From an optimization exercise on the open Yosys and OpenROAD flow, aimed at small area, a short achievable clock period and few clock cycles per item; shortcuts taken in it are not production practice.
RTL that was checked went through simulation tests only; none was proved equivalent to the original.
Not every run is shown, and edits may drop behaviour that the tests do not exercise.
For runs 2 and 4, only the layout was checked, not whether the RTL still works.

==> design.v <==
module MulDiv(input clk, input reset,
    output io_req_ready,
    input  io_req_valid,
    input [3:0] io_req_bits_fn,
    input  io_req_bits_dw,
    input [63:0] io_req_bits_in1,
    input [63:0] io_req_bits_in2,
    input [4:0] io_req_bits_tag,
    input  io_kill,
    input  io_resp_ready,
    output io_resp_valid,
    output[63:0] io_resp_bits_data,
    output[4:0] io_resp_bits_tag
);
  reg [4:0] req_tag;
  wire[4:0] T0;
  wire T1;
  wire[63:0] T2;
  wire[63:0] T3;
  reg [129:0] remainder;
  wire[129:0] T4;
  wire[129:0] T5;
  wire[129:0] T6;
  wire[129:0] T7;
  wire[129:0] T8;
  wire[129:0] T9;
  wire[129:0] T10;
  wire[129:0] T188;
  wire[63:0] negated_remainder;
  wire[63:0] T126;
  wire T11;
  wire T12;
  reg  isMul;
  wire T13;
  wire cmdMul;
  wire T14;
  wire T15;
  wire[3:0] T16;
  wire T17;
  wire[3:0] T18;
  wire T19;
  wire T20;
  reg [2:0] state;
  wire[2:0] T189;
  wire[2:0] T21;
  wire[2:0] T22;
  wire[2:0] T23;
  wire[2:0] T24;
  wire[2:0] T25;
  wire[2:0] T26;
  wire[2:0] T27;
  wire[2:0] T28;
  reg  neg_out;
  wire T29;
  wire T30;
  wire T31;
  wire T32;
  wire T33;
  reg  isHi;
  wire T34;
  wire cmdHi;
  wire T35;
  wire T36;
  wire T37;
  wire[3:0] T38;
  wire T39;
  wire[3:0] T40;
  wire T41;
  wire T42;
  wire less;
  wire[64:0] subtractor;
  reg [64:0] divisor;
  wire[64:0] T43;
  wire[64:0] T44;
  wire T45;
  wire T46;
  wire T47;
  wire[64:0] T48;
  wire[63:0] rhs_in;
  wire[31:0] T49;
  wire[31:0] T50;
  wire[31:0] T51;
  wire[31:0] T190;
  wire[31:0] T52;
  wire T53;
  wire T54;
  wire rhs_sign;
  wire T55;
  wire T56;
  wire T57;
  wire T58;
  wire T59;
  wire rhsSigned;
  wire T60;
  wire T61;
  wire[3:0] T62;
  wire[64:0] T63;
  wire T64;
  reg [6:0] count;
  wire[6:0] T65;
  wire[6:0] T66;
  wire[6:0] T67;
  wire[6:0] T68;
  wire[6:0] T69;
  wire[6:0] T70;
  wire[6:0] T191;
  wire[5:0] T71;
  wire[5:0] T72;
  wire[5:0] T73;
  wire[5:0] T192;
  wire[5:0] T193;
  wire[5:0] T194;
  wire[5:0] T195;
  wire[5:0] T196;
  wire[5:0] T197;
  wire[5:0] T198;
  wire[5:0] T199;
  wire[5:0] T200;
  wire[5:0] T201;
  wire[5:0] T202;
  wire[5:0] T203;
  wire[5:0] T204;
  wire[5:0] T205;
  wire[5:0] T206;
  wire[5:0] T207;
  wire[5:0] T208;
  wire[5:0] T209;
  wire[5:0] T210;
  wire[5:0] T211;
  wire[5:0] T212;
  wire[5:0] T213;
  wire[5:0] T214;
  wire[5:0] T215;
  wire[5:0] T216;
  wire[5:0] T217;
  wire[5:0] T218;
  wire[5:0] T219;
  wire[5:0] T220;
  wire[5:0] T221;
  wire[5:0] T222;
  wire[5:0] T223;
  wire[4:0] T224;
  wire[4:0] T225;
  wire[4:0] T226;
  wire[4:0] T227;
  wire[4:0] T228;
  wire[4:0] T229;
  wire[4:0] T230;
  wire[4:0] T231;
  wire[4:0] T232;
  wire[4:0] T233;
  wire[4:0] T234;
  wire[4:0] T235;
  wire[4:0] T236;
  wire[4:0] T237;
  wire[4:0] T238;
  wire[4:0] T239;
  wire[3:0] T240;
  wire[3:0] T241;
  wire[3:0] T242;
  wire[3:0] T243;
  wire[3:0] T244;
  wire[3:0] T245;
  wire[3:0] T246;
  wire[3:0] T247;
  wire[2:0] T248;
  wire[2:0] T249;
  wire[2:0] T250;
  wire[2:0] T251;
  wire[1:0] T252;
  wire[1:0] T253;
  wire T254;
  wire[63:0] T75;
  wire[63:0] T76;
  wire T255;
  wire T256;
  wire T257;
  wire T258;
  wire T259;
  wire T260;
  wire T261;
  wire T262;
  wire T263;
  wire T264;
  wire T265;
  wire T266;
  wire T267;
  wire T268;
  wire T269;
  wire T270;
  wire T271;
  wire T272;
  wire T273;
  wire T274;
  wire T275;
  wire T276;
  wire T277;
  wire T278;
  wire T279;
  wire T280;
  wire T281;
  wire T282;
  wire T283;
  wire T284;
  wire T285;
  wire T286;
  wire T287;
  wire T288;
  wire T289;
  wire T290;
  wire T291;
  wire T292;
  wire T293;
  wire T294;
  wire T295;
  wire T296;
  wire T297;
  wire T298;
  wire T299;
  wire T300;
  wire T301;
  wire T302;
  wire T303;
  wire T304;
  wire T305;
  wire T306;
  wire T307;
  wire T308;
  wire T309;
  wire T310;
  wire T311;
  wire T312;
  wire T313;
  wire T314;
  wire T315;
  wire T316;
  wire[5:0] T77;
  wire[5:0] T317;
  wire[5:0] T318;
  wire[5:0] T319;
  wire[5:0] T320;
  wire[5:0] T321;
  wire[5:0] T322;
  wire[5:0] T323;
  wire[5:0] T324;
  wire[5:0] T325;
  wire[5:0] T326;
  wire[5:0] T327;
  wire[5:0] T328;
  wire[5:0] T329;
  wire[5:0] T330;
  wire[5:0] T331;
  wire[5:0] T332;
  wire[5:0] T333;
  wire[5:0] T334;
  wire[5:0] T335;
  wire[5:0] T336;
  wire[5:0] T337;
  wire[5:0] T338;
  wire[5:0] T339;
  wire[5:0] T340;
  wire[5:0] T341;
  wire[5:0] T342;
  wire[5:0] T343;
  wire[5:0] T344;
  wire[5:0] T345;
  wire[5:0] T346;
  wire[5:0] T347;
  wire[5:0] T348;
  wire[4:0] T349;
  wire[4:0] T350;
  wire[4:0] T351;
  wire[4:0] T352;
  wire[4:0] T353;
  wire[4:0] T354;
  wire[4:0] T355;
  wire[4:0] T356;
  wire[4:0] T357;
  wire[4:0] T358;
  wire[4:0] T359;
  wire[4:0] T360;
  wire[4:0] T361;
  wire[4:0] T362;
  wire[4:0] T363;
  wire[4:0] T364;
  wire[3:0] T365;
  wire[3:0] T366;
  wire[3:0] T367;
  wire[3:0] T368;
  wire[3:0] T369;
  wire[3:0] T370;
  wire[3:0] T371;
  wire[3:0] T372;
  wire[2:0] T373;
  wire[2:0] T374;
  wire[2:0] T375;
  wire[2:0] T376;
  wire[1:0] T377;
  wire[1:0] T378;
  wire T379;
  wire[63:0] T79;
  wire[63:0] T80;
  wire T380;
  wire T381;
  wire T382;
  wire T383;
  wire T384;
  wire T385;
  wire T386;
  wire T387;
  wire T388;
  wire T389;
  wire T390;
  wire T391;
  wire T392;
  wire T393;
  wire T394;
  wire T395;
  wire T396;
  wire T397;
  wire T398;
  wire T399;
  wire T400;
  wire T401;
  wire T402;
  wire T403;
  wire T404;
  wire T405;
  wire T406;
  wire T407;
  wire T408;
  wire T409;
  wire T410;
  wire T411;
  wire T412;
  wire T413;
  wire T414;
  wire T415;
  wire T416;
  wire T417;
  wire T418;
  wire T419;
  wire T420;
  wire T421;
  wire T422;
  wire T423;
  wire T424;
  wire T425;
  wire T426;
  wire T427;
  wire T428;
  wire T429;
  wire T430;
  wire T431;
  wire T432;
  wire T433;
  wire T434;
  wire T435;
  wire T436;
  wire T437;
  wire T438;
  wire T439;
  wire T440;
  wire T441;
  wire T81;
  wire T82;
  wire T83;
  wire T84;
  wire lhs_sign;
  wire T85;
  wire T86;
  wire T87;
  wire T88;
  wire T89;
  wire lhsSigned;
  wire T90;
  wire T91;
  wire[3:0] T92;
  wire T93;
  wire T94;
  wire[2:0] T95;
  wire T96;
  wire T97;
  wire T98;
  wire T99;
  wire T100;
  wire[63:0] T101;
  wire[63:0] T102;
  wire[63:0] T103;
  wire[64:0] T104;
  wire[5:0] T105;
  wire[10:0] T106;
  wire[63:0] T107;
  wire[128:0] T108;
  wire[63:0] T109;
  wire[64:0] T110;
  wire T111;
  wire T112;
  wire T113;
  wire T114;
  wire T115;
  wire[2:0] T116;
  wire[2:0] T117;
  wire T118;
  wire T119;
  wire T120;
  wire T121;
  wire[2:0] T122;
  wire T123;
  wire T124;
  wire T125;
  wire[129:0] T442;
  wire T127;
  wire[129:0] T443;
  wire[63:0] T128;
  wire T129;
  wire[129:0] T130;
  wire[64:0] T131;
  wire[63:0] T132;
  wire[128:0] T133;
  wire[63:0] T134;
  wire[128:0] T135;
  wire[128:0] T136;
  wire[128:0] T137;
  wire[55:0] T138;
  wire[72:0] T139;
  wire[72:0] T444;
  wire[64:0] T140;
  wire[64:0] T141;
  wire[7:0] T445;
  wire T446;
  wire[72:0] T142;
  wire[8:0] T143;
  wire[8:0] T144;
  wire[7:0] T145;
  wire[64:0] T146;
  wire[128:0] T147;
  wire[5:0] T148;
  wire[10:0] T149;
  wire[10:0] T150;
  wire[64:0] T151;
  wire[64:0] T152;
  wire T153;
  wire T154;
  wire[129:0] T447;
  wire[128:0] T155;
  wire[64:0] T156;
  wire T157;
  wire[63:0] T158;
  wire[63:0] T159;
  wire[63:0] T160;
  wire[63:0] T161;
  wire T162;
  wire T163;
  wire T164;
  wire[129:0] T448;
  wire[126:0] T165;
  wire[63:0] T166;
  wire T167;
  wire T168;
  wire T169;
  wire T170;
  wire T171;
  wire T172;
  wire[129:0] T449;
  wire[63:0] lhs_in;
  wire[31:0] T173;
  wire[31:0] T174;
  wire[31:0] T175;
  wire[31:0] T450;
  wire[31:0] T176;
  wire T177;
  wire T178;
  wire[63:0] T179;
  wire[31:0] T180;
  wire[31:0] T181;
  wire[31:0] T451;
  wire T182;
  wire T183;
  wire T184;
  reg  req_dw;
  wire T185;
  wire T186;
  wire T187;
  assign io_resp_bits_tag = req_tag;
  assign T0 = T1 ? io_req_bits_tag : req_tag;
  assign T1 = io_req_ready & io_req_valid;
  assign io_resp_bits_data = T2;
  assign T2 = T183 ? T179 : T3;
  assign T3 = remainder[63:0];
  assign T4 = T1 ? T449 : T5;
  assign T5 = T167 ? T448 : T6;
  assign T6 = T162 ? T447 : T7;
  assign T7 = T153 ? T130 : T8;
  assign T8 = T129 ? T443 : T9;
  assign T9 = T127 ? T442 : T10;
  assign T10 = T11 ? T188 : remainder;
  assign T188 = {66'h0, negated_remainder};
  assign negated_remainder = 64'h0 - T126;
  assign T126 = remainder[63:0];
  assign T11 = T20 & T12;
  assign T12 = T19 | isMul;
  assign T13 = T1 ? cmdMul : isMul;
  assign cmdMul = T14;
  assign T14 = T17 | T15;
  assign T15 = T16 == 4'h8;
  assign T16 = io_req_bits_fn & 4'h8;
  assign T17 = T18 == 4'h0;
  assign T18 = io_req_bits_fn & 4'h4;
  assign T19 = remainder[63];
  assign T20 = state == 3'h1;
  assign T189 = reset ? 3'h0 : T21;
  assign T21 = T1 ? T122 : T22;
  assign T22 = T120 ? 3'h0 : T23;
  assign T23 = T118 ? T116 : T24;
  assign T24 = T96 ? T95 : T25;
  assign T25 = T129 ? T28 : T26;
  assign T26 = T127 ? 3'h5 : T27;
  assign T27 = T20 ? 3'h2 : state;
  assign T28 = neg_out ? 3'h4 : 3'h5;
  assign T29 = T1 ? T82 : T30;
  assign T30 = T31 ? 1'h0 : neg_out;
  assign T31 = T162 & T32;
  assign T32 = T41 & T33;
  assign T33 = isHi ^ 1'h1;
  assign T34 = T1 ? cmdHi : isHi;
  assign cmdHi = T35;
  assign T35 = T36 | T15;
  assign T36 = T39 | T37;
  assign T37 = T38 == 4'h2;
  assign T38 = io_req_bits_fn & 4'h2;
  assign T39 = T40 == 4'h1;
  assign T40 = io_req_bits_fn & 4'h5;
  assign T41 = T64 & T42;
  assign T42 = less ^ 1'h1;
  assign less = subtractor[64];
  assign subtractor = T63 - divisor;
  assign T43 = T1 ? T48 : T44;
  assign T44 = T45 ? subtractor : divisor;
  assign T45 = T20 & T46;
  assign T46 = T47 | isMul;
  assign T47 = divisor[63];
  assign T48 = {rhs_sign, rhs_in};
  assign rhs_in = {T50, T49};
  assign T49 = io_req_bits_in2[31:0];
  assign T50 = T53 ? T52 : T51;
  assign T51 = 32'h0 - T190;
  assign T190 = {31'h0, rhs_sign};
  assign T52 = io_req_bits_in2[63:32];
  assign T53 = 1'h1 == T54;
  assign T54 = io_req_bits_dw & 1'h1;
  assign rhs_sign = rhsSigned & T55;
  assign T55 = T58 ? T57 : T56;
  assign T56 = io_req_bits_in2[31];
  assign T57 = io_req_bits_in2[63];
  assign T58 = 1'h1 == T59;
  assign T59 = io_req_bits_dw & 1'h1;
  assign rhsSigned = T60;
  assign T60 = T61 | T17;
  assign T61 = T62 == 4'h0;
  assign T62 = io_req_bits_fn & 4'h9;
  assign T63 = remainder[128:64];
  assign T64 = count == 7'h0;
  assign T65 = T1 ? 7'h0 : T66;
  assign T66 = T167 ? T191 : T67;
  assign T67 = T162 ? T70 : T68;
  assign T68 = T153 ? T69 : count;
  assign T69 = count + 7'h1;
  assign T70 = count + 7'h1;
  assign T191 = {1'h0, T71};
  assign T71 = T81 ? 6'h3f : T72;
  assign T72 = T73;
  assign T73 = T77 - T192;
  assign T192 = T316 ? 6'h3f : T193;
  assign T193 = T315 ? 6'h3e : T194;
  assign T194 = T314 ? 6'h3d : T195;
  assign T195 = T313 ? 6'h3c : T196;
  assign T196 = T312 ? 6'h3b : T197;
  assign T197 = T311 ? 6'h3a : T198;
  assign T198 = T310 ? 6'h39 : T199;
  assign T199 = T309 ? 6'h38 : T200;
  assign T200 = T308 ? 6'h37 : T201;
  assign T201 = T307 ? 6'h36 : T202;
  assign T202 = T306 ? 6'h35 : T203;
  assign T203 = T305 ? 6'h34 : T204;
  assign T204 = T304 ? 6'h33 : T205;
  assign T205 = T303 ? 6'h32 : T206;
  assign T206 = T302 ? 6'h31 : T207;
  assign T207 = T301 ? 6'h30 : T208;
  assign T208 = T300 ? 6'h2f : T209;
  assign T209 = T299 ? 6'h2e : T210;
  assign T210 = T298 ? 6'h2d : T211;
  assign T211 = T297 ? 6'h2c : T212;
  assign T212 = T296 ? 6'h2b : T213;
  assign T213 = T295 ? 6'h2a : T214;
  assign T214 = T294 ? 6'h29 : T215;
  assign T215 = T293 ? 6'h28 : T216;
  assign T216 = T292 ? 6'h27 : T217;
  assign T217 = T291 ? 6'h26 : T218;
  assign T218 = T290 ? 6'h25 : T219;
  assign T219 = T289 ? 6'h24 : T220;
  assign T220 = T288 ? 6'h23 : T221;
  assign T221 = T287 ? 6'h22 : T222;
  assign T222 = T286 ? 6'h21 : T223;
  assign T223 = T285 ? 6'h20 : T224;
  assign T224 = T284 ? 5'h1f : T225;
  assign T225 = T283 ? 5'h1e : T226;
  assign T226 = T282 ? 5'h1d : T227;
  assign T227 = T281 ? 5'h1c : T228;
  assign T228 = T280 ? 5'h1b : T229;
  assign T229 = T279 ? 5'h1a : T230;
  assign T230 = T278 ? 5'h19 : T231;
  assign T231 = T277 ? 5'h18 : T232;
  assign T232 = T276 ? 5'h17 : T233;
  assign T233 = T275 ? 5'h16 : T234;
  assign T234 = T274 ? 5'h15 : T235;
  assign T235 = T273 ? 5'h14 : T236;
  assign T236 = T272 ? 5'h13 : T237;
  assign T237 = T271 ? 5'h12 : T238;
  assign T238 = T270 ? 5'h11 : T239;
  assign T239 = T269 ? 5'h10 : T240;
  assign T240 = T268 ? 4'hf : T241;
  assign T241 = T267 ? 4'he : T242;
  assign T242 = T266 ? 4'hd : T243;
  assign T243 = T265 ? 4'hc : T244;
  assign T244 = T264 ? 4'hb : T245;
  assign T245 = T263 ? 4'ha : T246;
  assign T246 = T262 ? 4'h9 : T247;
  assign T247 = T261 ? 4'h8 : T248;
  assign T248 = T260 ? 3'h7 : T249;
  assign T249 = T259 ? 3'h6 : T250;
  assign T250 = T258 ? 3'h5 : T251;
  assign T251 = T257 ? 3'h4 : T252;
  assign T252 = T256 ? 2'h3 : T253;
  assign T253 = T255 ? 2'h2 : T254;
  assign T254 = T75[1];
  assign T75 = T76;
  assign T76 = remainder[63:0];
  assign T255 = T75[2];
  assign T256 = T75[3];
  assign T257 = T75[4];
  assign T258 = T75[5];
  assign T259 = T75[6];
  assign T260 = T75[7];
  assign T261 = T75[8];
  assign T262 = T75[9];
  assign T263 = T75[10];
  assign T264 = T75[11];
  assign T265 = T75[12];
  assign T266 = T75[13];
  assign T267 = T75[14];
  assign T268 = T75[15];
  assign T269 = T75[16];
  assign T270 = T75[17];
  assign T271 = T75[18];
  assign T272 = T75[19];
  assign T273 = T75[20];
  assign T274 = T75[21];
  assign T275 = T75[22];
  assign T276 = T75[23];
  assign T277 = T75[24];
  assign T278 = T75[25];
  assign T279 = T75[26];
  assign T280 = T75[27];
  assign T281 = T75[28];
  assign T282 = T75[29];
  assign T283 = T75[30];
  assign T284 = T75[31];
  assign T285 = T75[32];
  assign T286 = T75[33];
  assign T287 = T75[34];
  assign T288 = T75[35];
  assign T289 = T75[36];
  assign T290 = T75[37];
  assign T291 = T75[38];
  assign T292 = T75[39];
  assign T293 = T75[40];
  assign T294 = T75[41];
  assign T295 = T75[42];
  assign T296 = T75[43];
  assign T297 = T75[44];
  assign T298 = T75[45];
  assign T299 = T75[46];
  assign T300 = T75[47];
  assign T301 = T75[48];
  assign T302 = T75[49];
  assign T303 = T75[50];
  assign T304 = T75[51];
  assign T305 = T75[52];
  assign T306 = T75[53];
  assign T307 = T75[54];
  assign T308 = T75[55];
  assign T309 = T75[56];
  assign T310 = T75[57];
  assign T311 = T75[58];
  assign T312 = T75[59];
  assign T313 = T75[60];
  assign T314 = T75[61];
  assign T315 = T75[62];
  assign T316 = T75[63];
  assign T77 = 6'h3f + T317;
  assign T317 = T441 ? 6'h3f : T318;
  assign T318 = T440 ? 6'h3e : T319;
  assign T319 = T439 ? 6'h3d : T320;
  assign T320 = T438 ? 6'h3c : T321;
  assign T321 = T437 ? 6'h3b : T322;
  assign T322 = T436 ? 6'h3a : T323;
  assign T323 = T435 ? 6'h39 : T324;
  assign T324 = T434 ? 6'h38 : T325;
  assign T325 = T433 ? 6'h37 : T326;
  assign T326 = T432 ? 6'h36 : T327;
  assign T327 = T431 ? 6'h35 : T328;
  assign T328 = T430 ? 6'h34 : T329;
  assign T329 = T429 ? 6'h33 : T330;
  assign T330 = T428 ? 6'h32 : T331;
  assign T331 = T427 ? 6'h31 : T332;
  assign T332 = T426 ? 6'h30 : T333;
  assign T333 = T425 ? 6'h2f : T334;
  assign T334 = T424 ? 6'h2e : T335;
  assign T335 = T423 ? 6'h2d : T336;
  assign T336 = T422 ? 6'h2c : T337;
  assign T337 = T421 ? 6'h2b : T338;
  assign T338 = T420 ? 6'h2a : T339;
  assign T339 = T419 ? 6'h29 : T340;
  assign T340 = T418 ? 6'h28 : T341;
  assign T341 = T417 ? 6'h27 : T342;
  assign T342 = T416 ? 6'h26 : T343;
  assign T343 = T415 ? 6'h25 : T344;
  assign T344 = T414 ? 6'h24 : T345;
  assign T345 = T413 ? 6'h23 : T346;
  assign T346 = T412 ? 6'h22 : T347;
  assign T347 = T411 ? 6'h21 : T348;
  assign T348 = T410 ? 6'h20 : T349;
  assign T349 = T409 ? 5'h1f : T350;
  assign T350 = T408 ? 5'h1e : T351;
  assign T351 = T407 ? 5'h1d : T352;
  assign T352 = T406 ? 5'h1c : T353;
  assign T353 = T405 ? 5'h1b : T354;
  assign T354 = T404 ? 5'h1a : T355;
  assign T355 = T403 ? 5'h19 : T356;
  assign T356 = T402 ? 5'h18 : T357;
  assign T357 = T401 ? 5'h17 : T358;
  assign T358 = T400 ? 5'h16 : T359;
  assign T359 = T399 ? 5'h15 : T360;
  assign T360 = T398 ? 5'h14 : T361;
  assign T361 = T397 ? 5'h13 : T362;
  assign T362 = T396 ? 5'h12 : T363;
  assign T363 = T395 ? 5'h11 : T364;
  assign T364 = T394 ? 5'h10 : T365;
  assign T365 = T393 ? 4'hf : T366;
  assign T366 = T392 ? 4'he : T367;
  assign T367 = T391 ? 4'hd : T368;
  assign T368 = T390 ? 4'hc : T369;
  assign T369 = T389 ? 4'hb : T370;
  assign T370 = T388 ? 4'ha : T371;
  assign T371 = T387 ? 4'h9 : T372;
  assign T372 = T386 ? 4'h8 : T373;
  assign T373 = T385 ? 3'h7 : T374;
  assign T374 = T384 ? 3'h6 : T375;
  assign T375 = T383 ? 3'h5 : T376;
  assign T376 = T382 ? 3'h4 : T377;
  assign T377 = T381 ? 2'h3 : T378;
  assign T378 = T380 ? 2'h2 : T379;
  assign T379 = T79[1];
  assign T79 = T80;
  assign T80 = divisor[63:0];
  assign T380 = T79[2];
  assign T381 = T79[3];
  assign T382 = T79[4];
  assign T383 = T79[5];
  assign T384 = T79[6];
  assign T385 = T79[7];
  assign T386 = T79[8];
  assign T387 = T79[9];
  assign T388 = T79[10];
  assign T389 = T79[11];
  assign T390 = T79[12];
  assign T391 = T79[13];
  assign T392 = T79[14];
  assign T393 = T79[15];
  assign T394 = T79[16];
  assign T395 = T79[17];
  assign T396 = T79[18];
  assign T397 = T79[19];
  assign T398 = T79[20];
  assign T399 = T79[21];
  assign T400 = T79[22];
  assign T401 = T79[23];
  assign T402 = T79[24];
  assign T403 = T79[25];
  assign T404 = T79[26];
  assign T405 = T79[27];
  assign T406 = T79[28];
  assign T407 = T79[29];
  assign T408 = T79[30];
  assign T409 = T79[31];
  assign T410 = T79[32];
  assign T411 = T79[33];
  assign T412 = T79[34];
  assign T413 = T79[35];
  assign T414 = T79[36];
  assign T415 = T79[37];
  assign T416 = T79[38];
  assign T417 = T79[39];
  assign T418 = T79[40];
  assign T419 = T79[41];
  assign T420 = T79[42];
  assign T421 = T79[43];
  assign T422 = T79[44];
  assign T423 = T79[45];
  assign T424 = T79[46];
  assign T425 = T79[47];
  assign T426 = T79[48];
  assign T427 = T79[49];
  assign T428 = T79[50];
  assign T429 = T79[51];
  assign T430 = T79[52];
  assign T431 = T79[53];
  assign T432 = T79[54];
  assign T433 = T79[55];
  assign T434 = T79[56];
  assign T435 = T79[57];
  assign T436 = T79[58];
  assign T437 = T79[59];
  assign T438 = T79[60];
  assign T439 = T79[61];
  assign T440 = T79[62];
  assign T441 = T79[63];
  assign T81 = T192 < T317;
  assign T82 = T94 & T83;
  assign T83 = cmdHi ? lhs_sign : T84;
  assign T84 = lhs_sign != rhs_sign;
  assign lhs_sign = lhsSigned & T85;
  assign T85 = T88 ? T87 : T86;
  assign T86 = io_req_bits_in1[31];
  assign T87 = io_req_bits_in1[63];
  assign T88 = 1'h1 == T89;
  assign T89 = io_req_bits_dw & 1'h1;
  assign lhsSigned = T90;
  assign T90 = T93 | T91;
  assign T91 = T92 == 4'h0;
  assign T92 = io_req_bits_fn & 4'h3;
  assign T93 = T61 | T17;
  assign T94 = cmdMul ^ 1'h1;
  assign T95 = isHi ? 3'h3 : 3'h5;
  assign T96 = T153 & T97;
  assign T97 = T99 | T98;
  assign T98 = count == 7'h7;
  assign T99 = 1'h0;  
  assign T100 = T101 == 64'h0;
  assign T101 = T107 & T102;
  assign T102 = ~ T103;
  assign T103 = T104[63:0];
  assign T104 = $signed(65'h10000000000000000) >>> T105;
  assign T105 = T106[5:0];
  assign T106 = count * 4'h8;
  assign T107 = T108[63:0];
  assign T108 = {T110, T109};
  assign T109 = remainder[63:0];
  assign T110 = remainder[129:65];
  assign T111 = T113 & T112;
  assign T112 = isHi ^ 1'h1;
  assign T113 = T115 & T114;
  assign T114 = count != 7'h0;
  assign T115 = count != 7'h7;
  assign T116 = isHi ? 3'h3 : T117;
  assign T117 = neg_out ? 3'h4 : 3'h5;
  assign T118 = T162 & T119;
  assign T119 = count == 7'h40;
  assign T120 = T121 | io_kill;
  assign T121 = io_resp_ready & io_resp_valid;
  assign T122 = T123 ? 3'h1 : 3'h2;
  assign T123 = lhs_sign | T124;
  assign T124 = rhs_sign & T125;
  assign T125 = cmdMul ^ 1'h1;
  assign T442 = {66'h0, negated_remainder};
  assign T127 = state == 3'h4;
  assign T443 = {66'h0, T128};
  assign T128 = remainder[128:65];
  assign T129 = state == 3'h3;
  assign T130 = {T152, T131};
  assign T131 = {1'h0, T132};
  assign T132 = T133[63:0];
  assign T133 = {T151, T134};
  assign T134 = T135[63:0];
  assign T135 = T99 ? T147 : T136;
  assign T136 = T137;
  assign T137 = {T139, T138};
  assign T138 = T107[63:8];
  assign T139 = T142 + T444;
  assign T444 = {T445, T140};
  assign T140 = T141;
  assign T141 = T108[128:64];
  assign T445 = T446 ? 8'hff : 8'h0;
  assign T446 = T140[64];
  assign T142 = $signed(T146) * $signed(T143);
  assign T143 = T144;
  assign T144 = {1'h0, T145};
  assign T145 = T107[7:0];
  assign T146 = divisor;
  assign T147 = T108 >> T148;
  assign T148 = T149[5:0];
  assign T149 = 11'h40 - T150;
  assign T150 = count * 4'h8;
  assign T151 = T136[128:64];
  assign T152 = T133 >> 7'h40;
  assign T153 = T154 & isMul;
  assign T154 = state == 3'h2;
  assign T447 = {1'h0, T155};
  assign T155 = {T159, T156};
  assign T156 = {T158, T157};
  assign T157 = less ^ 1'h1;
  assign T158 = remainder[63:0];
  assign T159 = less ? T161 : T160;
  assign T160 = subtractor[63:0];
  assign T161 = remainder[127:64];
  assign T162 = T164 & T163;
  assign T163 = isMul ^ 1'h1;
  assign T164 = state == 3'h2;
  assign T448 = {3'h0, T165};
  assign T165 = T166 << T71;
  assign T166 = remainder[63:0];
  assign T167 = 1'h0;  
  assign T168 = T171 & T169;
  assign T169 = T170 | T81;
  assign T170 = 6'h0 < T73;
  assign T171 = T172 & less;
  assign T172 = count == 7'h0;
  assign T449 = {66'h0, lhs_in};
  assign lhs_in = {T174, T173};
  assign T173 = io_req_bits_in1[31:0];
  assign T174 = T177 ? T176 : T175;
  assign T175 = 32'h0 - T450;
  assign T450 = {31'h0, lhs_sign};
  assign T176 = io_req_bits_in1[63:32];
  assign T177 = 1'h1 == T178;
  assign T178 = io_req_bits_dw & 1'h1;
  assign T179 = {T181, T180};
  assign T180 = remainder[31:0];
  assign T181 = 32'h0 - T451;
  assign T451 = {31'h0, T182};
  assign T182 = remainder[31];
  assign T183 = 1'h0 == T184;
  assign T184 = req_dw & 1'h1;
  assign T185 = T1 ? io_req_bits_dw : req_dw;
  assign io_resp_valid = T186;
  assign T186 = state == 3'h5;
  assign io_req_ready = T187;
  assign T187 = state == 3'h0;
  always @(posedge clk) begin
    if(T1) begin
      req_tag <= io_req_bits_tag;
    end
    if(T1) begin
      remainder <= T449;
    end else if(T167) begin
      remainder <= T448;
    end else if(T162) begin
      remainder <= T447;
    end else if(T153) begin
      remainder <= T130;
    end else if(T129) begin
      remainder <= T443;
    end else if(T127) begin
      remainder <= T442;
    end else if(T11) begin
      remainder <= T188;
    end
    if(T1) begin
      isMul <= cmdMul;
    end
    if(reset) begin
      state <= 3'h0;
    end else if(T1) begin
      state <= T122;
    end else if(T120) begin
      state <= 3'h0;
    end else if(T118) begin
      state <= T116;
    end else if(T96) begin
      state <= T95;
    end else if(T129) begin
      state <= T28;
    end else if(T127) begin
      state <= 3'h5;
    end else if(T20) begin
      state <= 3'h2;
    end
    if(T1) begin
      neg_out <= T82;
    end else if(T31) begin
      neg_out <= 1'h0;
    end
    if(T1) begin
      isHi <= cmdHi;
    end
    if(T1) begin
      divisor <= T48;
    end else if(T45) begin
      divisor <= subtractor;
    end
    if(T1) begin
      count <= 7'h0;
    end else if(T167) begin
      count <= T191;
    end else if(T162) begin
      count <= T70;
    end else if(T153) begin
      count <= T69;
    end
    if(T1) begin
      req_dw <= io_req_bits_dw;
    end
  end
endmodule
==> run.sh <==
#!/bin/bash
# synth_recipe.tcl (not shown) runs the flow's synth.tcl, then flattens the netlist and writes it again
# the make line also repeats each setting of config.mk as NAME=value (left out here)
make -C /OpenROAD-flow-scripts/flow DESIGN_CONFIG=/design/flow/config.mk WORK_HOME=/design/flow/orfs CLKGATE_MAP_FILE= SYNTH_SCRIPT=/design/flow/synth_recipe.tcl finish
==> config.mk <==
export PLATFORM = sky130hd
export DESIGN_NAME = MulDiv
export DESIGN_NICKNAME = MulDiv
export VERILOG_FILES = /design/flow/design.v
export SDC_FILE = /design/flow/constraint.sdc
export NUM_CORES = 4
export LEC_CHECK = 0
export CAP_MARGIN = 20
export CORE_MARGIN = 2
export CORE_UTILIZATION = 40
export SLEW_MARGIN = 20
==> constraint.sdc <==
create_clock -name core_clock -period 10.0 [get_ports {clk}]
set_input_delay 2.0000 -clock core_clock [delete_from_list [all_inputs] [get_ports {clk}]]
set_output_delay 2.0000 -clock core_clock [all_outputs]
set_load 0.01 [all_outputs]
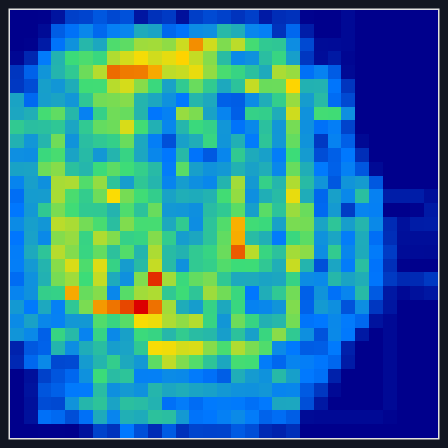
Figure 1: run 1, routed metal per tile.
The die is cut into 31 by 31 equal tiles; dark blue is low, red is high, scaled to the fullest tile. Values are wire area over tile area, all layers added.
tiles over half the peak: 19%
fullest tile: 0.73
nearly empty tiles: 18%

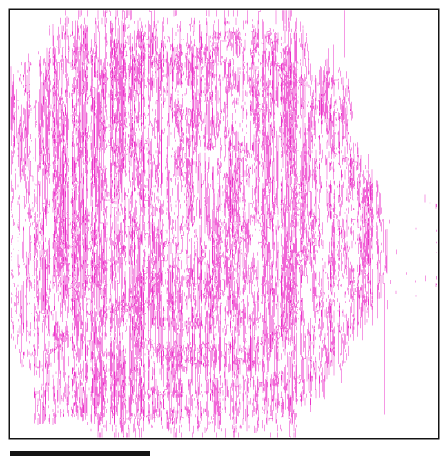
Figure 2: run 1, the metal 2 layer.
Bar = 100 um.
longest straight run: 102 um
wire length on this layer: 57.1 mm
share of all routed wire: 45%
main direction: vertical
via count: 32,006
routed wire length: 128,000 um
met2 usage: 0.426

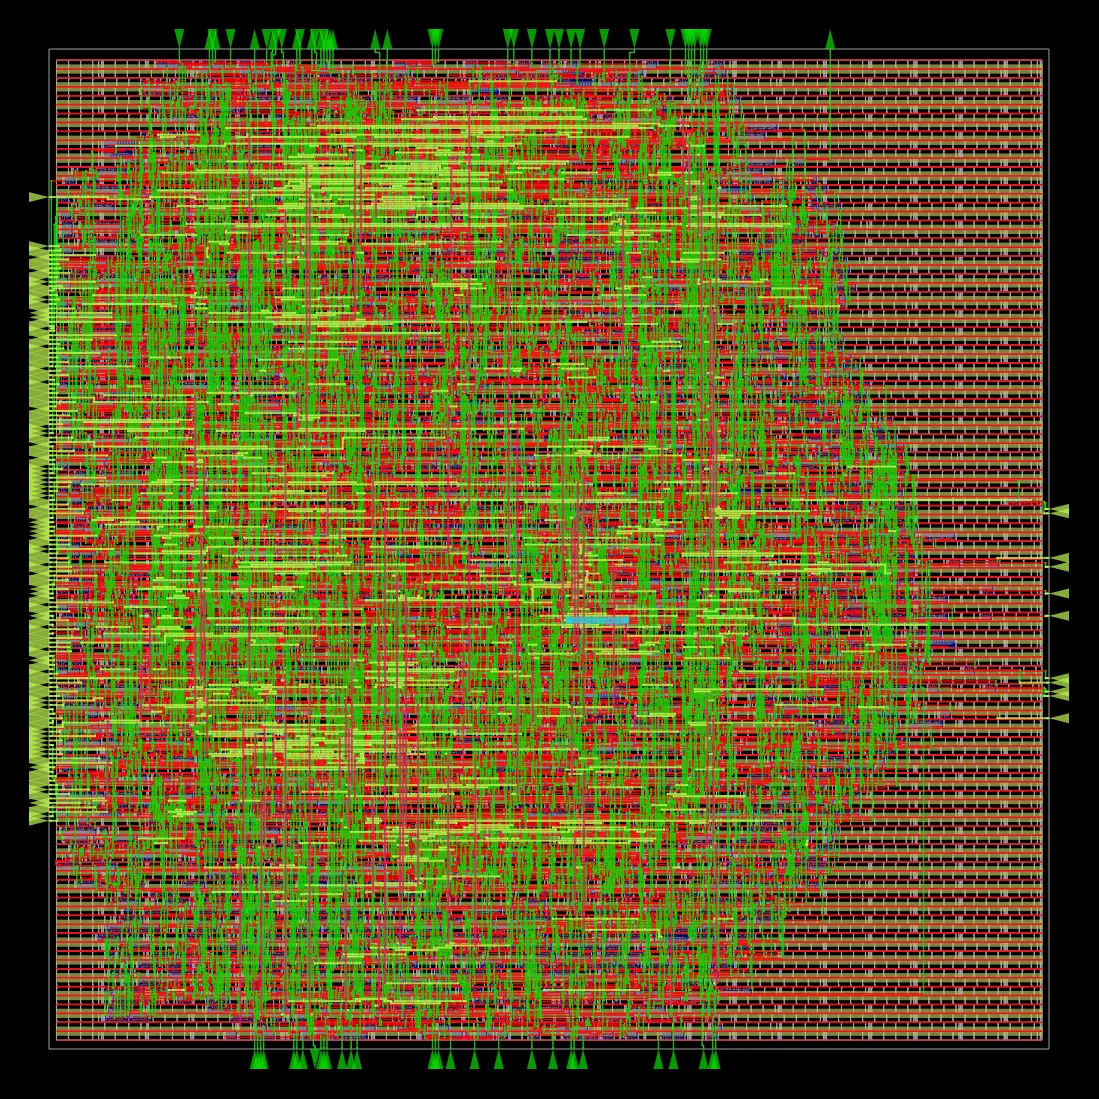
Figure 3: run 1, the routed nets.
wire length on met3: 11,200 um
M1 WL: 56,100 um
Met2 Wirelength: 57,100 um
Max Used Layer: met5

==> flow_summary_export.csv, run 1 <==
group,metric,value,unit
logic_synthesis,synth-edff-count,138,
global_route,first_global_vias,32331,
floorplan,core,90000,um2
logic_synthesis,netlist-cell-type-count,79,
logic_synthesis,synth_area,36300,um2
drt,post-route-drc-count,0,
floorplan,start_util,0.403,
logic_synthesis,ys_ff_latch,214,
sta,min_period_over_period,0.784,
run_status,status,"complete, no violations",
clock_network,cts_resized,0,
floorplan,num_rows,110,
clock_network,clk_pin_slew_worst_paths,0.07,ns
run,maxCapViolCount,0,
final_layout,syn_to_final_growth,10.5,%
sta,slew_headroom,0.289,
drt,ant_nets,0,
global_route,grt_util_all_layers,0.273,
logic_synthesis,synth_ff_type,"edfxtp_1",
global_route,grt_pass1_wl,199000,um
global_route,grt_antenna_before_repair,2,
floorplan,die_h,305,um
clock_network,cts_max_path_buffers,3,
final_layout,layout_commonest_cell,"inv_1",
placed_design,dp_hpwl,101000,um
drt,drtIter0Drc,3036,
sta,grt_setup_unrepaired,"no",
final_layout,final_cell_mix,"inv_1, nand2_1, fa_1",
logic_synthesis,ys_async_sr_fraction,0,
final_layout,nets,5261,
critical_path,path_class,"reg2reg",
sta,post-route-min-period,7.84,ns
global_route,grt_overflow_total,0,
logic_synthesis,yosys_warnings,1,
clock_network,cts.sinks,214,
placed_design,place_congestion,0.978,
sta,setup-tns-final,0,ns
floorplan,io_pins,214,
placed_design,portBuffers,213,
clock_network,cts_tree,"built",
sta,setup_violations,0,
clock_network,root_buffer,"clkbuf_16",
logic_synthesis,synth_cells,4433,
clock_network,cts-buffers-inserted,31,
final_layout,drive_gt1_frac,0.0330,
clock_network,cts_max_level,1,
floorplan,die_w,305,um
global_route,grt_max_degree,83,
Testbench counts for the RTL of run 1, summed over its fixed seeds: cycles 533,606, ops 16,000.
## run 1: layer usage
metal / track usage / routed length [um] / up-vias
li1: - / - / 14599
met5: 0 / 17 / -
met1: 0.387 / 56100 / 15803
met3: 0.0519 / 11200 / 181
met4: 0.0705 / 3540 / 2
met2: 0.426 / 57100 / 1421
## run 1: through the flow
stage / instances / cell area [um2] / utilization / hold WS [ns] / worst slack [ns]
2_1_floorplan: 4433 / 36300 / - / 0.459 / 0.159
3_3_place_gp: 5578 / 39100 / 0.434 / 0.482 / 2.22
3_5_place_dp: 5578 / 39100 / 0.434 / 0.494 / 1.97
4_1_cts: 5636 / 40100 / 0.446 / 0.503 / 1.95
5_1_grt: 5637 / 40100 / 0.446 / 0.555 / 1.55
6_report: 5638 / 40100 / 0.446 / 0.512 / 2.16
## run 1: area by class of cell
class / count / area (um2)
Fill cell: 9111 / 49900
Antenna cell: 1 / 2.50
Sequential cell: 214 / 5670
Clock inverter: 21 / 220
Clock buffer: 37 / 798
Tap cell: 1176 / 1470
Timing Repair Buffer: 255 / 2470
Multi-Input combinational cell: 3289 / 27100
Inverter: 645 / 2430
## run 1: synth_stat cells (10+ instances only)
library cell	instances	area share
or3_1	18	0.0031
nor3_1	47	0.0065
mux2_2	16	0.0050
nor2b_1	19	0.0033
a211oi_1	17	0.0035
and2_1	267	0.046
ha_1	219	0.075
nand2b_1	22	0.0038
xnor2_1	117	0.028
buf_1	16	0.0017
buf_4	33	0.0068
and3_1	13	0.0022
a22oi_1	22	0.0045
o22ai_1	10	0.0017
nand4_1	48	0.0083
a31oi_1	24	0.0041
nand3_1	25	0.0034
edfxtp_1	138	0.11
dfxtp_1	76	0.042
a21oi_1	354	0.049
a21o_1	54	0.011
nor4_1	13	0.0022
nand2_1	596	0.062
a222oi_1	32	0.0088
a221oi_1	19	0.0046
clkbuf_1	230	0.024
fa_1	463	0.26
o21bai_1	37	0.0076
o211ai_1	65	0.013
mux2i_1	79	0.022
xor2_1	78	0.019
o21a_1	22	0.0045
o21ai_0	197	0.027
nor2_1	265	0.027
inv_1	645	0.067
## run 1: flip-flops by register name, summed over array words and instances (netlist names)
name	cells
req_tag	5
divisor	65
remainder	130
isHi	1
neg_out	1
req_dw	1
isMul	1
count	7
state	3
## run 1: final timing paths
path | from | to | slack [ns] | depth (start not counted)
hold / removal | remainder[64] | remainder[64] | 0.51 | 2
setup / recovery | remainder[0] | remainder[119] | 2.16 | 22
hold reg to reg | remainder[64] | remainder[64] | 0.51 | 2
setup reg to reg | remainder[0] | remainder[119] | 2.16 | 22
## run 1: kinds of logic after synthesis
family / Yosys count / share of synthesized area
XOR/XNOR: 195 / 0.0470
flip-flops: 214 / 0.156
buffers and inverters: 930 / 0.0997
AND/OR/NAND/NOR: 1375 / 0.178
multiplexers: 95 / 0.0267
adder cells (fa/ha/maj): 682 / 0.331
AO/OA/AOI/OAI: 942 / 0.161
## run 1: worst max-delay path, cell delays in order (launching register included)
cell and delay, ns:
edfxtp_1 0.56, buf_4 0.48, nand2_1 0.13, fa_1 0.51, inv_1 0.09, fa_1 0.54, fa_1 0.45, fa_1 0.54
inv_1 0.05, fa_1 0.49, inv_1 0.04, ha_1 0.42, a21oi_1 0.25, inv_1 0.08, a211o_1 0.27, a21o_1 0.19
a2111oi_0 0.70, o21ai_0 0.46, a2111oi_0 0.67, nor2_1 0.21, a21boi_0 0.25, xor2_1 0.16, o22ai_1 0.09
Figure 4. The metal 1 layer (run 1).
Bar = 100 um.
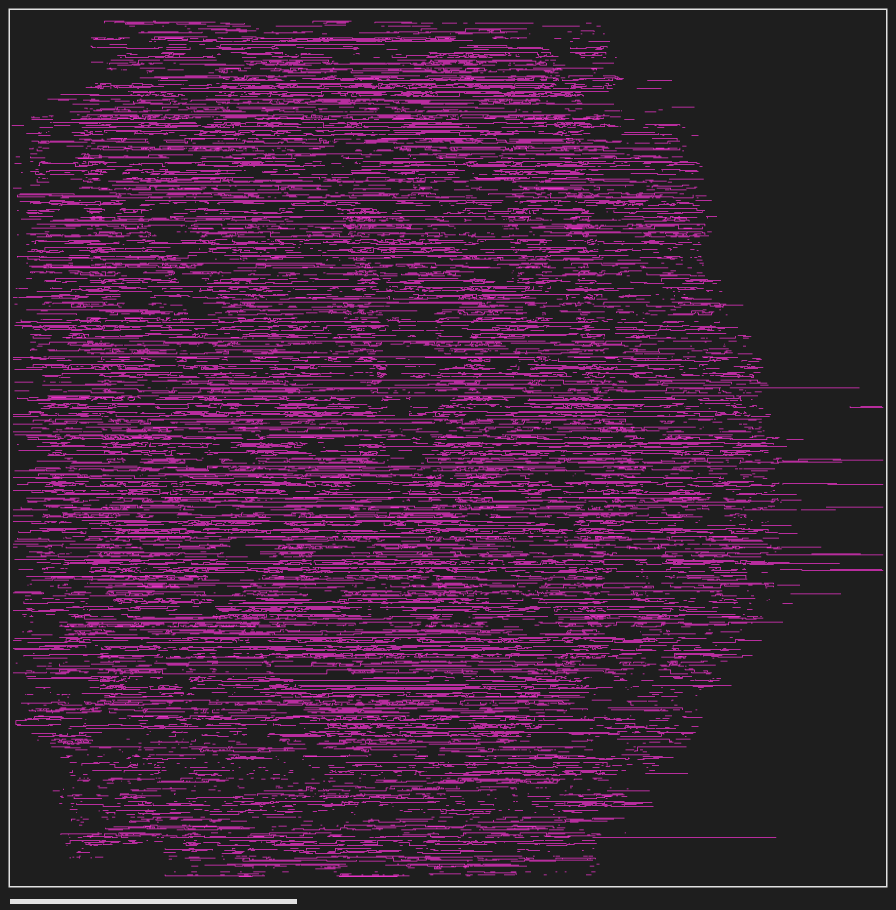

--- run 2 (changed files replaced; the others as in run 1) ---
==> design.v <==
module MulDiv(input clk, input reset,
    output io_req_ready,
    input  io_req_valid,
    input [3:0] io_req_bits_fn,
    input  io_req_bits_dw,
    input [63:0] io_req_bits_in1,
    input [63:0] io_req_bits_in2,
    input [4:0] io_req_bits_tag,
    input  io_kill,
    input  io_resp_ready,
    output io_resp_valid,
    output[63:0] io_resp_bits_data,
    output[4:0] io_resp_bits_tag
);
  localparam S_IDLE = 3'd0, S_MUL = 3'd1, S_MFIN = 3'd2, S_MCOR = 3'd3,
             S_NORM = 3'd4, S_DIV = 3'd5, S_FIX = 3'd6, S_DONE = 3'd7;
  reg [2:0] state;
  reg [65:0] R;      
  reg [65:0] C;      
  reg [65:0] D;      
  reg [63:0] Q;      
  reg [6:0] cnt;
  reg [4:0] tag;
  reg cl;            
  reg mprev;         
  reg isHi, isW, mulW, corr, negA, negB, divCin, outQ, needFix;
  reg [6:0] la, lb;   
  wire [3:0] fn = io_req_bits_fn;
  wire dw = io_req_bits_dw;
  wire cmdMul = fn[3] | ~fn[2];
  wire cmdHi = ((fn & 4'h5) == 4'h1) | fn[1] | fn[3];
  wire rhsSigned = ((fn & 4'h9) == 4'h0) | ~fn[2];
  wire lhsSigned = rhsSigned | ((fn & 4'h3) == 4'h0);
  wire [63:0] a_ext = dw ? io_req_bits_in1 : {{32{lhsSigned & io_req_bits_in1[31]}}, io_req_bits_in1[31:0]};
  wire [63:0] b_ext = dw ? io_req_bits_in2 : {{32{rhsSigned & io_req_bits_in2[31]}}, io_req_bits_in2[31:0]};
  wire sA = lhsSigned & a_ext[63];
  wire sB = rhsSigned & b_ext[63];
  function [6:0] bitlen;
    input [63:0] x;
    reg [31:0] v1, p1; reg [15:0] v2; reg [31:0] p2; reg [7:0] v3; reg [23:0] p3;
    reg [3:0] v4; reg [15:0] p4; reg [1:0] v5; reg [9:0] p5; reg [5:0] p6;
    integer i;
    begin
      for (i = 0; i < 32; i = i + 1) begin v1[i] = x[2*i+1] | x[2*i]; p1[i] = x[2*i+1]; end
      for (i = 0; i < 16; i = i + 1) begin
        v2[i] = v1[2*i+1] | v1[2*i];
        p2[2*i+1] = v1[2*i+1]; p2[2*i] = v1[2*i+1] ? p1[2*i+1] : p1[2*i];
      end
      for (i = 0; i < 8; i = i + 1) begin
        v3[i] = v2[2*i+1] | v2[2*i];
        p3[3*i+2] = v2[2*i+1]; p3[3*i+:2] = v2[2*i+1] ? p2[4*i+2+:2] : p2[4*i+:2];
      end
      for (i = 0; i < 4; i = i + 1) begin
        v4[i] = v3[2*i+1] | v3[2*i];
        p4[4*i+3] = v3[2*i+1]; p4[4*i+:3] = v3[2*i+1] ? p3[6*i+3+:3] : p3[6*i+:3];
      end
      for (i = 0; i < 2; i = i + 1) begin
        v5[i] = v4[2*i+1] | v4[2*i];
        p5[5*i+4] = v4[2*i+1]; p5[5*i+:4] = v4[2*i+1] ? p4[8*i+4+:4] : p4[8*i+:4];
      end
      p6 = {v5[1], v5[1] ? p5[9:5] : p5[4:0]};
      bitlen = (v5[1] | v5[0]) ? {1'b0, p6} + 7'd1 : 7'd0;
    end
  endfunction
  wire [6:0] laIn = bitlen(a_ext ^ {64{sA}}) + {6'd0, sA};
  wire [6:0] lbIn = bitlen(b_ext ^ {64{sB}});
  wire done = state == S_DONE;
  assign io_req_ready = (state == S_IDLE) | (done & io_resp_ready);
  assign io_resp_valid = done;
  wire fire = io_req_valid & io_req_ready;
  wire [66:0] Dx = {D[64], D[64], D[64:0]};    
  wire [8:0] mb = {Q[7:0], mprev};
  reg [73:0] pp [0:3];
  reg [73:0] nk;
  integer k;
  always @* begin
    nk = 74'd0;
    nk[65] = 1'b1; nk[67] = 1'b1; nk[69] = 1'b1; nk[71] = 1'b1;    
    for (k = 0; k < 4; k = k + 1) begin : booth
      reg b0, b1, b2, one, two;
      reg [66:0] mag, row;
      b0 = mb[2*k]; b1 = mb[2*k+1]; b2 = mb[2*k+2];
      one = b1 ^ b0;
      two = (b2 & ~b1 & ~b0) | (~b2 & b1 & b0);
      mag = one ? Dx : (two ? {Dx[65:0], 1'b0} : 67'd0);
      row = mag ^ {67{b2}};
      row[66] = ~row[66];
      pp[k] = {7'd0, row} << (2*k);
      nk[2*k] = b2;
    end
  end
  function [147:0] csa;    
    input [73:0] a, b, c;
    begin
      csa[73:0] = a ^ b ^ c;
      csa[147:74] = {((a & b) | (a & c) | (b & c)), 1'b0};
    end
  endfunction
  wire [147:0] l1a = csa({8'd0, R}, {8'd0, C}, nk);
  wire [147:0] l1b = csa(pp[0], pp[1], pp[2]);
  wire [147:0] l2a = csa(l1a[73:0], l1a[147:74], pp[3]);
  wire [147:0] l3a = csa(l2a[73:0], l2a[147:74], l1b[73:0]);
  wire [147:0] l4a = csa(l3a[73:0], l3a[147:74], l1b[147:74]);
  wire [73:0] S  = l4a[73:0];
  wire [73:0] Cy = l4a[147:74];
  wire [8:0] lowsum = {1'b0, S[7:0]} + {1'b0, Cy[7:0]} + {8'd0, cl};
  wire mulLast = mulW ? (cnt[2:0] == 3'd3) : (cnt[2:0] == 3'd7);
  wire selC = state == S_MFIN;
  wire [65:0] addY = selC ? {2'b0, C[63:0]} : D;
  wire addCin = (state == S_DIV) ? divCin : (selC & cl);
  wire [65:0] t = {2'b0, R[63:0]} + addY + {65'd0, addCin};
  wire ge = ~t[65];
  wire [63:0] R1 = ge ? t[63:0] : R[63:0];
  wire [65:0] t2 = {2'b0, R1} + {D[65], D[65:1]} + {65'd0, divCin};
  wire ge2 = ~t2[65];
  wire [63:0] nIn = (state == S_FIX & outQ) ? Q : R[63:0];
  wire [63:0] nOut = 64'd0 - nIn;
  wire [6:0] sh0 = la - lb;
  wire [6:0] sh = sh0 | 7'd1;    
  wire bZero = D[63:0] == 64'd0;
  wire qZero = la < lb;
  wire [65:0] Dsh = D << sh;
  always @(posedge clk) begin
    if (reset) begin
      state <= S_IDLE;
    end else if (fire) begin
      state <= cmdMul ? S_MUL : S_NORM;
    end else if (io_kill) begin
      state <= S_IDLE;
    end else begin
      case (state)
        S_MUL:  if (mulLast) state <= isHi ? S_MFIN : S_DONE;
        S_MFIN: state <= corr ? S_MCOR : S_DONE;
        S_MCOR: state <= S_DONE;
        S_NORM: if (bZero | qZero) state <= (isHi ? negA : 1'b0) ? S_FIX : S_DONE;
                else state <= S_DIV;
        S_DIV:  if (cnt == 7'd0) state <= needFix ? S_FIX : S_DONE;
        S_FIX:  state <= S_DONE;
        S_DONE: if (io_resp_ready) state <= S_IDLE;
        default: state <= S_IDLE;
      endcase
    end
    if (fire) begin
      tag <= io_req_bits_tag;
      isHi <= cmdHi;
      isW <= ~dw;
      mulW <= cmdMul & ~dw;
      corr <= cmdMul & cmdHi & ~rhsSigned & io_req_bits_in2[63];
      negA <= sA;
      negB <= sB;
      divCin <= ~sB;
      la <= laIn;
      lb <= lbIn;
      needFix <= ~cmdMul & (cmdHi ? sA : (sA ^ sB));
      outQ <= ~cmdHi;
      cnt <= 7'd0;
      cl <= 1'b0;
      mprev <= 1'b0;
      if (cmdMul) begin
        R <= 66'h20000000000000000;    
        C <= 66'd0;
        D <= {{2{lhsSigned & io_req_bits_in1[63]}}, io_req_bits_in1};
      end else begin
        R <= {2'b0, a_ext};
        D <= {sB, sB, b_ext};
      end
      Q <= io_req_bits_in2;
    end else begin
      case (state)
        S_MUL: begin
          R <= S[73:8];
          C <= Cy[73:8];
          Q <= {lowsum[7:0], Q[63:8]};
          cl <= lowsum[8];
          mprev <= Q[7];
          cnt <= cnt + 7'd1;
        end
        S_MFIN, S_MCOR: begin
          R <= {2'b0, t[63:0]};
        end
        S_NORM: begin
          if (negA) R <= {2'b0, nOut};
          D <= negB ? Dsh : ~Dsh;
          cnt <= {1'b0, sh[6:1]};
          Q <= {64{bZero}};
          if (bZero) needFix <= ~outQ & negA;
        end
        S_DIV: begin
          R <= {2'b0, ge2 ? t2[63:0] : R1};
          Q <= {Q[61:0], ge, ge2};
          D <= {D[65], D[65], D[65:2]};
          cnt <= cnt - 7'd1;
        end
        S_FIX: begin
          R <= {2'b0, nOut};
          outQ <= 1'b0;
        end
        default: ;
      endcase
    end
  end
  wire [63:0] x = outQ ? Q : R[63:0];
  wire [31:0] x32 = mulW ? Q[63:32] : x[31:0];
  assign io_resp_bits_data = isW ? {{32{x32[31]}}, x32} : x;
  assign io_resp_bits_tag = tag;
endmodule
==> config.mk <==
export PLATFORM = sky130hd
export DESIGN_NAME = MulDiv
export DESIGN_NICKNAME = MulDiv
export VERILOG_FILES = /design/flow/design.v
export SDC_FILE = /design/flow/constraint.sdc
export NUM_CORES = 4
export LEC_CHECK = 0
export CAP_MARGIN = 20
export CORE_MARGIN = 2
export CORE_UTILIZATION = 40
export SETUP_SLACK_MARGIN = 5
export SLEW_MARGIN = 20
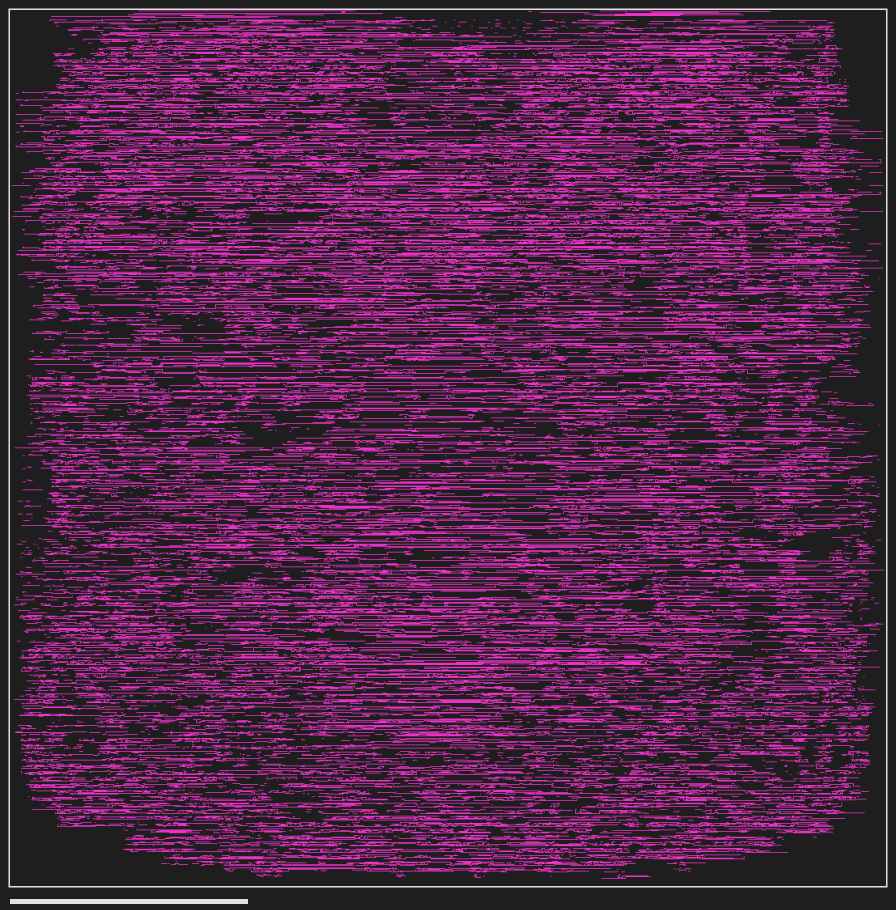
Figure 5: run 2, the metal 1 layer.
Bar = 100 um.
share of all routed wire: 37%
longest straight run: 227 um
nets with wire on the layer: 7,541
main direction: horizontal

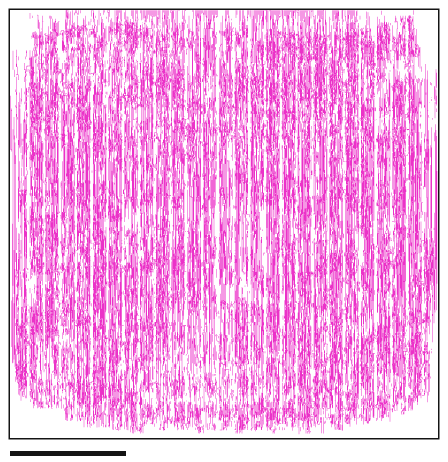
Figure 6: run 2, the metal 2 layer.
Bar = 100 um.
main direction: vertical
share of all routed wire: 43%
nets with wire on the layer: 6,361

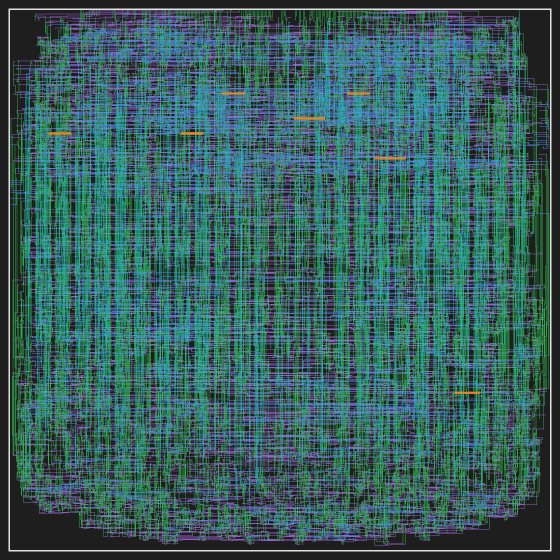
Figure 7: run 2, signal wires by layer.
| color | layer | wire length |
|---|---|---|
| purple | met1 | 115 mm |
| orange | met5 | 111 um |
| cyan | met4 | 30.4 mm |
| green | met2 | 136 mm |
| blue | met3 | 31.8 mm |
via count: 60,833
Routed WL per cell: 34.1 um
routed wire length: 313,000 um
GR Util All Layers: 0.443

==> run 2 against run 1 <==
Against the previous run: via count increased by 90%; maximum frequency is 3.2% higher; area after synthesis rose by 46%; highest routed layer unchanged; sequential cell count grew 87; critical path depth grew 16; critical path type unchanged.
==> flow_summary_export.csv, run 2 <==
group,metric,value,unit
logic_synthesis,synthTopCellsByCount,"nand2_1, o21ai_0, a21oi_1",
logic_synthesis,synthAdderAreaFrac,0.168,
logic_synthesis,yosys_warnings,2,
drt,post-route-drc-count,0,
logic_synthesis,synth_cells,7330,
sta,slew_headroom,0.183,
critical_path,path_class,"reg2reg",
clock_network,cts_tree,"built",
run_status,status,"complete, no violations",
global_route,grt_pass1_wl,432000,um
placed_design,dp_hpwl,229000,um
logic_synthesis,synth_ff_type,"edfxtp_1",
placed_design,dp_cells,8833,
critical_path,r2r_slack,2.40,ns
floorplan,io_pins,214,
sta,post-route-min-period,7.60,ns
global_route,grt_max_degree,173,
floorplan,die_h,368,um
critical_path,slowest_stage,"a311oi_2",
logic_synthesis,synth.area.top_cells,"edfxtp_1, fa_1, nand2_1, o21ai_0, a21oi_1",
placed_design,place_congestion,1.05,
logic_synthesis,synthMuxAreaShare,0.0720,
logic_synthesis,synthSimpleGateAreaFrac,0.200,
final_layout,final_cell_mix,"nand2_1, o21ai_0, a21oi_1",
placed_design,place_ws,1.59,ns
logic_synthesis,synth_area,53000,um2
logic_synthesis,yosysMostFrequentCell,"nand2_1",
final_layout,top_regs,"D: 66 flops, R: 66 flops, C: 65 flops",
clock_network,clk_pin_slew_worst_paths,0.06,ns
critical_path,r2r_start,"state[2]",
==> run 2: how the worst min path moves through the flow <==
| stage | startpoint | to | slack, ns | cells after the start |
|---|---|---|---|---|
| 6_report | cnt[3] | cnt[3] | 0.50 | 2 |
| 5_1_grt | cnt[3] | cnt[3] | 0.51 | 2 |
| 4_1_cts | cnt[3] | cnt[3] | 0.50 | 2 |
| 3_5_place_dp | cnt[3] | cnt[3] | 0.49 | 2 |
| 3_3_place_gp | cnt[3] | cnt[3] | 0.49 | 2 |
| 2_1_floorplan | cnt[6] | cnt[6] | 0.43 | 2 |
==> run 2: area by class of cell <==
class / count / share of cell area
inverter: 423 / 0.0251
clock inverter: 36 / 0.00645
sequential: 301 / 0.138
clock buffer: 48 / 0.0183
antenna: 7 / 0.000271
timing repair inverter: 1 / 0.000136
multi-input combinational: 5911 / 0.672
tap: 1755 / 0.0340
timing repair buffer: 682 / 0.105
==> run 2: metal layers <==
metal  vias to the layer above  wire length (um)  global-route usage
met5                         -               111                   0
met4                        14             30400               0.345
met3                       941             31800              0.0907
met2                      4095            136000               0.674
met1                     29631            115000               0.547
li1                      26152                 -                   -
==> run 2: worst max-delay path: cells and delay by family, from the launching register on <==
family,cells,cell delay (ns)
compound gates,16,3.57
buf+inv,9,1.24
xor+xnor,2,0.40
flops,1,0.32
fa+ha+maj,2,0.62
mux,1,0.32
simple gates,8,0.81
==> run 2: what timing repair did <==
item                                    CTS  global route
resized for setup                       549           270
cloned                                   24             4
endpoints found under the setup margin  243           122
buffers inserted                        145            66
hold buffers                              0             0
pin swaps                               109           112
==> run 2: stage by stage <==
| stage | util | instance area [um2] |
|---|---|---|
| after floorplan | - | 53800 |
| after global placement | 0.436 | 57300 |
| after detailed placement | 0.436 | 57300 |
| after CTS | 0.477 | 62700 |
| after global routing | 0.491 | 64500 |
| final | 0.491 | 64600 |
==> run 2: kinds of logic after synthesis <==
kind of cell,count (synthesis)
simple gates,2375
mux,370
fa+ha+maj,564
buf+inv,1125
xor+xnor,284
compound gates,2311
flops,301
Figure 8. The routed nets (run 2).
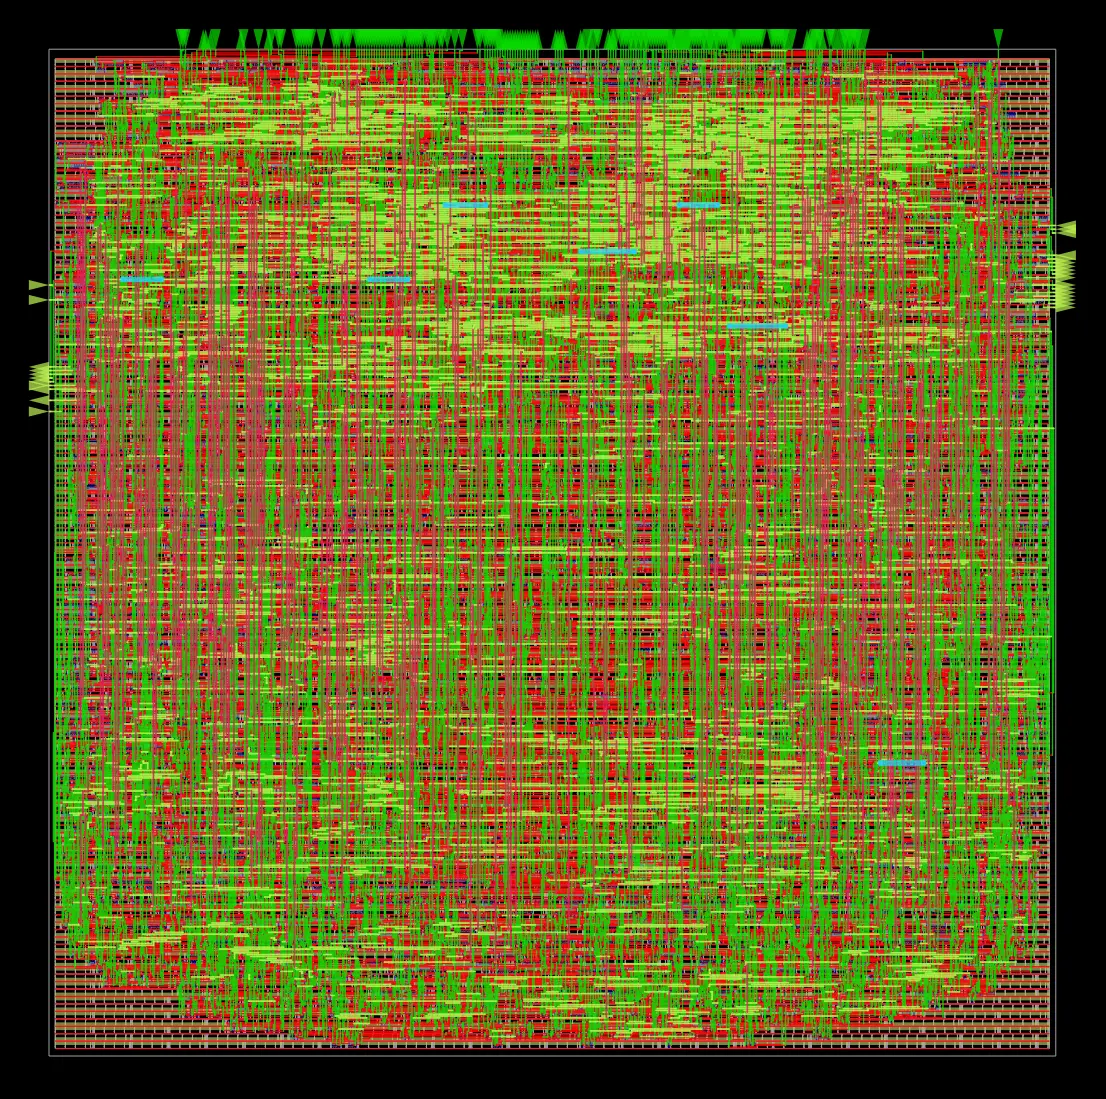

==> run 3: changes to the inputs <==
--- a/design.v
+++ b/design.v
@@ -17,7 +17,7 @@
   reg [2:0] state;
   reg [65:0] R;      
   reg [65:0] C;      
-  reg [65:0] D;      
+  reg [64:0] D;      
   reg [63:0] Q;      
   reg [6:0] cnt;
   reg [4:0] tag;
@@ -68,7 +68,7 @@
   assign io_req_ready = (state == S_IDLE) | (done & io_resp_ready);
   assign io_resp_valid = done;
   wire fire = io_req_valid & io_req_ready;
-  wire [66:0] Dx = {D[64], D[64], D[64:0]};    
+  wire [66:0] Dx = {D[64], D[64], D};    
   wire [8:0] mb = {Q[7:0], mprev};
   reg [73:0] pp [0:3];
   reg [73:0] nk;
@@ -106,20 +106,16 @@
   wire [8:0] lowsum = {1'b0, S[7:0]} + {1'b0, Cy[7:0]} + {8'd0, cl};
   wire mulLast = mulW ? (cnt[2:0] == 3'd3) : (cnt[2:0] == 3'd7);
   wire selC = state == S_MFIN;
-  wire [65:0] addY = selC ? {2'b0, C[63:0]} : D;
+  wire [64:0] addY = selC ? {1'b0, C[63:0]} : D;
   wire addCin = (state == S_DIV) ? divCin : (selC & cl);
-  wire [65:0] t = {2'b0, R[63:0]} + addY + {65'd0, addCin};
-  wire ge = ~t[65];
-  wire [63:0] R1 = ge ? t[63:0] : R[63:0];
-  wire [65:0] t2 = {2'b0, R1} + {D[65], D[65:1]} + {65'd0, divCin};
-  wire ge2 = ~t2[65];
+  wire [64:0] t = {1'b0, R[63:0]} + addY + {64'd0, addCin};
+  wire ge = ~t[64];
   wire [63:0] nIn = (state == S_FIX & outQ) ? Q : R[63:0];
   wire [63:0] nOut = 64'd0 - nIn;
-  wire [6:0] sh0 = la - lb;
-  wire [6:0] sh = sh0 | 7'd1;    
+  wire [6:0] sh = la - lb;
   wire bZero = D[63:0] == 64'd0;
   wire qZero = la < lb;
-  wire [65:0] Dsh = D << sh;
+  wire [64:0] Dsh = D << sh;
   always @(posedge clk) begin
     if (reset) begin
       state <= S_IDLE;
@@ -159,10 +155,10 @@
       if (cmdMul) begin
         R <= 66'h20000000000000000;    
         C <= 66'd0;
-        D <= {{2{lhsSigned & io_req_bits_in1[63]}}, io_req_bits_in1};
+        D <= {lhsSigned & io_req_bits_in1[63], io_req_bits_in1};
       end else begin
         R <= {2'b0, a_ext};
-        D <= {sB, sB, b_ext};
+        D <= {sB, b_ext};
       end
       Q <= io_req_bits_in2;
     end else begin
@@ -181,14 +177,14 @@
         S_NORM: begin
           if (negA) R <= {2'b0, nOut};
           D <= negB ? Dsh : ~Dsh;
-          cnt <= {1'b0, sh[6:1]};
+          cnt <= sh;
           Q <= {64{bZero}};
           if (bZero) needFix <= ~outQ & negA;
         end
         S_DIV: begin
-          R <= {2'b0, ge2 ? t2[63:0] : R1};
-          Q <= {Q[61:0], ge, ge2};
-          D <= {D[65], D[65], D[65:2]};
+          if (ge) R <= {2'b0, t[63:0]};
+          Q <= {Q[62:0], ge};
+          D <= {D[64], D[64:1]};
           cnt <= cnt - 7'd1;
         end
         S_FIX: begin
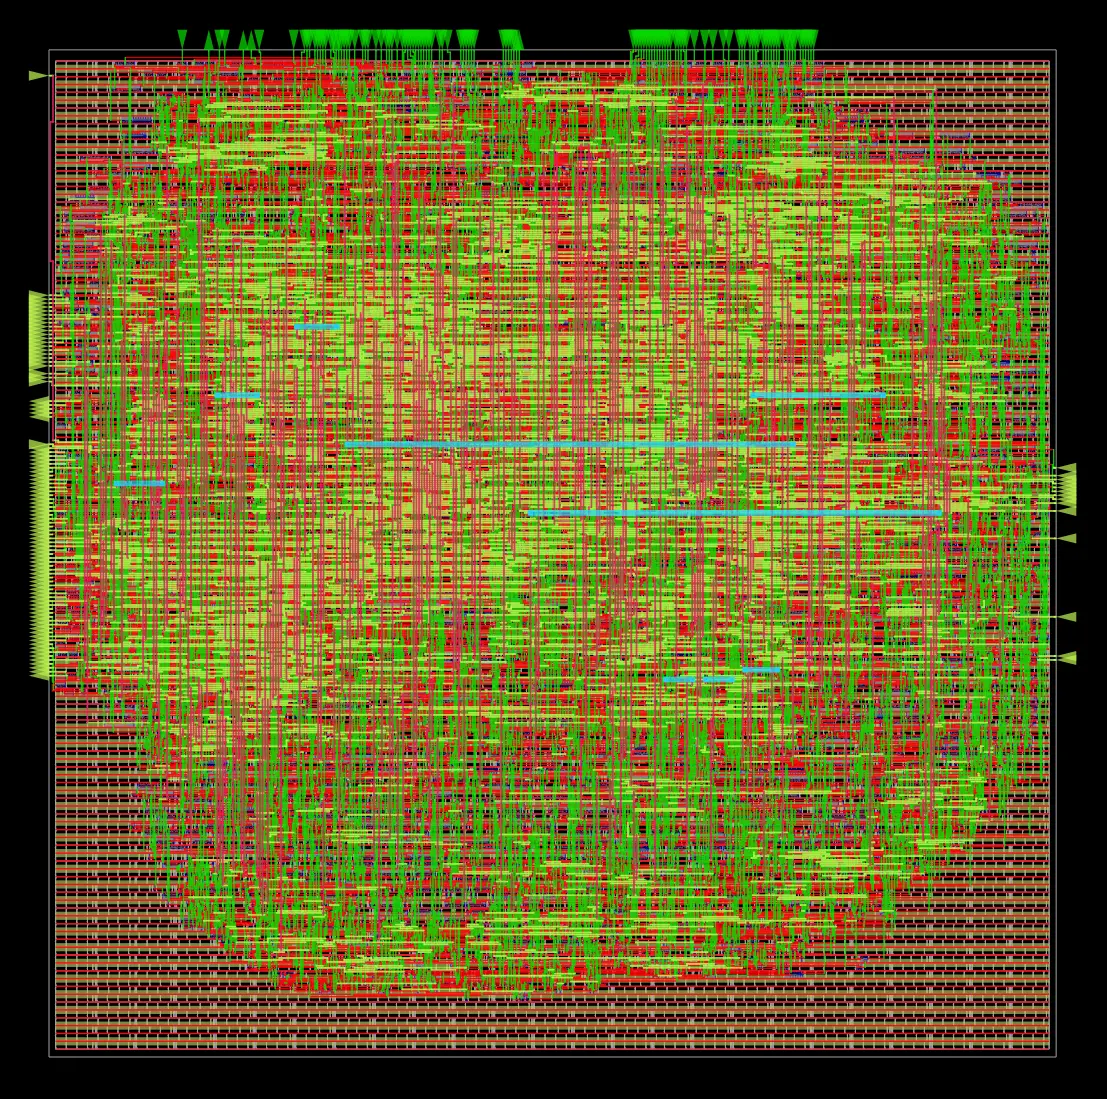
Figure 9: run 3, the routed nets.
routed wire length: 259,000 um
M1 WL: 95,400 um
Met2 Wirelength: 101,000 um
Routed WL per cell: 33.3 um
GR Util All Layers: 0.403

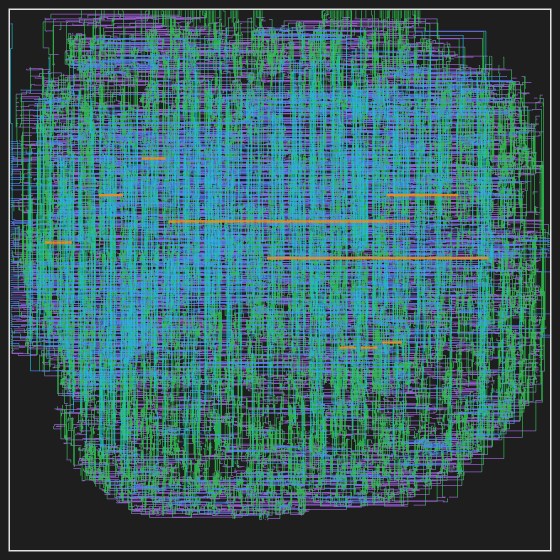
Figure 10: run 3, signal wires by layer.
| color | layer | wire length |
|---|---|---|
| blue | met3 | 39.7 mm |
| orange | met5 | 414 um |
| purple | met1 | 95.4 mm |
| cyan | met4 | 22.3 mm |
| green | met2 | 101 mm |
via count: 53,243

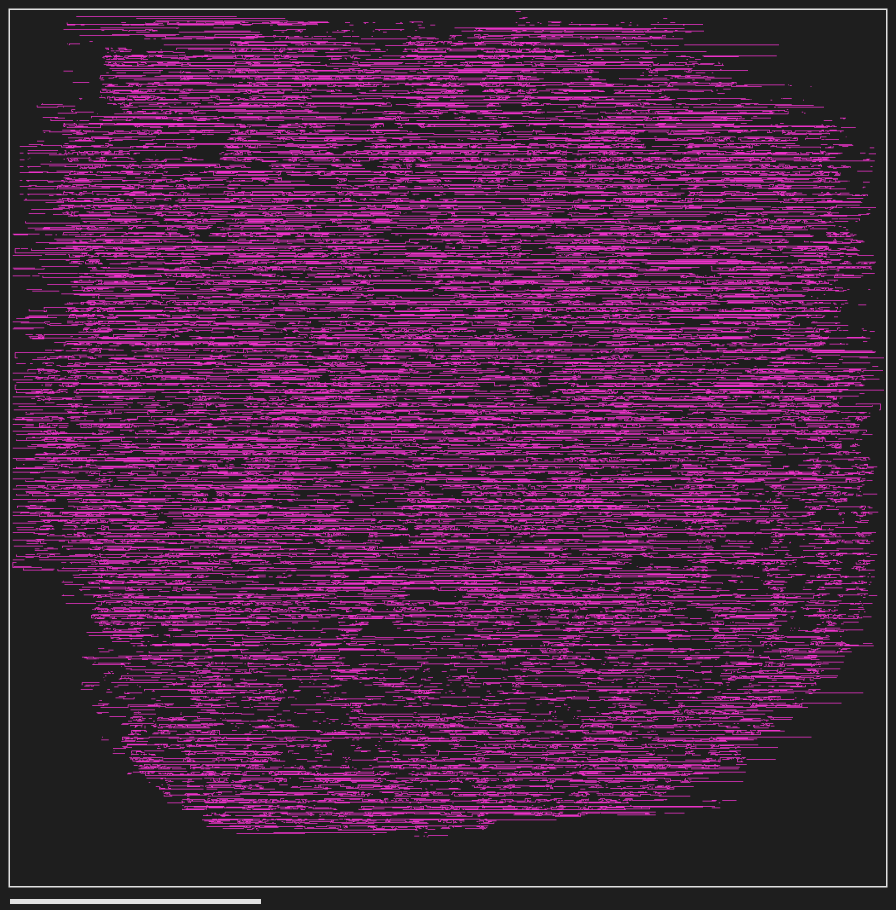
Figure 11: run 3, the metal 1 layer.
Bar = 100 um.
wire length on this layer: 95.4 mm
main direction: horizontal
nets with wire on the layer: 6,340
share of all routed wire: 37%

==> run 3 against run 2 <==
Against the previous run: area after synthesis down 10%; non-clock buffer count fell by 189; highest routed layer unchanged; critical path type is now in2reg; utilization is 2.4 points lower; synthesized cell count decreased by 15%.
==> flow_summary_export.csv, run 3 <==
group,metric,value,unit
final_layout,syn_to_final_growth,15.6,%
clock_network,cts_hold_buf,0,
critical_path,cp-endpoint,"la[5]",
drt,met3_length,39700,um
floorplan,die_w,349,um
floorplan,die_h,349,um
global_route,grt_overflow_total,0,
final_layout,regArea,8900,um2
global_route,grt_antenna_before_repair,26,
critical_path,cp_top_family,"simple AND/OR/NAND/NOR gates",
critical_path,slowest_stage,"or4_4",
critical_path,critical_path_cell_count,15,
logic_synthesis,synth_cells,6258,
sta,setup_violations,0,
logic_synthesis,ys_ff_latch,300,
logic_synthesis,synthTopCellsByCount,"nand2_1, o21ai_0, clkbuf_1",
logic_synthesis,yosys_warnings,2,
run,maxCapViolCount,0,
run_status,status,"complete, no violations",
logic_synthesis,yosysMostFrequentCell,"nand2_1",
sta,setup-tns-final,0,ns
placed_design,portBuffers,213,
floorplan,core,118000,um2
critical_path,r2r_end,"R[3]",
final_layout,top_register,"R",
critical_path,r2r_cells,23,
critical_path,cp-startpoint,"io_req_bits_dw",
floorplan,io_pins,214,
final_layout,multi_input_area,36100,um2
placed_design,dp_hpwl,177000,um
drt,post-route-drc-count,0,
critical_path,critPathBufInv,6,
clock_network,root_buffer,"clkbuf_16",
sta,post-route-min-period,5.15,ns
critical_path,path_common_cell,"buf_12",
logic_synthesis,synth-edff-count,288,
critical_path,slowest_delay,0.66,ns
logic_synthesis,ys_async_sr_fraction,0,
logic_synthesis,netlist-cell-type-count,98,
Testbench counts for the RTL of run 3, summed over its fixed seeds: cycles 154,199, ops 16,000.
==> run 3: changes by cell type in the layout (fill, tap and decap cells not counted), moves of 48 or more <==
cell and delta:
o21ai_0 -54, mux2i_1 -54, buf_4 -157, nor2_1 -73, mux4_2 +48, a21oi_1 -139, nand2_1 -191, a221oi_1 +60
==> run 3: final cells by class <==
| type | count | area share |
|---|---|---|
| Tap cell | 1536 | 0.0349 |
| Clock inverter | 24 | 0.00411 |
| Multi-Input combinational cell | 4919 | 0.655 |
| Inverter | 426 | 0.0298 |
| Clock buffer | 50 | 0.0200 |
| Timing Repair inverter | 1 | 0.000159 |
| Sequential cell | 300 | 0.162 |
| Timing Repair Buffer | 493 | 0.0943 |
| Antenna cell | 14 | 0.000635 |
==> run 3: cell families (layout without fill, tap and decap cells) <==
| kind of cell | after synthesis | after routing | share of synthesized area |
|---|---|---|---|
| simple gates | 1915 | 1928 | 0.181 |
| flops | 300 | 300 | 0.186 |
| other cells | 0 | 14 | 0 |
| xor+xnor | 214 | 214 | 0.0393 |
| compound gates | 1941 | 1941 | 0.254 |
| mux | 338 | 338 | 0.0858 |
| buf+inv | 1052 | 994 | 0.0840 |
| fa+ha+maj | 498 | 498 | 0.169 |
==> run 3: worst min-delay path, stage by stage (launching register included) <==
cell	delay [ns]
dfxtp_1	0.33
nand2_1	0.06
o21ai_0	0.06
==> run 3: how the worst min path moves through the flow <==
| stage | cells after the start | start | slack (ns) | to |
|---|---|---|---|---|
| 3_3_place_gp | 2 | cnt[5] | 0.47 | cnt[5] |
| 6_report | 2 | cnt[5] | 0.50 | cnt[5] |
| 3_5_place_dp | 2 | cnt[5] | 0.48 | cnt[5] |
| 2_1_floorplan | 2 | cnt[5] | 0.45 | cnt[5] |
| 5_1_grt | 2 | cnt[5] | 0.52 | cnt[5] |
| 4_1_cts | 2 | cnt[5] | 0.50 | cnt[5] |
==> run 3: stage by stage <==
stage	worst slack, ns	hold slack (ns)	std cells	instance area (um2)
floorplan	4.41	0.455	6258	48000
global placement	2.35	0.473	7522	50800
detailed placement	2.30	0.482	7523	50800
CTS	4.79	0.495	7690	53800
global route	4.78	0.521	7753	55100
finish	4.85	0.496	7763	55100
==> run 3: timing repair <==
item / CTS / global route
pin swaps: 24 / 33
gates resized for setup: 200 / 153
buffers inserted: 74 / 45
endpoints found under the setup margin: 391 / 286
cloned: 19 / 12
==> run 3: routing by layer <==
metal	track usage	vias to the layer above
met3	0.158	910
met5	0	-
li1	-	22237
met1	0.519	25727
met4	0.275	18
met2	0.548	4351
Figure 12. The metal 2 layer (run 3).
Bar = 100 um.
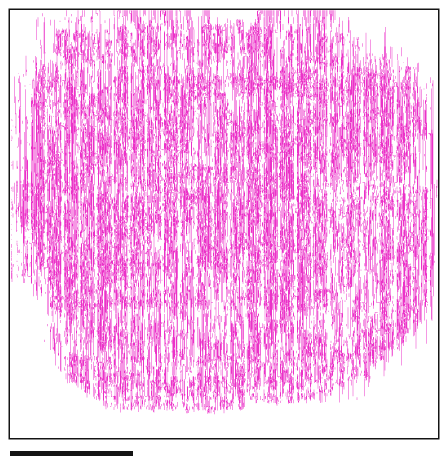

==> run 4: changes to the inputs <==
--- a/design.v
+++ b/design.v
@@ -19,12 +19,13 @@
   reg [65:0] C;      
   reg [64:0] D;      
   reg [63:0] Q;      
+  reg [7:0] CL;      
   reg [6:0] cnt;
   reg [4:0] tag;
   reg cl;            
-  reg mprev;         
+  reg [3:0] bOne, bTwo, bNeg;    
   reg isHi, isW, mulW, corr, negA, negB, divCin, outQ, needFix;
-  reg [6:0] la, lb;   
+  reg [6:0] la, lb;  
   wire [3:0] fn = io_req_bits_fn;
   wire dw = io_req_bits_dw;
   wire cmdMul = fn[3] | ~fn[2];
@@ -64,12 +65,24 @@
   endfunction
   wire [6:0] laIn = bitlen(a_ext ^ {64{sA}}) + {6'd0, sA};
   wire [6:0] lbIn = bitlen(b_ext ^ {64{sB}});
+  function [11:0] bdec;    
+    input [8:0] mb;        
+    integer k;
+    reg b0, b1, b2;
+    begin
+      for (k = 0; k < 4; k = k + 1) begin
+        b0 = mb[2*k]; b1 = mb[2*k+1]; b2 = mb[2*k+2];
+        bdec[k] = b1 ^ b0;
+        bdec[4+k] = (b2 & ~b1 & ~b0) | (~b2 & b1 & b0);
+        bdec[8+k] = b2 & ~(b1 & b0);
+      end
+    end
+  endfunction
   wire done = state == S_DONE;
   assign io_req_ready = (state == S_IDLE) | (done & io_resp_ready);
   assign io_resp_valid = done;
   wire fire = io_req_valid & io_req_ready;
   wire [66:0] Dx = {D[64], D[64], D};    
-  wire [8:0] mb = {Q[7:0], mprev};
   reg [73:0] pp [0:3];
   reg [73:0] nk;
   integer k;
@@ -77,16 +90,12 @@
     nk = 74'd0;
     nk[65] = 1'b1; nk[67] = 1'b1; nk[69] = 1'b1; nk[71] = 1'b1;    
     for (k = 0; k < 4; k = k + 1) begin : booth
-      reg b0, b1, b2, one, two;
       reg [66:0] mag, row;
-      b0 = mb[2*k]; b1 = mb[2*k+1]; b2 = mb[2*k+2];
-      one = b1 ^ b0;
-      two = (b2 & ~b1 & ~b0) | (~b2 & b1 & b0);
-      mag = one ? Dx : (two ? {Dx[65:0], 1'b0} : 67'd0);
-      row = mag ^ {67{b2}};
+      mag = Dx ^ {67{bNeg[k]}};
+      row = ({67{bOne[k]}} & mag) | ({67{bTwo[k]}} & {mag[65:0], bNeg[k]});
       row[66] = ~row[66];
       pp[k] = {7'd0, row} << (2*k);
-      nk[2*k] = b2;
+      nk[2*k] = bNeg[k];
     end
   end
   function [147:0] csa;    
@@ -103,12 +112,33 @@
   wire [147:0] l4a = csa(l3a[73:0], l3a[147:74], l1b[147:74]);
   wire [73:0] S  = l4a[73:0];
   wire [73:0] Cy = l4a[147:74];
-  wire [8:0] lowsum = {1'b0, S[7:0]} + {1'b0, Cy[7:0]} + {8'd0, cl};
+  wire [8:0] lowfix = {1'b0, Q[63:56]} + {1'b0, CL} + {8'd0, cl};
   wire mulLast = mulW ? (cnt[2:0] == 3'd3) : (cnt[2:0] == 3'd7);
+  function [65:0] add66;
+    input [65:0] a, b;
+    input ci;
+    reg [66:0] g, p, G, P, G2, P2;
+    integer i, d;
+    begin
+      g[0] = ci; p[0] = 1'b0;
+      for (i = 0; i < 66; i = i + 1) begin g[i+1] = a[i] & b[i]; p[i+1] = a[i] ^ b[i]; end
+      G = g; P = p;
+      for (d = 1; d < 67; d = d * 2) begin
+        G2 = G; P2 = P;
+        for (i = 0; i < 67; i = i + 1)
+          if ((i / d) % 2 == 1) begin
+            G2[i] = G[i] | (P[i] & G[(i/d)*d - 1]);
+            P2[i] = P[i] & P[(i/d)*d - 1];
+          end
+        G = G2; P = P2;
+      end
+      for (i = 0; i < 66; i = i + 1) add66[i] = p[i+1] ^ G[i];
+    end
+  endfunction
   wire selC = state == S_MFIN;
-  wire [64:0] addY = selC ? {1'b0, C[63:0]} : D;
-  wire addCin = (state == S_DIV) ? divCin : (selC & cl);
-  wire [64:0] t = {1'b0, R[63:0]} + addY + {64'd0, addCin};
+  wire [65:0] addY = selC ? {2'b0, C[63:0]} : {D[64], D};
+  wire addCin = (state == S_DIV) ? divCin : (selC & lowfix[8]);
+  wire [65:0] t = add66({2'b0, R[63:0]}, addY, addCin);
   wire ge = ~t[64];
   wire [63:0] nIn = (state == S_FIX & outQ) ? Q : R[63:0];
   wire [63:0] nOut = 64'd0 - nIn;
@@ -151,7 +181,8 @@
       outQ <= ~cmdHi;
       cnt <= 7'd0;
       cl <= 1'b0;
-      mprev <= 1'b0;
+      CL <= 8'd0;
+      {bNeg, bTwo, bOne} <= bdec({io_req_bits_in2[7:0], 1'b0});
       if (cmdMul) begin
         R <= 66'h20000000000000000;    
         C <= 66'd0;
@@ -166,9 +197,10 @@
         S_MUL: begin
           R <= S[73:8];
           C <= Cy[73:8];
-          Q <= {lowsum[7:0], Q[63:8]};
-          cl <= lowsum[8];
-          mprev <= Q[7];
+          Q <= {S[7:0], lowfix[7:0], Q[55:8]};
+          CL <= Cy[7:0];
+          cl <= lowfix[8];
+          {bNeg, bTwo, bOne} <= bdec(Q[15:7]);
           cnt <= cnt + 7'd1;
         end
         S_MFIN, S_MCOR: begin
@@ -195,8 +227,9 @@
       endcase
     end
   end
-  wire [63:0] x = outQ ? Q : R[63:0];
-  wire [31:0] x32 = mulW ? Q[63:32] : x[31:0];
+  wire [63:0] Qf = {lowfix[7:0], Q[55:0]};
+  wire [63:0] x = outQ ? Qf : R[63:0];
+  wire [31:0] x32 = mulW ? Qf[63:32] : x[31:0];
   assign io_resp_bits_data = isW ? {{32{x32[31]}}, x32} : x;
   assign io_resp_bits_tag = tag;
 endmodule
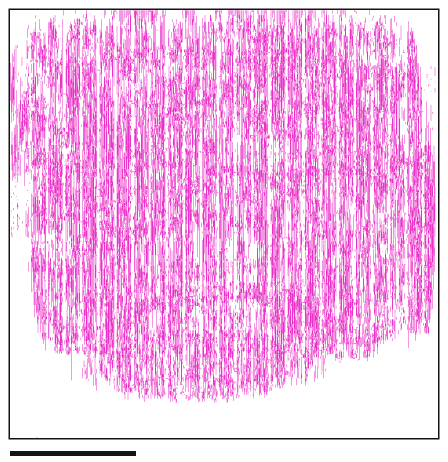
Figure 13: run 4, the metal 2 layer.
Bar = 100 um.
longest straight run: 139 um
main direction: vertical
nets with wire on the layer: 4,909
wire length on this layer: 97.7 mm
share of all routed wire: 43%
routed wire length: 229,000 um
met2 usage: 0.569
via count: 46,525

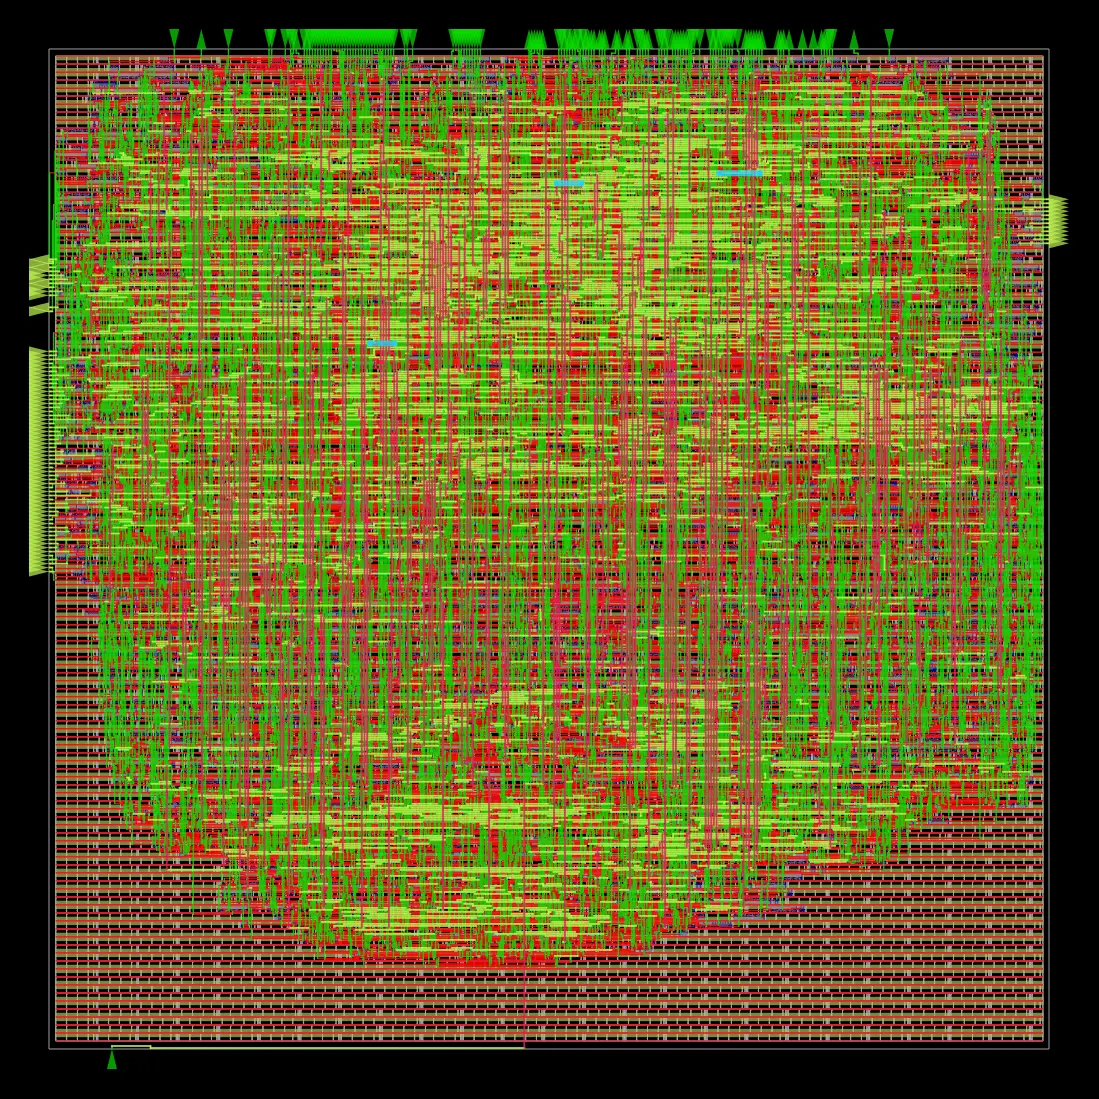
Figure 14: run 4, the routed nets.
M1 WL: 84,200 um
Met2 Wirelength: 97,700 um
GR Util All Layers: 0.383
wire length on met3: 28,700 um
Routed WL per cell: 33.3 um

==> run 4 against run 3 <==
Against the previous run: still clean on timing, DRC and antenna; sequential cell count grew 17; largest cell class unchanged; critical endpoint is now R[15]; sequential share of layout area is 2.0 points higher; non-clock buffer count down 51; via count decreased by 13%.
==> flow_summary_export.csv, run 4 <==
group,metric,value,unit
clock_network,clk_pin_slew_worst_paths,0.07,ns
clock_network,cts.sinks,317,
clock_network,root_buffer,"clkbuf_16",
run,maxCapViolCount,0,
drt,post-route-drc-count,0,
global_route,grt_max_degree,193,
critical_path,r2r_cells,27,
clock_network,cts_max_level,2,
critical_path,path_common_cell,"a21oi_2",
global_route,first_global_vias,43322,
run_status,status,"complete, no violations",
final_layout,layout_commonest_cell,"nand2_1",
floorplan,start_util,0.402,
logic_synthesis,synth_area,45100,um2
logic_synthesis,synthTopCellsByCount,"nand2_1, inv_1, clkbuf_1",
final_layout,largest_register_ffs,66,
sta,slew_headroom,0.153,
final_layout,syn_to_final_growth,14.1,%
floorplan,num_rows,123,
logic_synthesis,yosys.area.top_type,"edfxtp_1",
final_layout,final_cell_mix,"nand2_1, inv_1, a21oi_1",
placed_design,place_congestion,1.05,
clock_network,cts-buffers-inserted,45,
placed_design,dp_hpwl,171000,um
global_route,grt_pass1_wl,323000,um
critical_path,r2r_slack,4.01,ns
logic_synthesis,synth_cells,5392,
logic_synthesis,ys_ff_latch,317,
sta,grt_setup_unrepaired,"yes",
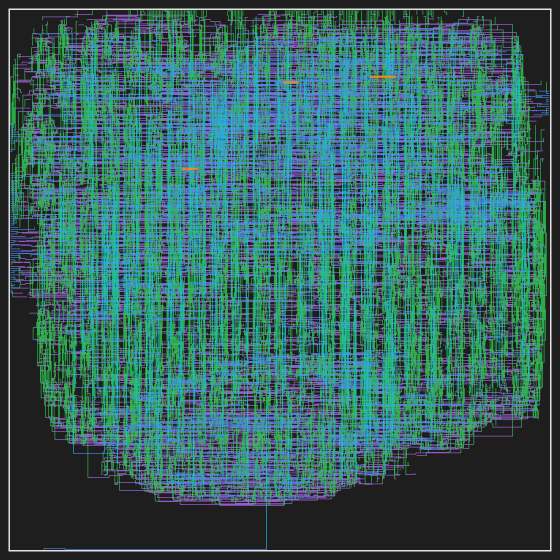
Figure 15: run 4, signal wires by layer.
| color | layer | wire length |
|---|---|---|
| green | met2 | 97.7 mm |
| cyan | met4 | 18,700 um |
| purple | met1 | 84.2 mm |
| blue | met3 | 28.7 mm |
| orange | met5 | 30.4 um |

## run 4: cell types whose count changed after synthesis, sizes merged, moves of 66 or more
| cell | previous run | this run |
|---|---|---|
| a21oi | 459 | 351 |
| clkbuf | 537 | 401 |
| nor2 | 443 | 320 |
| a221o | 6 | 127 |
| mux2i | 219 | 301 |
| xor2 | 89 | 195 |
| maj3 | 66 | 0 |
| nand2 | 863 | 541 |
| nor2b | 97 | 24 |
| o21ai | 662 | 306 |
| o221ai | 73 | 148 |
## run 4: area by class of cell
cell class | instances | area [um2]
Fill cell | 10996 | 60700
Multi-Input combinational cell | 4136 | 32900
Sequential cell | 317 | 9360
Timing Repair Buffer | 442 | 4140
Tap cell | 1500 | 1880
Inverter | 408 | 1570
Clock buffer | 56 | 1220
Clock inverter | 27 | 337
Antenna cell | 5 | 12.5
Timing Repair inverter | 1 | 5.00
## run 4: kinds of logic (layout without fill, tap and decap cells)
kind of cell / Yosys count / in the layout / synth area share
compound gates: 1606 / 1607 / 0.248
simple gates: 1381 / 1381 / 0.143
buf+inv: 940 / 934 / 0.0813
fa+ha+maj: 443 / 443 / 0.168
mux: 383 / 383 / 0.0891
xor+xnor: 322 / 322 / 0.0627
flops: 317 / 317 / 0.207
other cells: 0 / 5 / 0
## run 4: per-layer routing
layer,global-route usage,up-vias
met5,0,-
met4,0.256,6
met3,0.109,698
met2,0.569,3472
met1,0.483,22721
li1,-,19628
## run 4: worst max-delay path by stage
stage	start	to	slack, ns	cells after the start
finish	Q[56]	R[15]	4.01	27
global route	Q[56]	R[19]	3.97	27
CTS	Q[56]	R[11]	3.97	27
detailed placement	state[1]	R[17]	2.32	21
global placement	state[1]	R[10]	2.48	21
floorplan	Q[56]	R[0]	4.03	24
## run 4: repair_timing
action,4_1_cts,5_1_grt
endpoints found under the hold margin,0,0
pin swaps,21,28
endpoints found under the setup margin,267,160
resized for setup,313,116
gates cloned,13,3
setup buffers,57,20
## run 4: tightest hold or removal path: stages, from the launching register on
cell and delay (ns):
dfxtp_1 0.32, nand2_1 0.05, o21ai_0 0.06
## run 4: through the flow
| step | worst slack [ns] | util | hold WS, ns | area, um2 | std cells |
|---|---|---|---|---|---|
| global placement | 2.48 | 0.431 | 0.455 | 48300 | 6711 |
| floorplan | 4.03 | - | 0.440 | 45200 | 5392 |
| detailed placement | 2.32 | 0.431 | 0.466 | 48300 | 6711 |
| CTS | 3.97 | 0.454 | 0.475 | 50900 | 6864 |
| global route | 3.97 | 0.458 | 0.499 | 51400 | 6887 |
| finish | 4.01 | 0.459 | 0.479 | 51400 | 6892 |
Figure 16. Routed metal per tile (run 4).
The die is cut into 34 by 34 equal tiles; dark blue is low, red is high, scaled to the fullest tile. Values are wire area over tile area, all layers added.
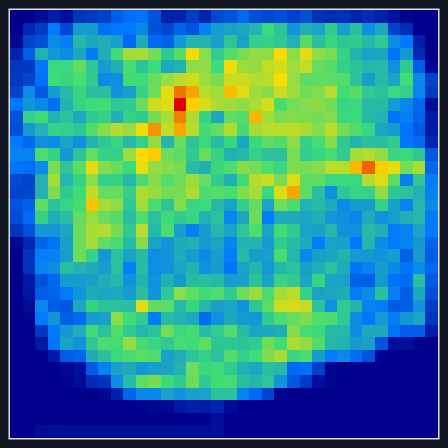

==> run 5: changes to the inputs <==
--- a/design.v
+++ b/design.v
@@ -12,9 +12,10 @@
     output[63:0] io_resp_bits_data,
     output[4:0] io_resp_bits_tag
 );
-  localparam S_IDLE = 3'd0, S_MUL = 3'd1, S_MFIN = 3'd2, S_MCOR = 3'd3,
-             S_NORM = 3'd4, S_DIV = 3'd5, S_FIX = 3'd6, S_DONE = 3'd7;
-  reg [2:0] state;
+  localparam S_IDLE = 4'd0, S_MUL = 4'd1, S_MFIN = 4'd2, S_MCOR = 4'd3,
+             S_NORM = 4'd4, S_DIV = 4'd5, S_FIX = 4'd6, S_DONE = 4'd7,
+             S_MRES = 4'd8;
+  reg [3:0] state;
   reg [65:0] R;      
   reg [65:0] C;      
   reg [64:0] D;      
@@ -137,7 +138,7 @@
   endfunction
   wire selC = state == S_MFIN;
   wire [65:0] addY = selC ? {2'b0, C[63:0]} : {D[64], D};
-  wire addCin = (state == S_DIV) ? divCin : (selC & lowfix[8]);
+  wire addCin = (state == S_DIV) ? divCin : (selC & cl);
   wire [65:0] t = add66({2'b0, R[63:0]}, addY, addCin);
   wire ge = ~t[64];
   wire [63:0] nIn = (state == S_FIX & outQ) ? Q : R[63:0];
@@ -155,7 +156,8 @@
       state <= S_IDLE;
     end else begin
       case (state)
-        S_MUL:  if (mulLast) state <= isHi ? S_MFIN : S_DONE;
+        S_MUL:  if (mulLast) state <= isHi ? S_MRES : S_DONE;
+        S_MRES: state <= S_MFIN;
         S_MFIN: state <= corr ? S_MCOR : S_DONE;
         S_MCOR: state <= S_DONE;
         S_NORM: if (bZero | qZero) state <= (isHi ? negA : 1'b0) ? S_FIX : S_DONE;
@@ -203,6 +205,11 @@
           {bNeg, bTwo, bOne} <= bdec(Q[15:7]);
           cnt <= cnt + 7'd1;
         end
+        S_MRES: begin
+          Q[63:56] <= lowfix[7:0];
+          CL <= 8'd0;
+          cl <= lowfix[8];
+        end
         S_MFIN, S_MCOR: begin
           R <= {2'b0, t[63:0]};
         end
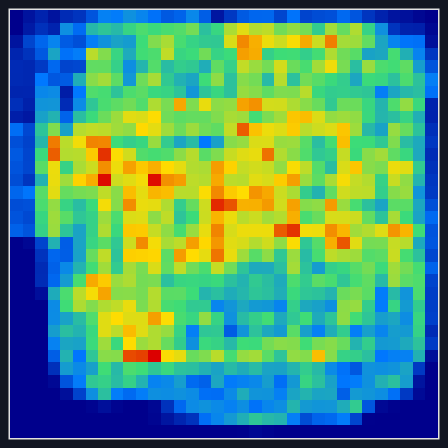
Figure 17: run 5, routed metal per tile.
The die is cut into 34 by 34 equal tiles; dark blue is low, red is high, scaled to the fullest tile. Values are wire area over tile area, all layers added.
tiles over half the peak: 44%
emptiest ninth of the die: lower left
nearly empty tiles: 9.7%
GR Util All Layers: 0.420
via count: 48,988
routed wire length: 256,000 um

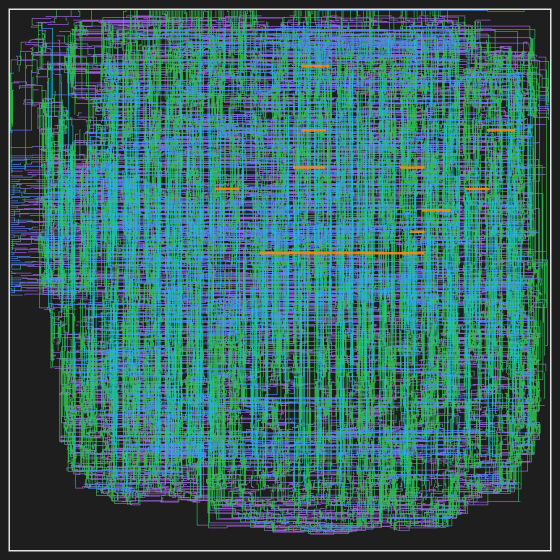
Figure 18: run 5, signal wires by layer.
| color | layer | wire length |
|---|---|---|
| cyan | met4 | 25.2 mm |
| blue | met3 | 33.3 mm |
| green | met2 | 106 mm |
| orange | met5 | 233 um |
| purple | met1 | 90.5 mm |
Routed WL per cell: 35.8 um

==> run 5 against run 4 <==
Against the previous run: die area grew 2.1%; synthesized cell count grew 4.2%; final cell count grew 3.6%; register-to-register slack gained 0.48 ns.
==> flow_summary_export.csv, run 5 <==
group,metric,value,unit
run_status,status,"complete, no violations",
floorplan,core,114000,um2
final_layout,regArea,9390,um2
global_route,grt_antenna_before_repair,23,
critical_path,cp-startpoint,"state[0]",
clock_network,cts-buffers-inserted,43,
critical_path,r2r_start,"state[0]",
drt,top_layer,"met5",
clock_network,clk_pin_slew_worst_paths,0.07,ns
final_layout,nets,6174,
floorplan,io_pins,214,
sta,min_period_over_period,0.551,
global_route,grt_max_degree,149,
floorplan,die_w,343,um
sta,post-route-min-period,5.51,ns
sta,setup-tns-final,0,ns
worst_hold_path,hold_path.startpoint,"CL[7]",
logic_synthesis,synth_area,46000,um2
logic_synthesis,yosys_warnings,2,
final_layout,layout_commonest_cell,"nand2_1",
placed_design,dp_hpwl,189000,um
sta,slew_headroom,0.159,
logic_synthesis,synth_top_area_share,0.196,
final_layout,largest_register_ffs,66,
logic_synthesis,synth_cells,5621,
floorplan,start_util,0.403,
Testbench counts for the RTL of run 5, summed over its fixed seeds: cycles 156,599, ops 16,000.
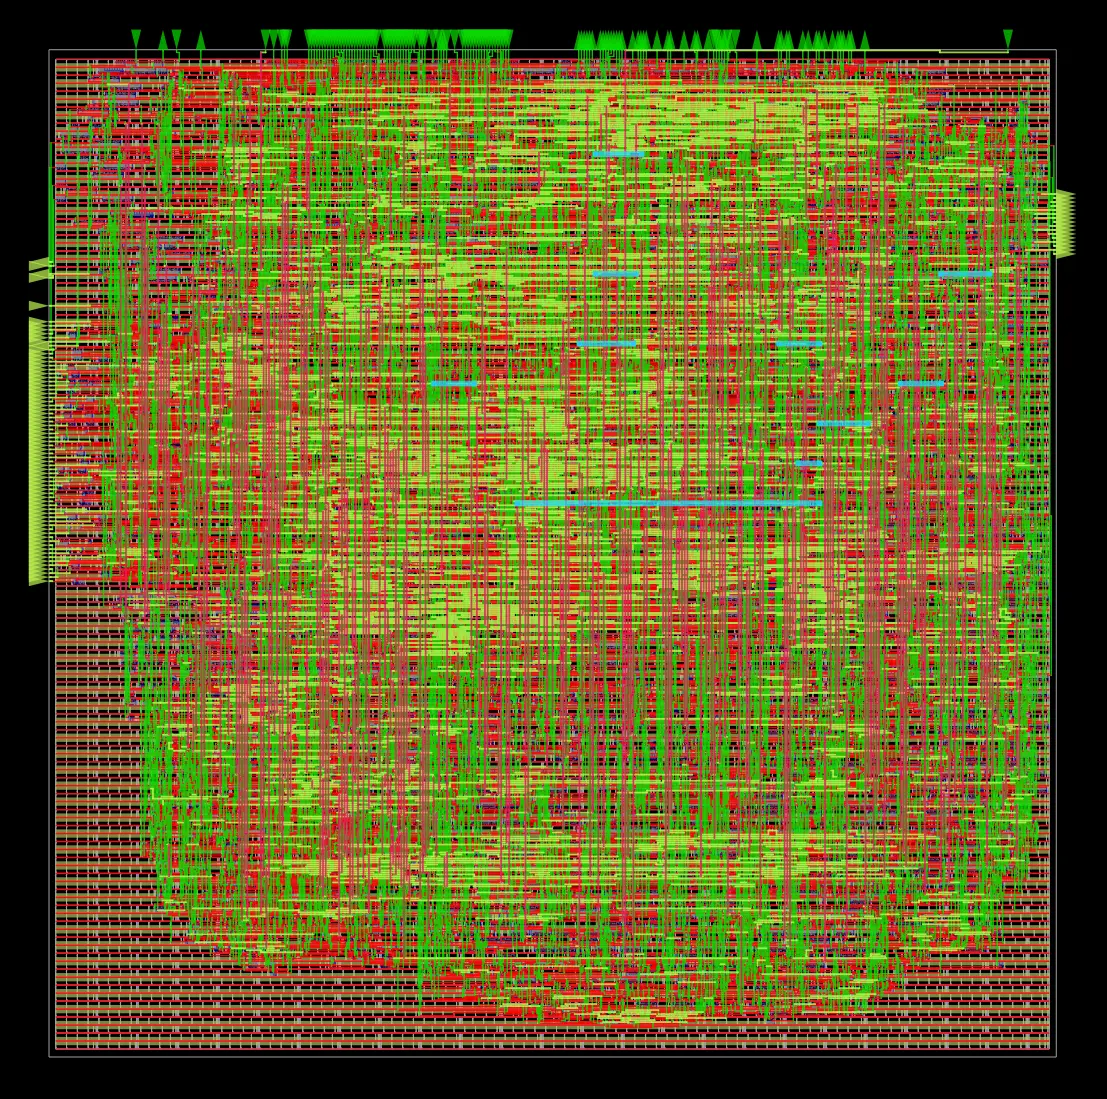
Figure 19: run 5, the routed nets.
wire length on met3: 33,300 um
Met2 Wirelength: 106,000 um

-- run 5: changes by cell type after synthesis, sizes merged, moves of 13 or more --
cell    before  now
a21oi      351  424
a221o      127  197
a221oi      54   67
a22oi      191   90
a31oi       95   36
buf        131  112
clkbuf     401  478
nand2      541  622
o211ai      37   53
o21ai      306  322
o221ai     148  214
or3         23   45
xor2       195  134
-- run 5: worst max-delay path, cell delays in order, from the launching register on --
cell      delay (ns)
dfxtp_4         0.35
buf_12          0.12
or2_4           0.24
nor2_4          0.21
buf_6           0.16
mux2_2          0.37
ha_1            0.27
a21o_1          0.20
a2111o_1        0.48
nor3_2          0.14
o21ai_2         0.09
inv_2           0.09
a211oi_4        0.05
buf_6           0.14
o211ai_1        0.29
a211oi_2        0.17
a31oi_2         0.23
o21bai_1        0.10
a21o_1          0.19
fa_2            0.40
xor2_2          0.18
o211ai_1        0.30
buf_6           0.29
nand2_8         0.14
-- run 5: metrics by stage --
| step | hold WS [ns] | worst slack, ns | utilization | instances |
|---|---|---|---|---|
| 6_report | 0.468 | 4.49 | 0.462 | 7140 |
| 5_1_grt | 0.499 | 4.42 | 0.462 | 7134 |
| 4_1_cts | 0.467 | 4.58 | 0.457 | 7096 |
| 3_5_place_dp | 0.458 | 2.99 | 0.433 | 6924 |
| 3_3_place_gp | 0.456 | 2.68 | 0.433 | 6923 |
| 2_1_floorplan | 0.440 | 4.72 | - | 5621 |
-- run 5: final cells by class --
class | instances | area share
diodes | 7 | 0.000332
inverters | 405 | 0.0290
multi-input cells | 4316 | 0.646
well taps | 1512 | 0.0358
repair buffers | 504 | 0.0839
clock inverters | 29 | 0.00571
flip-flops and latches | 318 | 0.178
clock buffers | 49 | 0.0208
-- run 5: path summary, 6_finish.rpt --
check | cells after the start | to | slack (ns)
worst min register to register | 2 | CL[7] | 0.47
worst max-delay path | 23 | R[8] | 4.49
worst max register to register | 23 | R[8] | 4.49
worst min-delay path | 2 | CL[7] | 0.47
-- run 5: layer usage --
metal / vias to the layer above / track usage
met1: 23750 / 0.507
met3: 908 / 0.139
met2: 3723 / 0.611
met4: 20 / 0.334
met5: - / 0.00601
li1: 20587 / -
-- run 5: timing repair --
item / 4_1_cts / 5_1_grt
setup endpoints to repair: 374 / 217
resized for setup: 370 / 195
buffers inserted: 78 / 35
hold buffers: 0 / 0
pin swaps: 49 / 42
cloned: 16 / 2
-- run 5: logic make-up after synthesis --
group	Yosys count	share of synthesized area
AOI/OAI and AO/OA	1722	0.263
xor gates and xnor gates	261	0.0496
adders and majority gates	443	0.165
buffers and inverters	995	0.0820
DFF	318	0.203
muxes	387	0.0882
and+or+nand+nor	1495	0.149
Figure 20. The metal 2 layer (run 5).
Bar = 100 um.
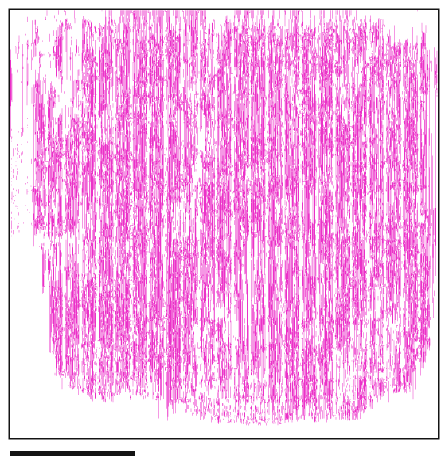

==> run 6: changes to the inputs <==
--- a/design.v
+++ b/design.v
@@ -27,6 +27,9 @@
   reg [3:0] bOne, bTwo, bNeg;    
   reg isHi, isW, mulW, corr, negA, negB, divCin, outQ, needFix;
   reg [6:0] la, lb;  
+  reg held;          
+  reg [63:0] O;
+  reg [4:0] Otag;
   wire [3:0] fn = io_req_bits_fn;
   wire dw = io_req_bits_dw;
   wire cmdMul = fn[3] | ~fn[2];
@@ -80,9 +83,10 @@
     end
   endfunction
   wire done = state == S_DONE;
-  assign io_req_ready = (state == S_IDLE) | (done & io_resp_ready);
-  assign io_resp_valid = done;
+  assign io_req_ready = ~held & ((state == S_IDLE) | done);
+  assign io_resp_valid = held | done;
   wire fire = io_req_valid & io_req_ready;
+  wire [63:0] result;
   wire [66:0] Dx = {D[64], D[64], D};    
   reg [73:0] pp [0:3];
   reg [73:0] nk;
@@ -148,6 +152,17 @@
   wire qZero = la < lb;
   wire [64:0] Dsh = D << sh;
   always @(posedge clk) begin
+    if (reset) begin
+      held <= 1'b0;
+    end else if (fire & done & ~io_resp_ready & ~io_kill) begin
+      held <= 1'b1;
+    end else if (io_kill | io_resp_ready) begin
+      held <= 1'b0;
+    end
+    if (fire & done) begin
+      O <= result;
+      Otag <= tag;
+    end
     if (reset) begin
       state <= S_IDLE;
     end else if (fire) begin
@@ -164,7 +179,7 @@
                 else state <= S_DIV;
         S_DIV:  if (cnt == 7'd0) state <= needFix ? S_FIX : S_DONE;
         S_FIX:  state <= S_DONE;
-        S_DONE: if (io_resp_ready) state <= S_IDLE;
+        S_DONE: if (io_resp_ready & ~held) state <= S_IDLE;
         default: state <= S_IDLE;
       endcase
     end
@@ -237,6 +252,7 @@
   wire [63:0] Qf = {lowfix[7:0], Q[55:0]};
   wire [63:0] x = outQ ? Qf : R[63:0];
   wire [31:0] x32 = mulW ? Qf[63:32] : x[31:0];
-  assign io_resp_bits_data = isW ? {{32{x32[31]}}, x32} : x;
-  assign io_resp_bits_tag = tag;
+  assign result = isW ? {{32{x32[31]}}, x32} : x;
+  assign io_resp_bits_data = held ? O : result;
+  assign io_resp_bits_tag = held ? Otag : tag;
 endmodule
==> flow/run.sh (new file) <==
#!/bin/bash
set -euo pipefail
bash standard.sh SETUP_SLACK_MARGIN=6 finish > flow_make.log 2>&1
==> standard.sh (new file) <==
#!/bin/bash
# synth_recipe.tcl (not shown) runs the flow's synth.tcl, then flattens the netlist and writes it again
# the make line also repeats each setting of config.mk as NAME=value (left out here)
make -C /OpenROAD-flow-scripts/flow DESIGN_CONFIG=/design/flow/config.mk WORK_HOME=/design/flow/orfs CLKGATE_MAP_FILE= SYNTH_SCRIPT=/design/flow/synth_recipe.tcl "${@:-finish}"
removed: run.sh
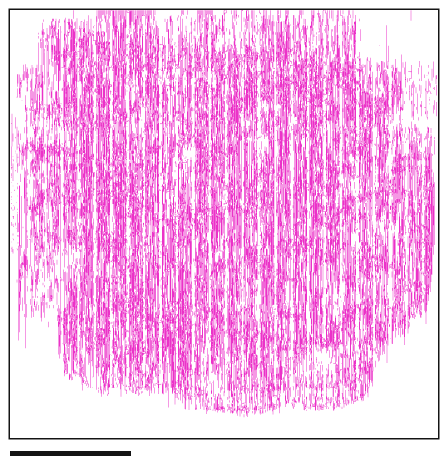
Figure 21: run 6, the metal 2 layer.
Bar = 100 um.
share of all routed wire: 40%
longest straight run: 151 um
nets with wire on the layer: 5,468
wire length on this layer: 108 mm
main direction: vertical

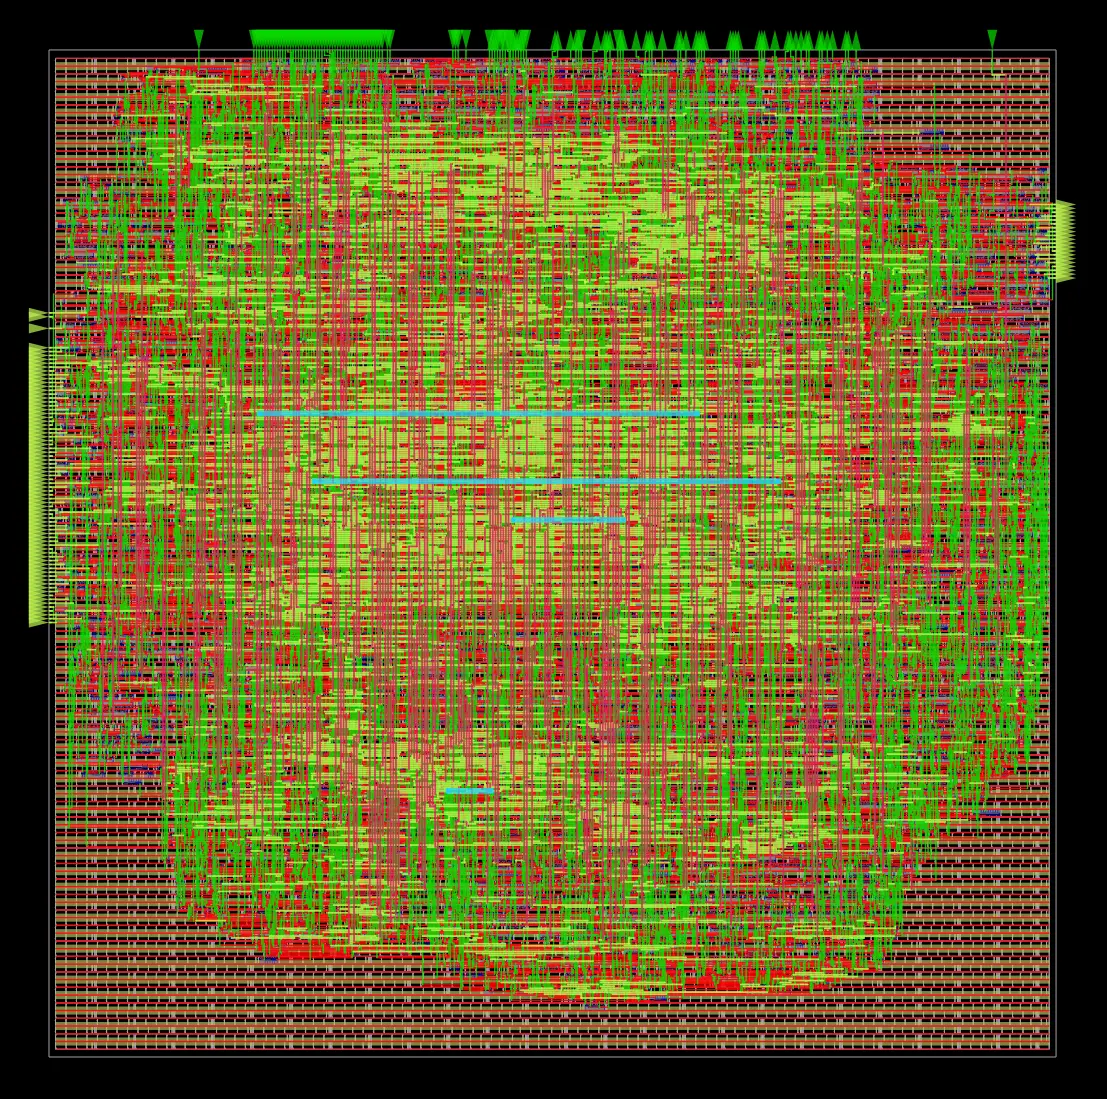
Figure 22: run 6, the routed nets.
Met2 Wirelength: 108,000 um
M1 WL: 94,100 um

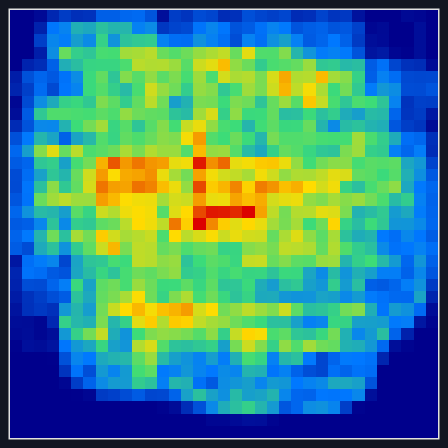
Figure 23: run 6, routed metal per tile.
The die is cut into 35 by 35 equal tiles; dark blue is low, red is high, scaled to the fullest tile. Values are wire area over tile area, all layers added.
mean over tiles: 0.40
fullest tile: 1.1
densest ninth of the die: center
nearly empty tiles: 13%
tiles over half the peak: 36%
routed wire length: 268,000 um
via count: 52,855
Routed WL per cell: 35.1 um
GR Util All Layers: 0.407

==> run 6 against run 5 <==
Against the previous run: sequential share of layout area is 0.73 points higher; clock skew is 0.044 ns lower; critical endpoint is now R[39]; via count rose by 7.9%; worst setup slack worse by 0.19 ns; final cell count rose by 7.0%; area after synthesis increased by 6.3%; synthesized cell count up 3.1%; global-route usage shrank 1.3 points; first-iteration DRC count grew 16%; still clean on timing, DRC and antenna; register-to-register slack lost 0.19 ns; highest routed layer unchanged.
==> flow_summary_export.csv, run 6 <==
group,metric,value,unit
placed_design,dp_hpwl,184000,um
floorplan,core,122000,um2
clock_network,clk_pin_slew_worst_paths,0.06,ns
clock_network,cts-buffers-inserted,51,
placed_design,place_ws,2.75,ns
logic_synthesis,synthTopCellsByCount,"nand2_1, clkbuf_1, a21oi_1",
sta,post-route-min-period,5.70,ns
run_status,status,"complete, no violations",
global_route,grt_overflow_total,0,
logic_synthesis,synthSimpleGateAreaFrac,0.144,
clock_network,cts_hold_buf,0,
clock_network,cts_max_path_buffers,3,
critical_path,slowest_delay,0.40,ns
logic_synthesis,synth_area,49000,um2
critical_path,path_class,"reg2reg",
sta,slew_headroom,0.146,
placed_design,place_congestion,1.09,
global_route,grt_antenna_before_repair,16,
logic_synthesis,netlist-cell-type-count,92,
logic_synthesis,synth-xor-area-share,0.0470,
drt,post-route-drc-count,0,
sta,whs,0.451,ns
sta,setup-tns-final,0,ns
global_route,grt_pass1_wl,367000,um
logic_synthesis,synth-edff-count,369,
logic_synthesis,ys_ff_latch,388,
global_route,grt_max_degree,106,
sta,min_period_over_period,0.570,
final_layout,top_register,"R",
clock_network,cts.sinks,388,
critical_path,path_common_cell,"buf_12",
floorplan,die_w,354,um
floorplan,io_pins,214,
clock_network,cts_max_level,2,
critical_path,slowest_stage,"a221o_1",
sta,setup_slack,4.30,ns
final_layout,drive_gt1_frac,0.226,
sta,grt_setup_unrepaired,"yes",
logic_synthesis,yosys_warnings,2,
logic_synthesis,yosys.area.top_type,"edfxtp_1",
logic_synthesis,synth_top_family_by_area,"compound AO/OA/AOI/OAI gates",
drt,ant_nets,0,
critical_path,cp_top_family,"compound AO/OA/AOI/OAI gates",
final_layout,layout_commonest_cell,"nand2_1",
Testbench counts for the RTL of run 6, summed over its fixed seeds: cycles 156,599, ops 16,000.
## run 6: changes by cell type in the layout (fill, tap and decap cells not counted), sizes merged, moves of 28 or more
cell,delta
clkdlybuf4s50,-57
o21ai,+41
buf,+234
dlygate4sd2,+28
edfxtp,+69
a21oi,+33
mux2,+71
## run 6: path summary, 6_finish.rpt
path	end	slack, ns	from	depth (start not counted)
hold / removal	Otag[4]	0.45	tag[4]	0
setup reg to reg	R[39]	4.30	state[0]	25
hold reg to reg	Otag[4]	0.45	tag[4]	0
setup / recovery	R[39]	4.30	state[0]	25
## run 6: repair_timing
| action | in CTS | in global routing |
|---|---|---|
| gates cloned | 39 | 8 |
| pin swaps | 136 | 157 |
| setup buffers | 207 | 102 |
| resized for setup | 977 | 416 |
| setup endpoints to repair | 521 | 291 |
## run 6: area by class of cell
cell class                 instances  area, um2
antenna                            8       20.0
fill                           11173      59600
multi-input combinational       4406      37300
inverter                         395       1550
timing repair buffer             727       7880
sequential                       388      11500
timing repair inverter             1       8.76
clock buffer                      56       1290
clock inverter                    34        419
tap                             1625       2030
## run 6: cell families (layout without fill, tap and decap cells)
kind of cell / Yosys count / count (layout)
buffers and inverters: 1005 / 1213
adders and majority gates: 443 / 443
DFF: 388 / 388
xor gates and xnor gates: 263 / 263
other: 0 / 8
muxes: 456 / 456
and+or+nand+nor: 1511 / 1515
AOI/OAI and AO/OA: 1728 / 1729
## run 6: per-layer routing
| layer | global-route usage | share of wire |
|---|---|---|
| met1 | 0.495 | 0.35 |
| met2 | 0.576 | 0.40 |
| met3 | 0.151 | 0.14 |
| met4 | 0.317 | 0.10 |
| met5 | 0.0147 | 0.0014 |
## run 6: worst reg2reg max path, cell delays in order, from the launching register on
cell	delay, ns
dfxtp_4	0.35
buf_12	0.12
nor3_4	0.22
buf_4	0.15
buf_8	0.12
buf_12	0.11
buf_16	0.13
mux2_2	0.35
ha_1	0.32
and4_1	0.24
a211o_1	0.29
a221o_1	0.40
a211o_4	0.33
a31oi_4	0.22
o21ai_4	0.09
a21oi_2	0.17
o21ai_2	0.07
fa_2	0.39
xnor2_4	0.33
o22ai_4	0.14
a21oi_4	0.26
buf_6	0.14
buf_6	0.10
buf_8	0.13
buf_12	0.11
buf_12	0.11
## run 6: per-stage QoR
step / instances / instance area (um2) / util
after detailed placement: 7186 / 52800 / 0.434
after CTS: 7522 / 59400 / 0.489
final: 7640 / 62000 / 0.510
after global routing: 7634 / 62000 / 0.510
after global placement: 7186 / 52800 / 0.434
after floorplan: 5794 / 49800 / -
Figure 24. Signal wires by layer (run 6).
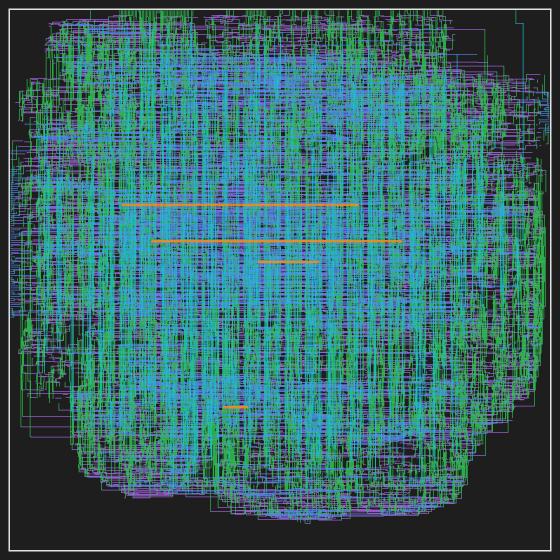

==> run 7: changes to the inputs <==
--- a/design.v
+++ b/design.v
@@ -14,7 +14,7 @@
 );
   localparam S_IDLE = 4'd0, S_MUL = 4'd1, S_MFIN = 4'd2, S_MCOR = 4'd3,
              S_NORM = 4'd4, S_DIV = 4'd5, S_FIX = 4'd6, S_DONE = 4'd7,
-             S_MRES = 4'd8;
+             S_MRES = 4'd8, S_NORM2 = 4'd9;
   reg [3:0] state;
   reg [65:0] R;      
   reg [65:0] C;      
@@ -26,7 +26,8 @@
   reg cl;            
   reg [3:0] bOne, bTwo, bNeg;    
   reg isHi, isW, mulW, corr, negA, negB, divCin, outQ, needFix;
-  reg [6:0] la, lb;  
+  reg [6:0] shr;     
+  reg bZr, qZr;      
   reg held;          
   reg [63:0] O;
   reg [4:0] Otag;
@@ -67,8 +68,6 @@
       bitlen = (v5[1] | v5[0]) ? {1'b0, p6} + 7'd1 : 7'd0;
     end
   endfunction
-  wire [6:0] laIn = bitlen(a_ext ^ {64{sA}}) + {6'd0, sA};
-  wire [6:0] lbIn = bitlen(b_ext ^ {64{sB}});
   function [11:0] bdec;    
     input [8:0] mb;        
     integer k;
@@ -140,17 +139,15 @@
       for (i = 0; i < 66; i = i + 1) add66[i] = p[i+1] ^ G[i];
     end
   endfunction
-  wire selC = state == S_MFIN;
-  wire [65:0] addY = selC ? {2'b0, C[63:0]} : {D[64], D};
-  wire addCin = (state == S_DIV) ? divCin : (selC & cl);
+  wire [65:0] addY = {D[64], D};
+  wire addCin = (state == S_DIV) ? divCin : ((state == S_MFIN) & cl);
   wire [65:0] t = add66({2'b0, R[63:0]}, addY, addCin);
   wire ge = ~t[64];
   wire [63:0] nIn = (state == S_FIX & outQ) ? Q : R[63:0];
   wire [63:0] nOut = 64'd0 - nIn;
-  wire [6:0] sh = la - lb;
-  wire bZero = D[63:0] == 64'd0;
-  wire qZero = la < lb;
-  wire [64:0] Dsh = D << sh;
+  wire [6:0] la = bitlen(R[63:0] ^ {64{negA}}) + {6'd0, negA};
+  wire [6:0] lb = bitlen(D[63:0] ^ {64{negB}});
+  wire [64:0] Dsh = D << shr;
   always @(posedge clk) begin
     if (reset) begin
       held <= 1'b0;
@@ -171,12 +168,13 @@
       state <= S_IDLE;
     end else begin
       case (state)
-        S_MUL:  if (mulLast) state <= isHi ? S_MRES : S_DONE;
-        S_MRES: state <= S_MFIN;
-        S_MFIN: state <= corr ? S_MCOR : S_DONE;
-        S_MCOR: state <= S_DONE;
-        S_NORM: if (bZero | qZero) state <= (isHi ? negA : 1'b0) ? S_FIX : S_DONE;
-                else state <= S_DIV;
+        S_MUL:  if (mulLast) state <= S_MRES;
+        S_MRES: state <= isHi ? (corr ? S_MCOR : S_MFIN) : S_DONE;
+        S_MCOR: state <= S_MFIN;
+        S_MFIN: state <= S_DONE;
+        S_NORM: state <= S_NORM2;
+        S_NORM2: if (bZr | qZr) state <= (isHi ? negA : 1'b0) ? S_FIX : S_DONE;
+                 else state <= S_DIV;
         S_DIV:  if (cnt == 7'd0) state <= needFix ? S_FIX : S_DONE;
         S_FIX:  state <= S_DONE;
         S_DONE: if (io_resp_ready & ~held) state <= S_IDLE;
@@ -192,8 +190,6 @@
       negA <= sA;
       negB <= sB;
       divCin <= ~sB;
-      la <= laIn;
-      lb <= lbIn;
       needFix <= ~cmdMul & (cmdHi ? sA : (sA ^ sB));
       outQ <= ~cmdHi;
       cnt <= 7'd0;
@@ -221,19 +217,30 @@
           cnt <= cnt + 7'd1;
         end
         S_MRES: begin
-          Q[63:56] <= lowfix[7:0];
+          if (mulW) Q <= {{32{lowfix[7]}}, lowfix[7:0], Q[55:32]};
+          else Q[63:56] <= lowfix[7:0];
           CL <= 8'd0;
           cl <= lowfix[8];
-        end
-        S_MFIN, S_MCOR: begin
+          if (~corr) D <= C[64:0];
+        end
+        S_MCOR: begin
+          R <= {2'b0, t[63:0]};
+          D <= C[64:0];
+        end
+        S_MFIN: begin
           R <= {2'b0, t[63:0]};
         end
         S_NORM: begin
           if (negA) R <= {2'b0, nOut};
+          shr <= la - lb;
+          bZr <= D[63:0] == 64'd0;
+          qZr <= la < lb;
+        end
+        S_NORM2: begin
           D <= negB ? Dsh : ~Dsh;
-          cnt <= sh;
-          Q <= {64{bZero}};
-          if (bZero) needFix <= ~outQ & negA;
+          cnt <= shr;
+          Q <= {64{bZr}};
+          if (bZr) needFix <= ~outQ & negA;
         end
         S_DIV: begin
           if (ge) R <= {2'b0, t[63:0]};
@@ -249,10 +256,9 @@
       endcase
     end
   end
-  wire [63:0] Qf = {lowfix[7:0], Q[55:0]};
+  wire [63:0] Qf = Q;
   wire [63:0] x = outQ ? Qf : R[63:0];
-  wire [31:0] x32 = mulW ? Qf[63:32] : x[31:0];
-  assign result = isW ? {{32{x32[31]}}, x32} : x;
+  assign result = (isW & ~mulW) ? {{32{x[31]}}, x[31:0]} : x;
   assign io_resp_bits_data = held ? O : result;
   assign io_resp_bits_tag = held ? Otag : tag;
 endmodule
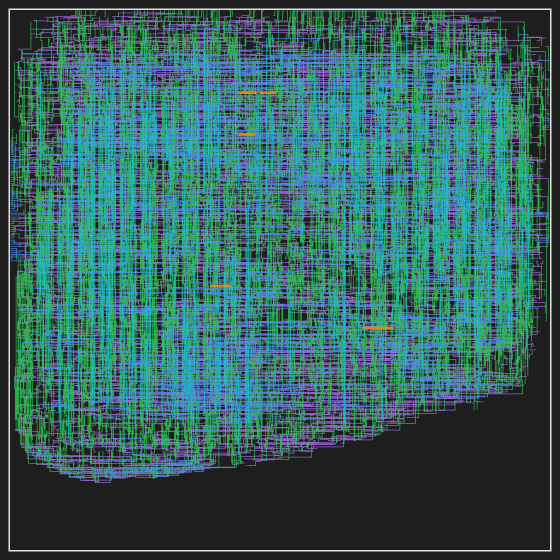
Figure 25: run 7, signal wires by layer.
| color | layer | wire length |
|---|---|---|
| blue | met3 | 30.9 mm |
| cyan | met4 | 21.4 mm |
| purple | met1 | 86.0 mm |
| green | met2 | 101 mm |
| orange | met5 | 58.9 um |

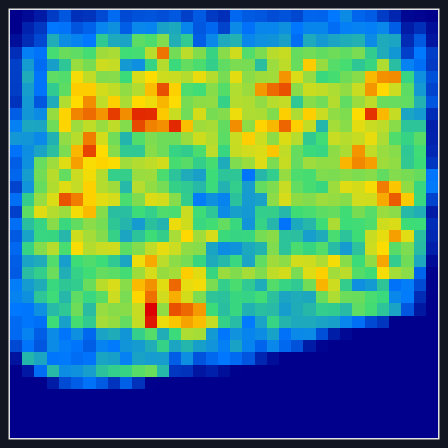
Figure 26: run 7, routed metal per tile.
The die is cut into 35 by 35 equal tiles; dark blue is low, red is high, scaled to the fullest tile. Values are wire area over tile area, all layers added.
fullest tile: 0.89
emptiest ninth of the die: lower right
tiles over half the peak: 42%
nearly empty tiles: 19%
Routed WL per cell: 32.7 um
GR Util All Layers: 0.369
via count: 50,152

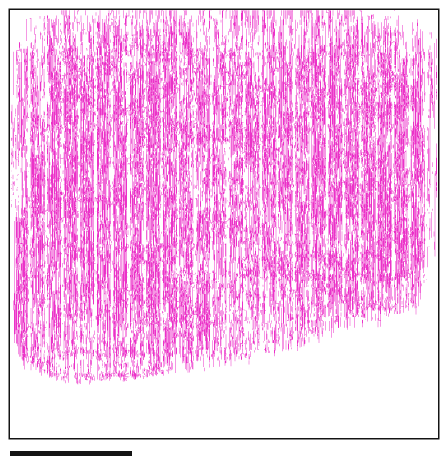
Figure 27: run 7, the metal 2 layer.
Bar = 100 um.
share of all routed wire: 42%
nets with wire on the layer: 5,228
wire length on this layer: 101 mm

==> run 7 against run 6 <==
Against the previous run: still clean; clock-buffer cell count up 3; first-iteration DRC count down 11%; maximum frequency grew 11%; register-to-register slack improved by 0.55 ns; design area down 5.9%; wire length down 11%; synthesized cell count is 4.0% lower; worst hold slack better by 0.00068 ns; highest routed layer unchanged.
==> flow_summary_export.csv, run 7 <==
group,metric,value,unit
run_status,status,"complete, no violations",
floorplan,die_h,351,um
clock_network,cts-buffers-inserted,48,
final_layout,utilization,0.487,
critical_path,cp-startpoint,"D[14]",
floorplan,io_pins,214,
global_route,met2_usage,0.543,
run,maxCapViolCount,0,
drt,post-route-drc-count,0,
clock_network,cts_max_level,2,
placed_design,portBuffers,213,
final_layout,syn_to_final_growth,21.0,%
logic_synthesis,yosys.area.top_type,"edfxtp_1",
sta,min_period_over_period,0.515,
drt,ant_nets,0,
logic_synthesis,ys_async_sr_fraction,0,
clock_network,cts.sinks,383,
placed_design,place_ws,3.07,ns
final_layout,top_register,"R",
critical_path,r2r_start,"D[14]",
sta,post-route-min-period,5.15,ns
clock_network,cts_hold_buf,0,
sta,grt_setup_unrepaired,"yes",
sta,setup_violations,0,
logic_synthesis,netlist-cell-type-count,91,
worst_hold_path,hold_path.startpoint,"tag[3]",
final_layout,final_cell_mix,"nand2_1, inv_1, edfxtp_1",
sta,setup-tns-final,0,ns
floorplan,num_rows,127,
Testbench counts for the RTL of run 7, summed over its fixed seeds: cycles 170,199, ops 16,000.
[run 7: cell types whose count changed in the layout (fill, tap and decap cells not counted), sizes merged, moves of 59 or more]
cell / change
o21ai: -96
clkdlybuf4s50: +89
mux2i: -153
a21oi: -77
buf: -90
mux4: +59
[run 7: layer usage]
layer	part of all wire	vias to the layer above
li1	-	20756
met1	0.36	24434
met2	0.42	4042
met3	0.13	910
met4	0.089	10
met5	0.00024	-
[run 7: critical path, cell delays in order (launching register included)]
cell       delay [ns]
edfxtp_1         0.71
ha_1             0.37
a21oi_1          0.41
o21ai_0          0.19
nor2_1           0.36
a21boi_4         0.11
buf_12           0.16
o2111ai_4        0.23
a21oi_2          0.10
o21a_4           0.23
a311o_1          0.36
a21o_1           0.21
a21oi_2          0.14
fa_2             0.27
xor2_4           0.27
o22ai_2          0.14
a21oi_4          0.16
buf_4            0.15
buf_12           0.14
clkbuf_16        0.15
[run 7: cell type report]
cell class                 count  area, um2
antenna                        1       2.50
clock buffer                  59       1250
clock inverter                29        313
fill                       11326      61400
inverter                     388       1530
multi-input combinational   4205      35300
sequential                   383      11300
tap                         1612       2020
timing repair buffer         632       6630
timing repair inverter         3       22.5
[run 7: kinds of logic (layout without fill, tap and decap cells)]
| kind of cell | after synthesis | count (layout) | share of synthesized area |
|---|---|---|---|
| AO/OA/AOI/OAI | 1660 | 1661 | 0.246 |
| AND/OR/NAND/NOR | 1453 | 1456 | 0.138 |
| buffers and inverters | 981 | 1111 | 0.0768 |
| adder cells (fa/ha/maj) | 443 | 443 | 0.157 |
| flip-flops | 383 | 383 | 0.234 |
| multiplexers | 362 | 362 | 0.0961 |
| XOR/XNOR | 283 | 283 | 0.0514 |
| other | 0 | 1 | 0 |
[run 7: final timing paths]
kind              slack, ns  depth (start not counted)  endpoint
hold reg to reg        0.45                          0   Otag[3]
hold / removal         0.45                          0   Otag[3]
setup reg to reg       4.85                         19      R[2]
setup / recovery       4.85                         19      R[2]

## separate check: timing with driven ports
The results above use ideal ports. As a check the final layouts listed here were re-extracted and re-timed, cells and wires unchanged.
Step 1, drivers: a clkbuf_16 drives clk and a buf_2 each remaining input, both assumed.
Step 2, shift: input delay + t, output delay - t, t = (earliest + latest rising clock arrival at the registers) / 2. This alone moves slack from input paths to output paths.
Slacks: ideal ports / drivers / drivers and shift; pairs: ideal ports / drivers.
run	t, ns	slack for setup (ns)	hold slack, ns	worst data-port slew with drivers (ns)	pins driven straight from the clock port
run 1	0.684	2.159 / 2.159 / 2.159	0.512 / 0.512 / 0.512	0.07	1
run 2	0.740	2.400 / 2.400 / 2.400	0.505 / 0.505 / 0.505	0.21	1
run 3	0.692	4.848 / 4.785 / 4.094	0.496 / 0.496 / 0.496	0.18	1
run 4	0.697	4.011 / 4.011 / 4.011	0.479 / 0.479 / 0.479	0.05	1
run 5	0.703	4.489 / 4.489 / 4.258	0.468 / 0.468 / 0.468	0.10	1
run 6	0.748	4.298 / 4.262 / 4.298	0.451 / 0.451 / 0.451	0.16	1
run 7	0.702	4.850 / 4.836 / 4.850	0.452 / 0.452 / 0.452	0.07	1
After both steps setup and hold are still met in every run listed. For run 3, which loses most, drivers alone change the setup slack by -0.063 ns; drivers and shift together by -0.754 ns.
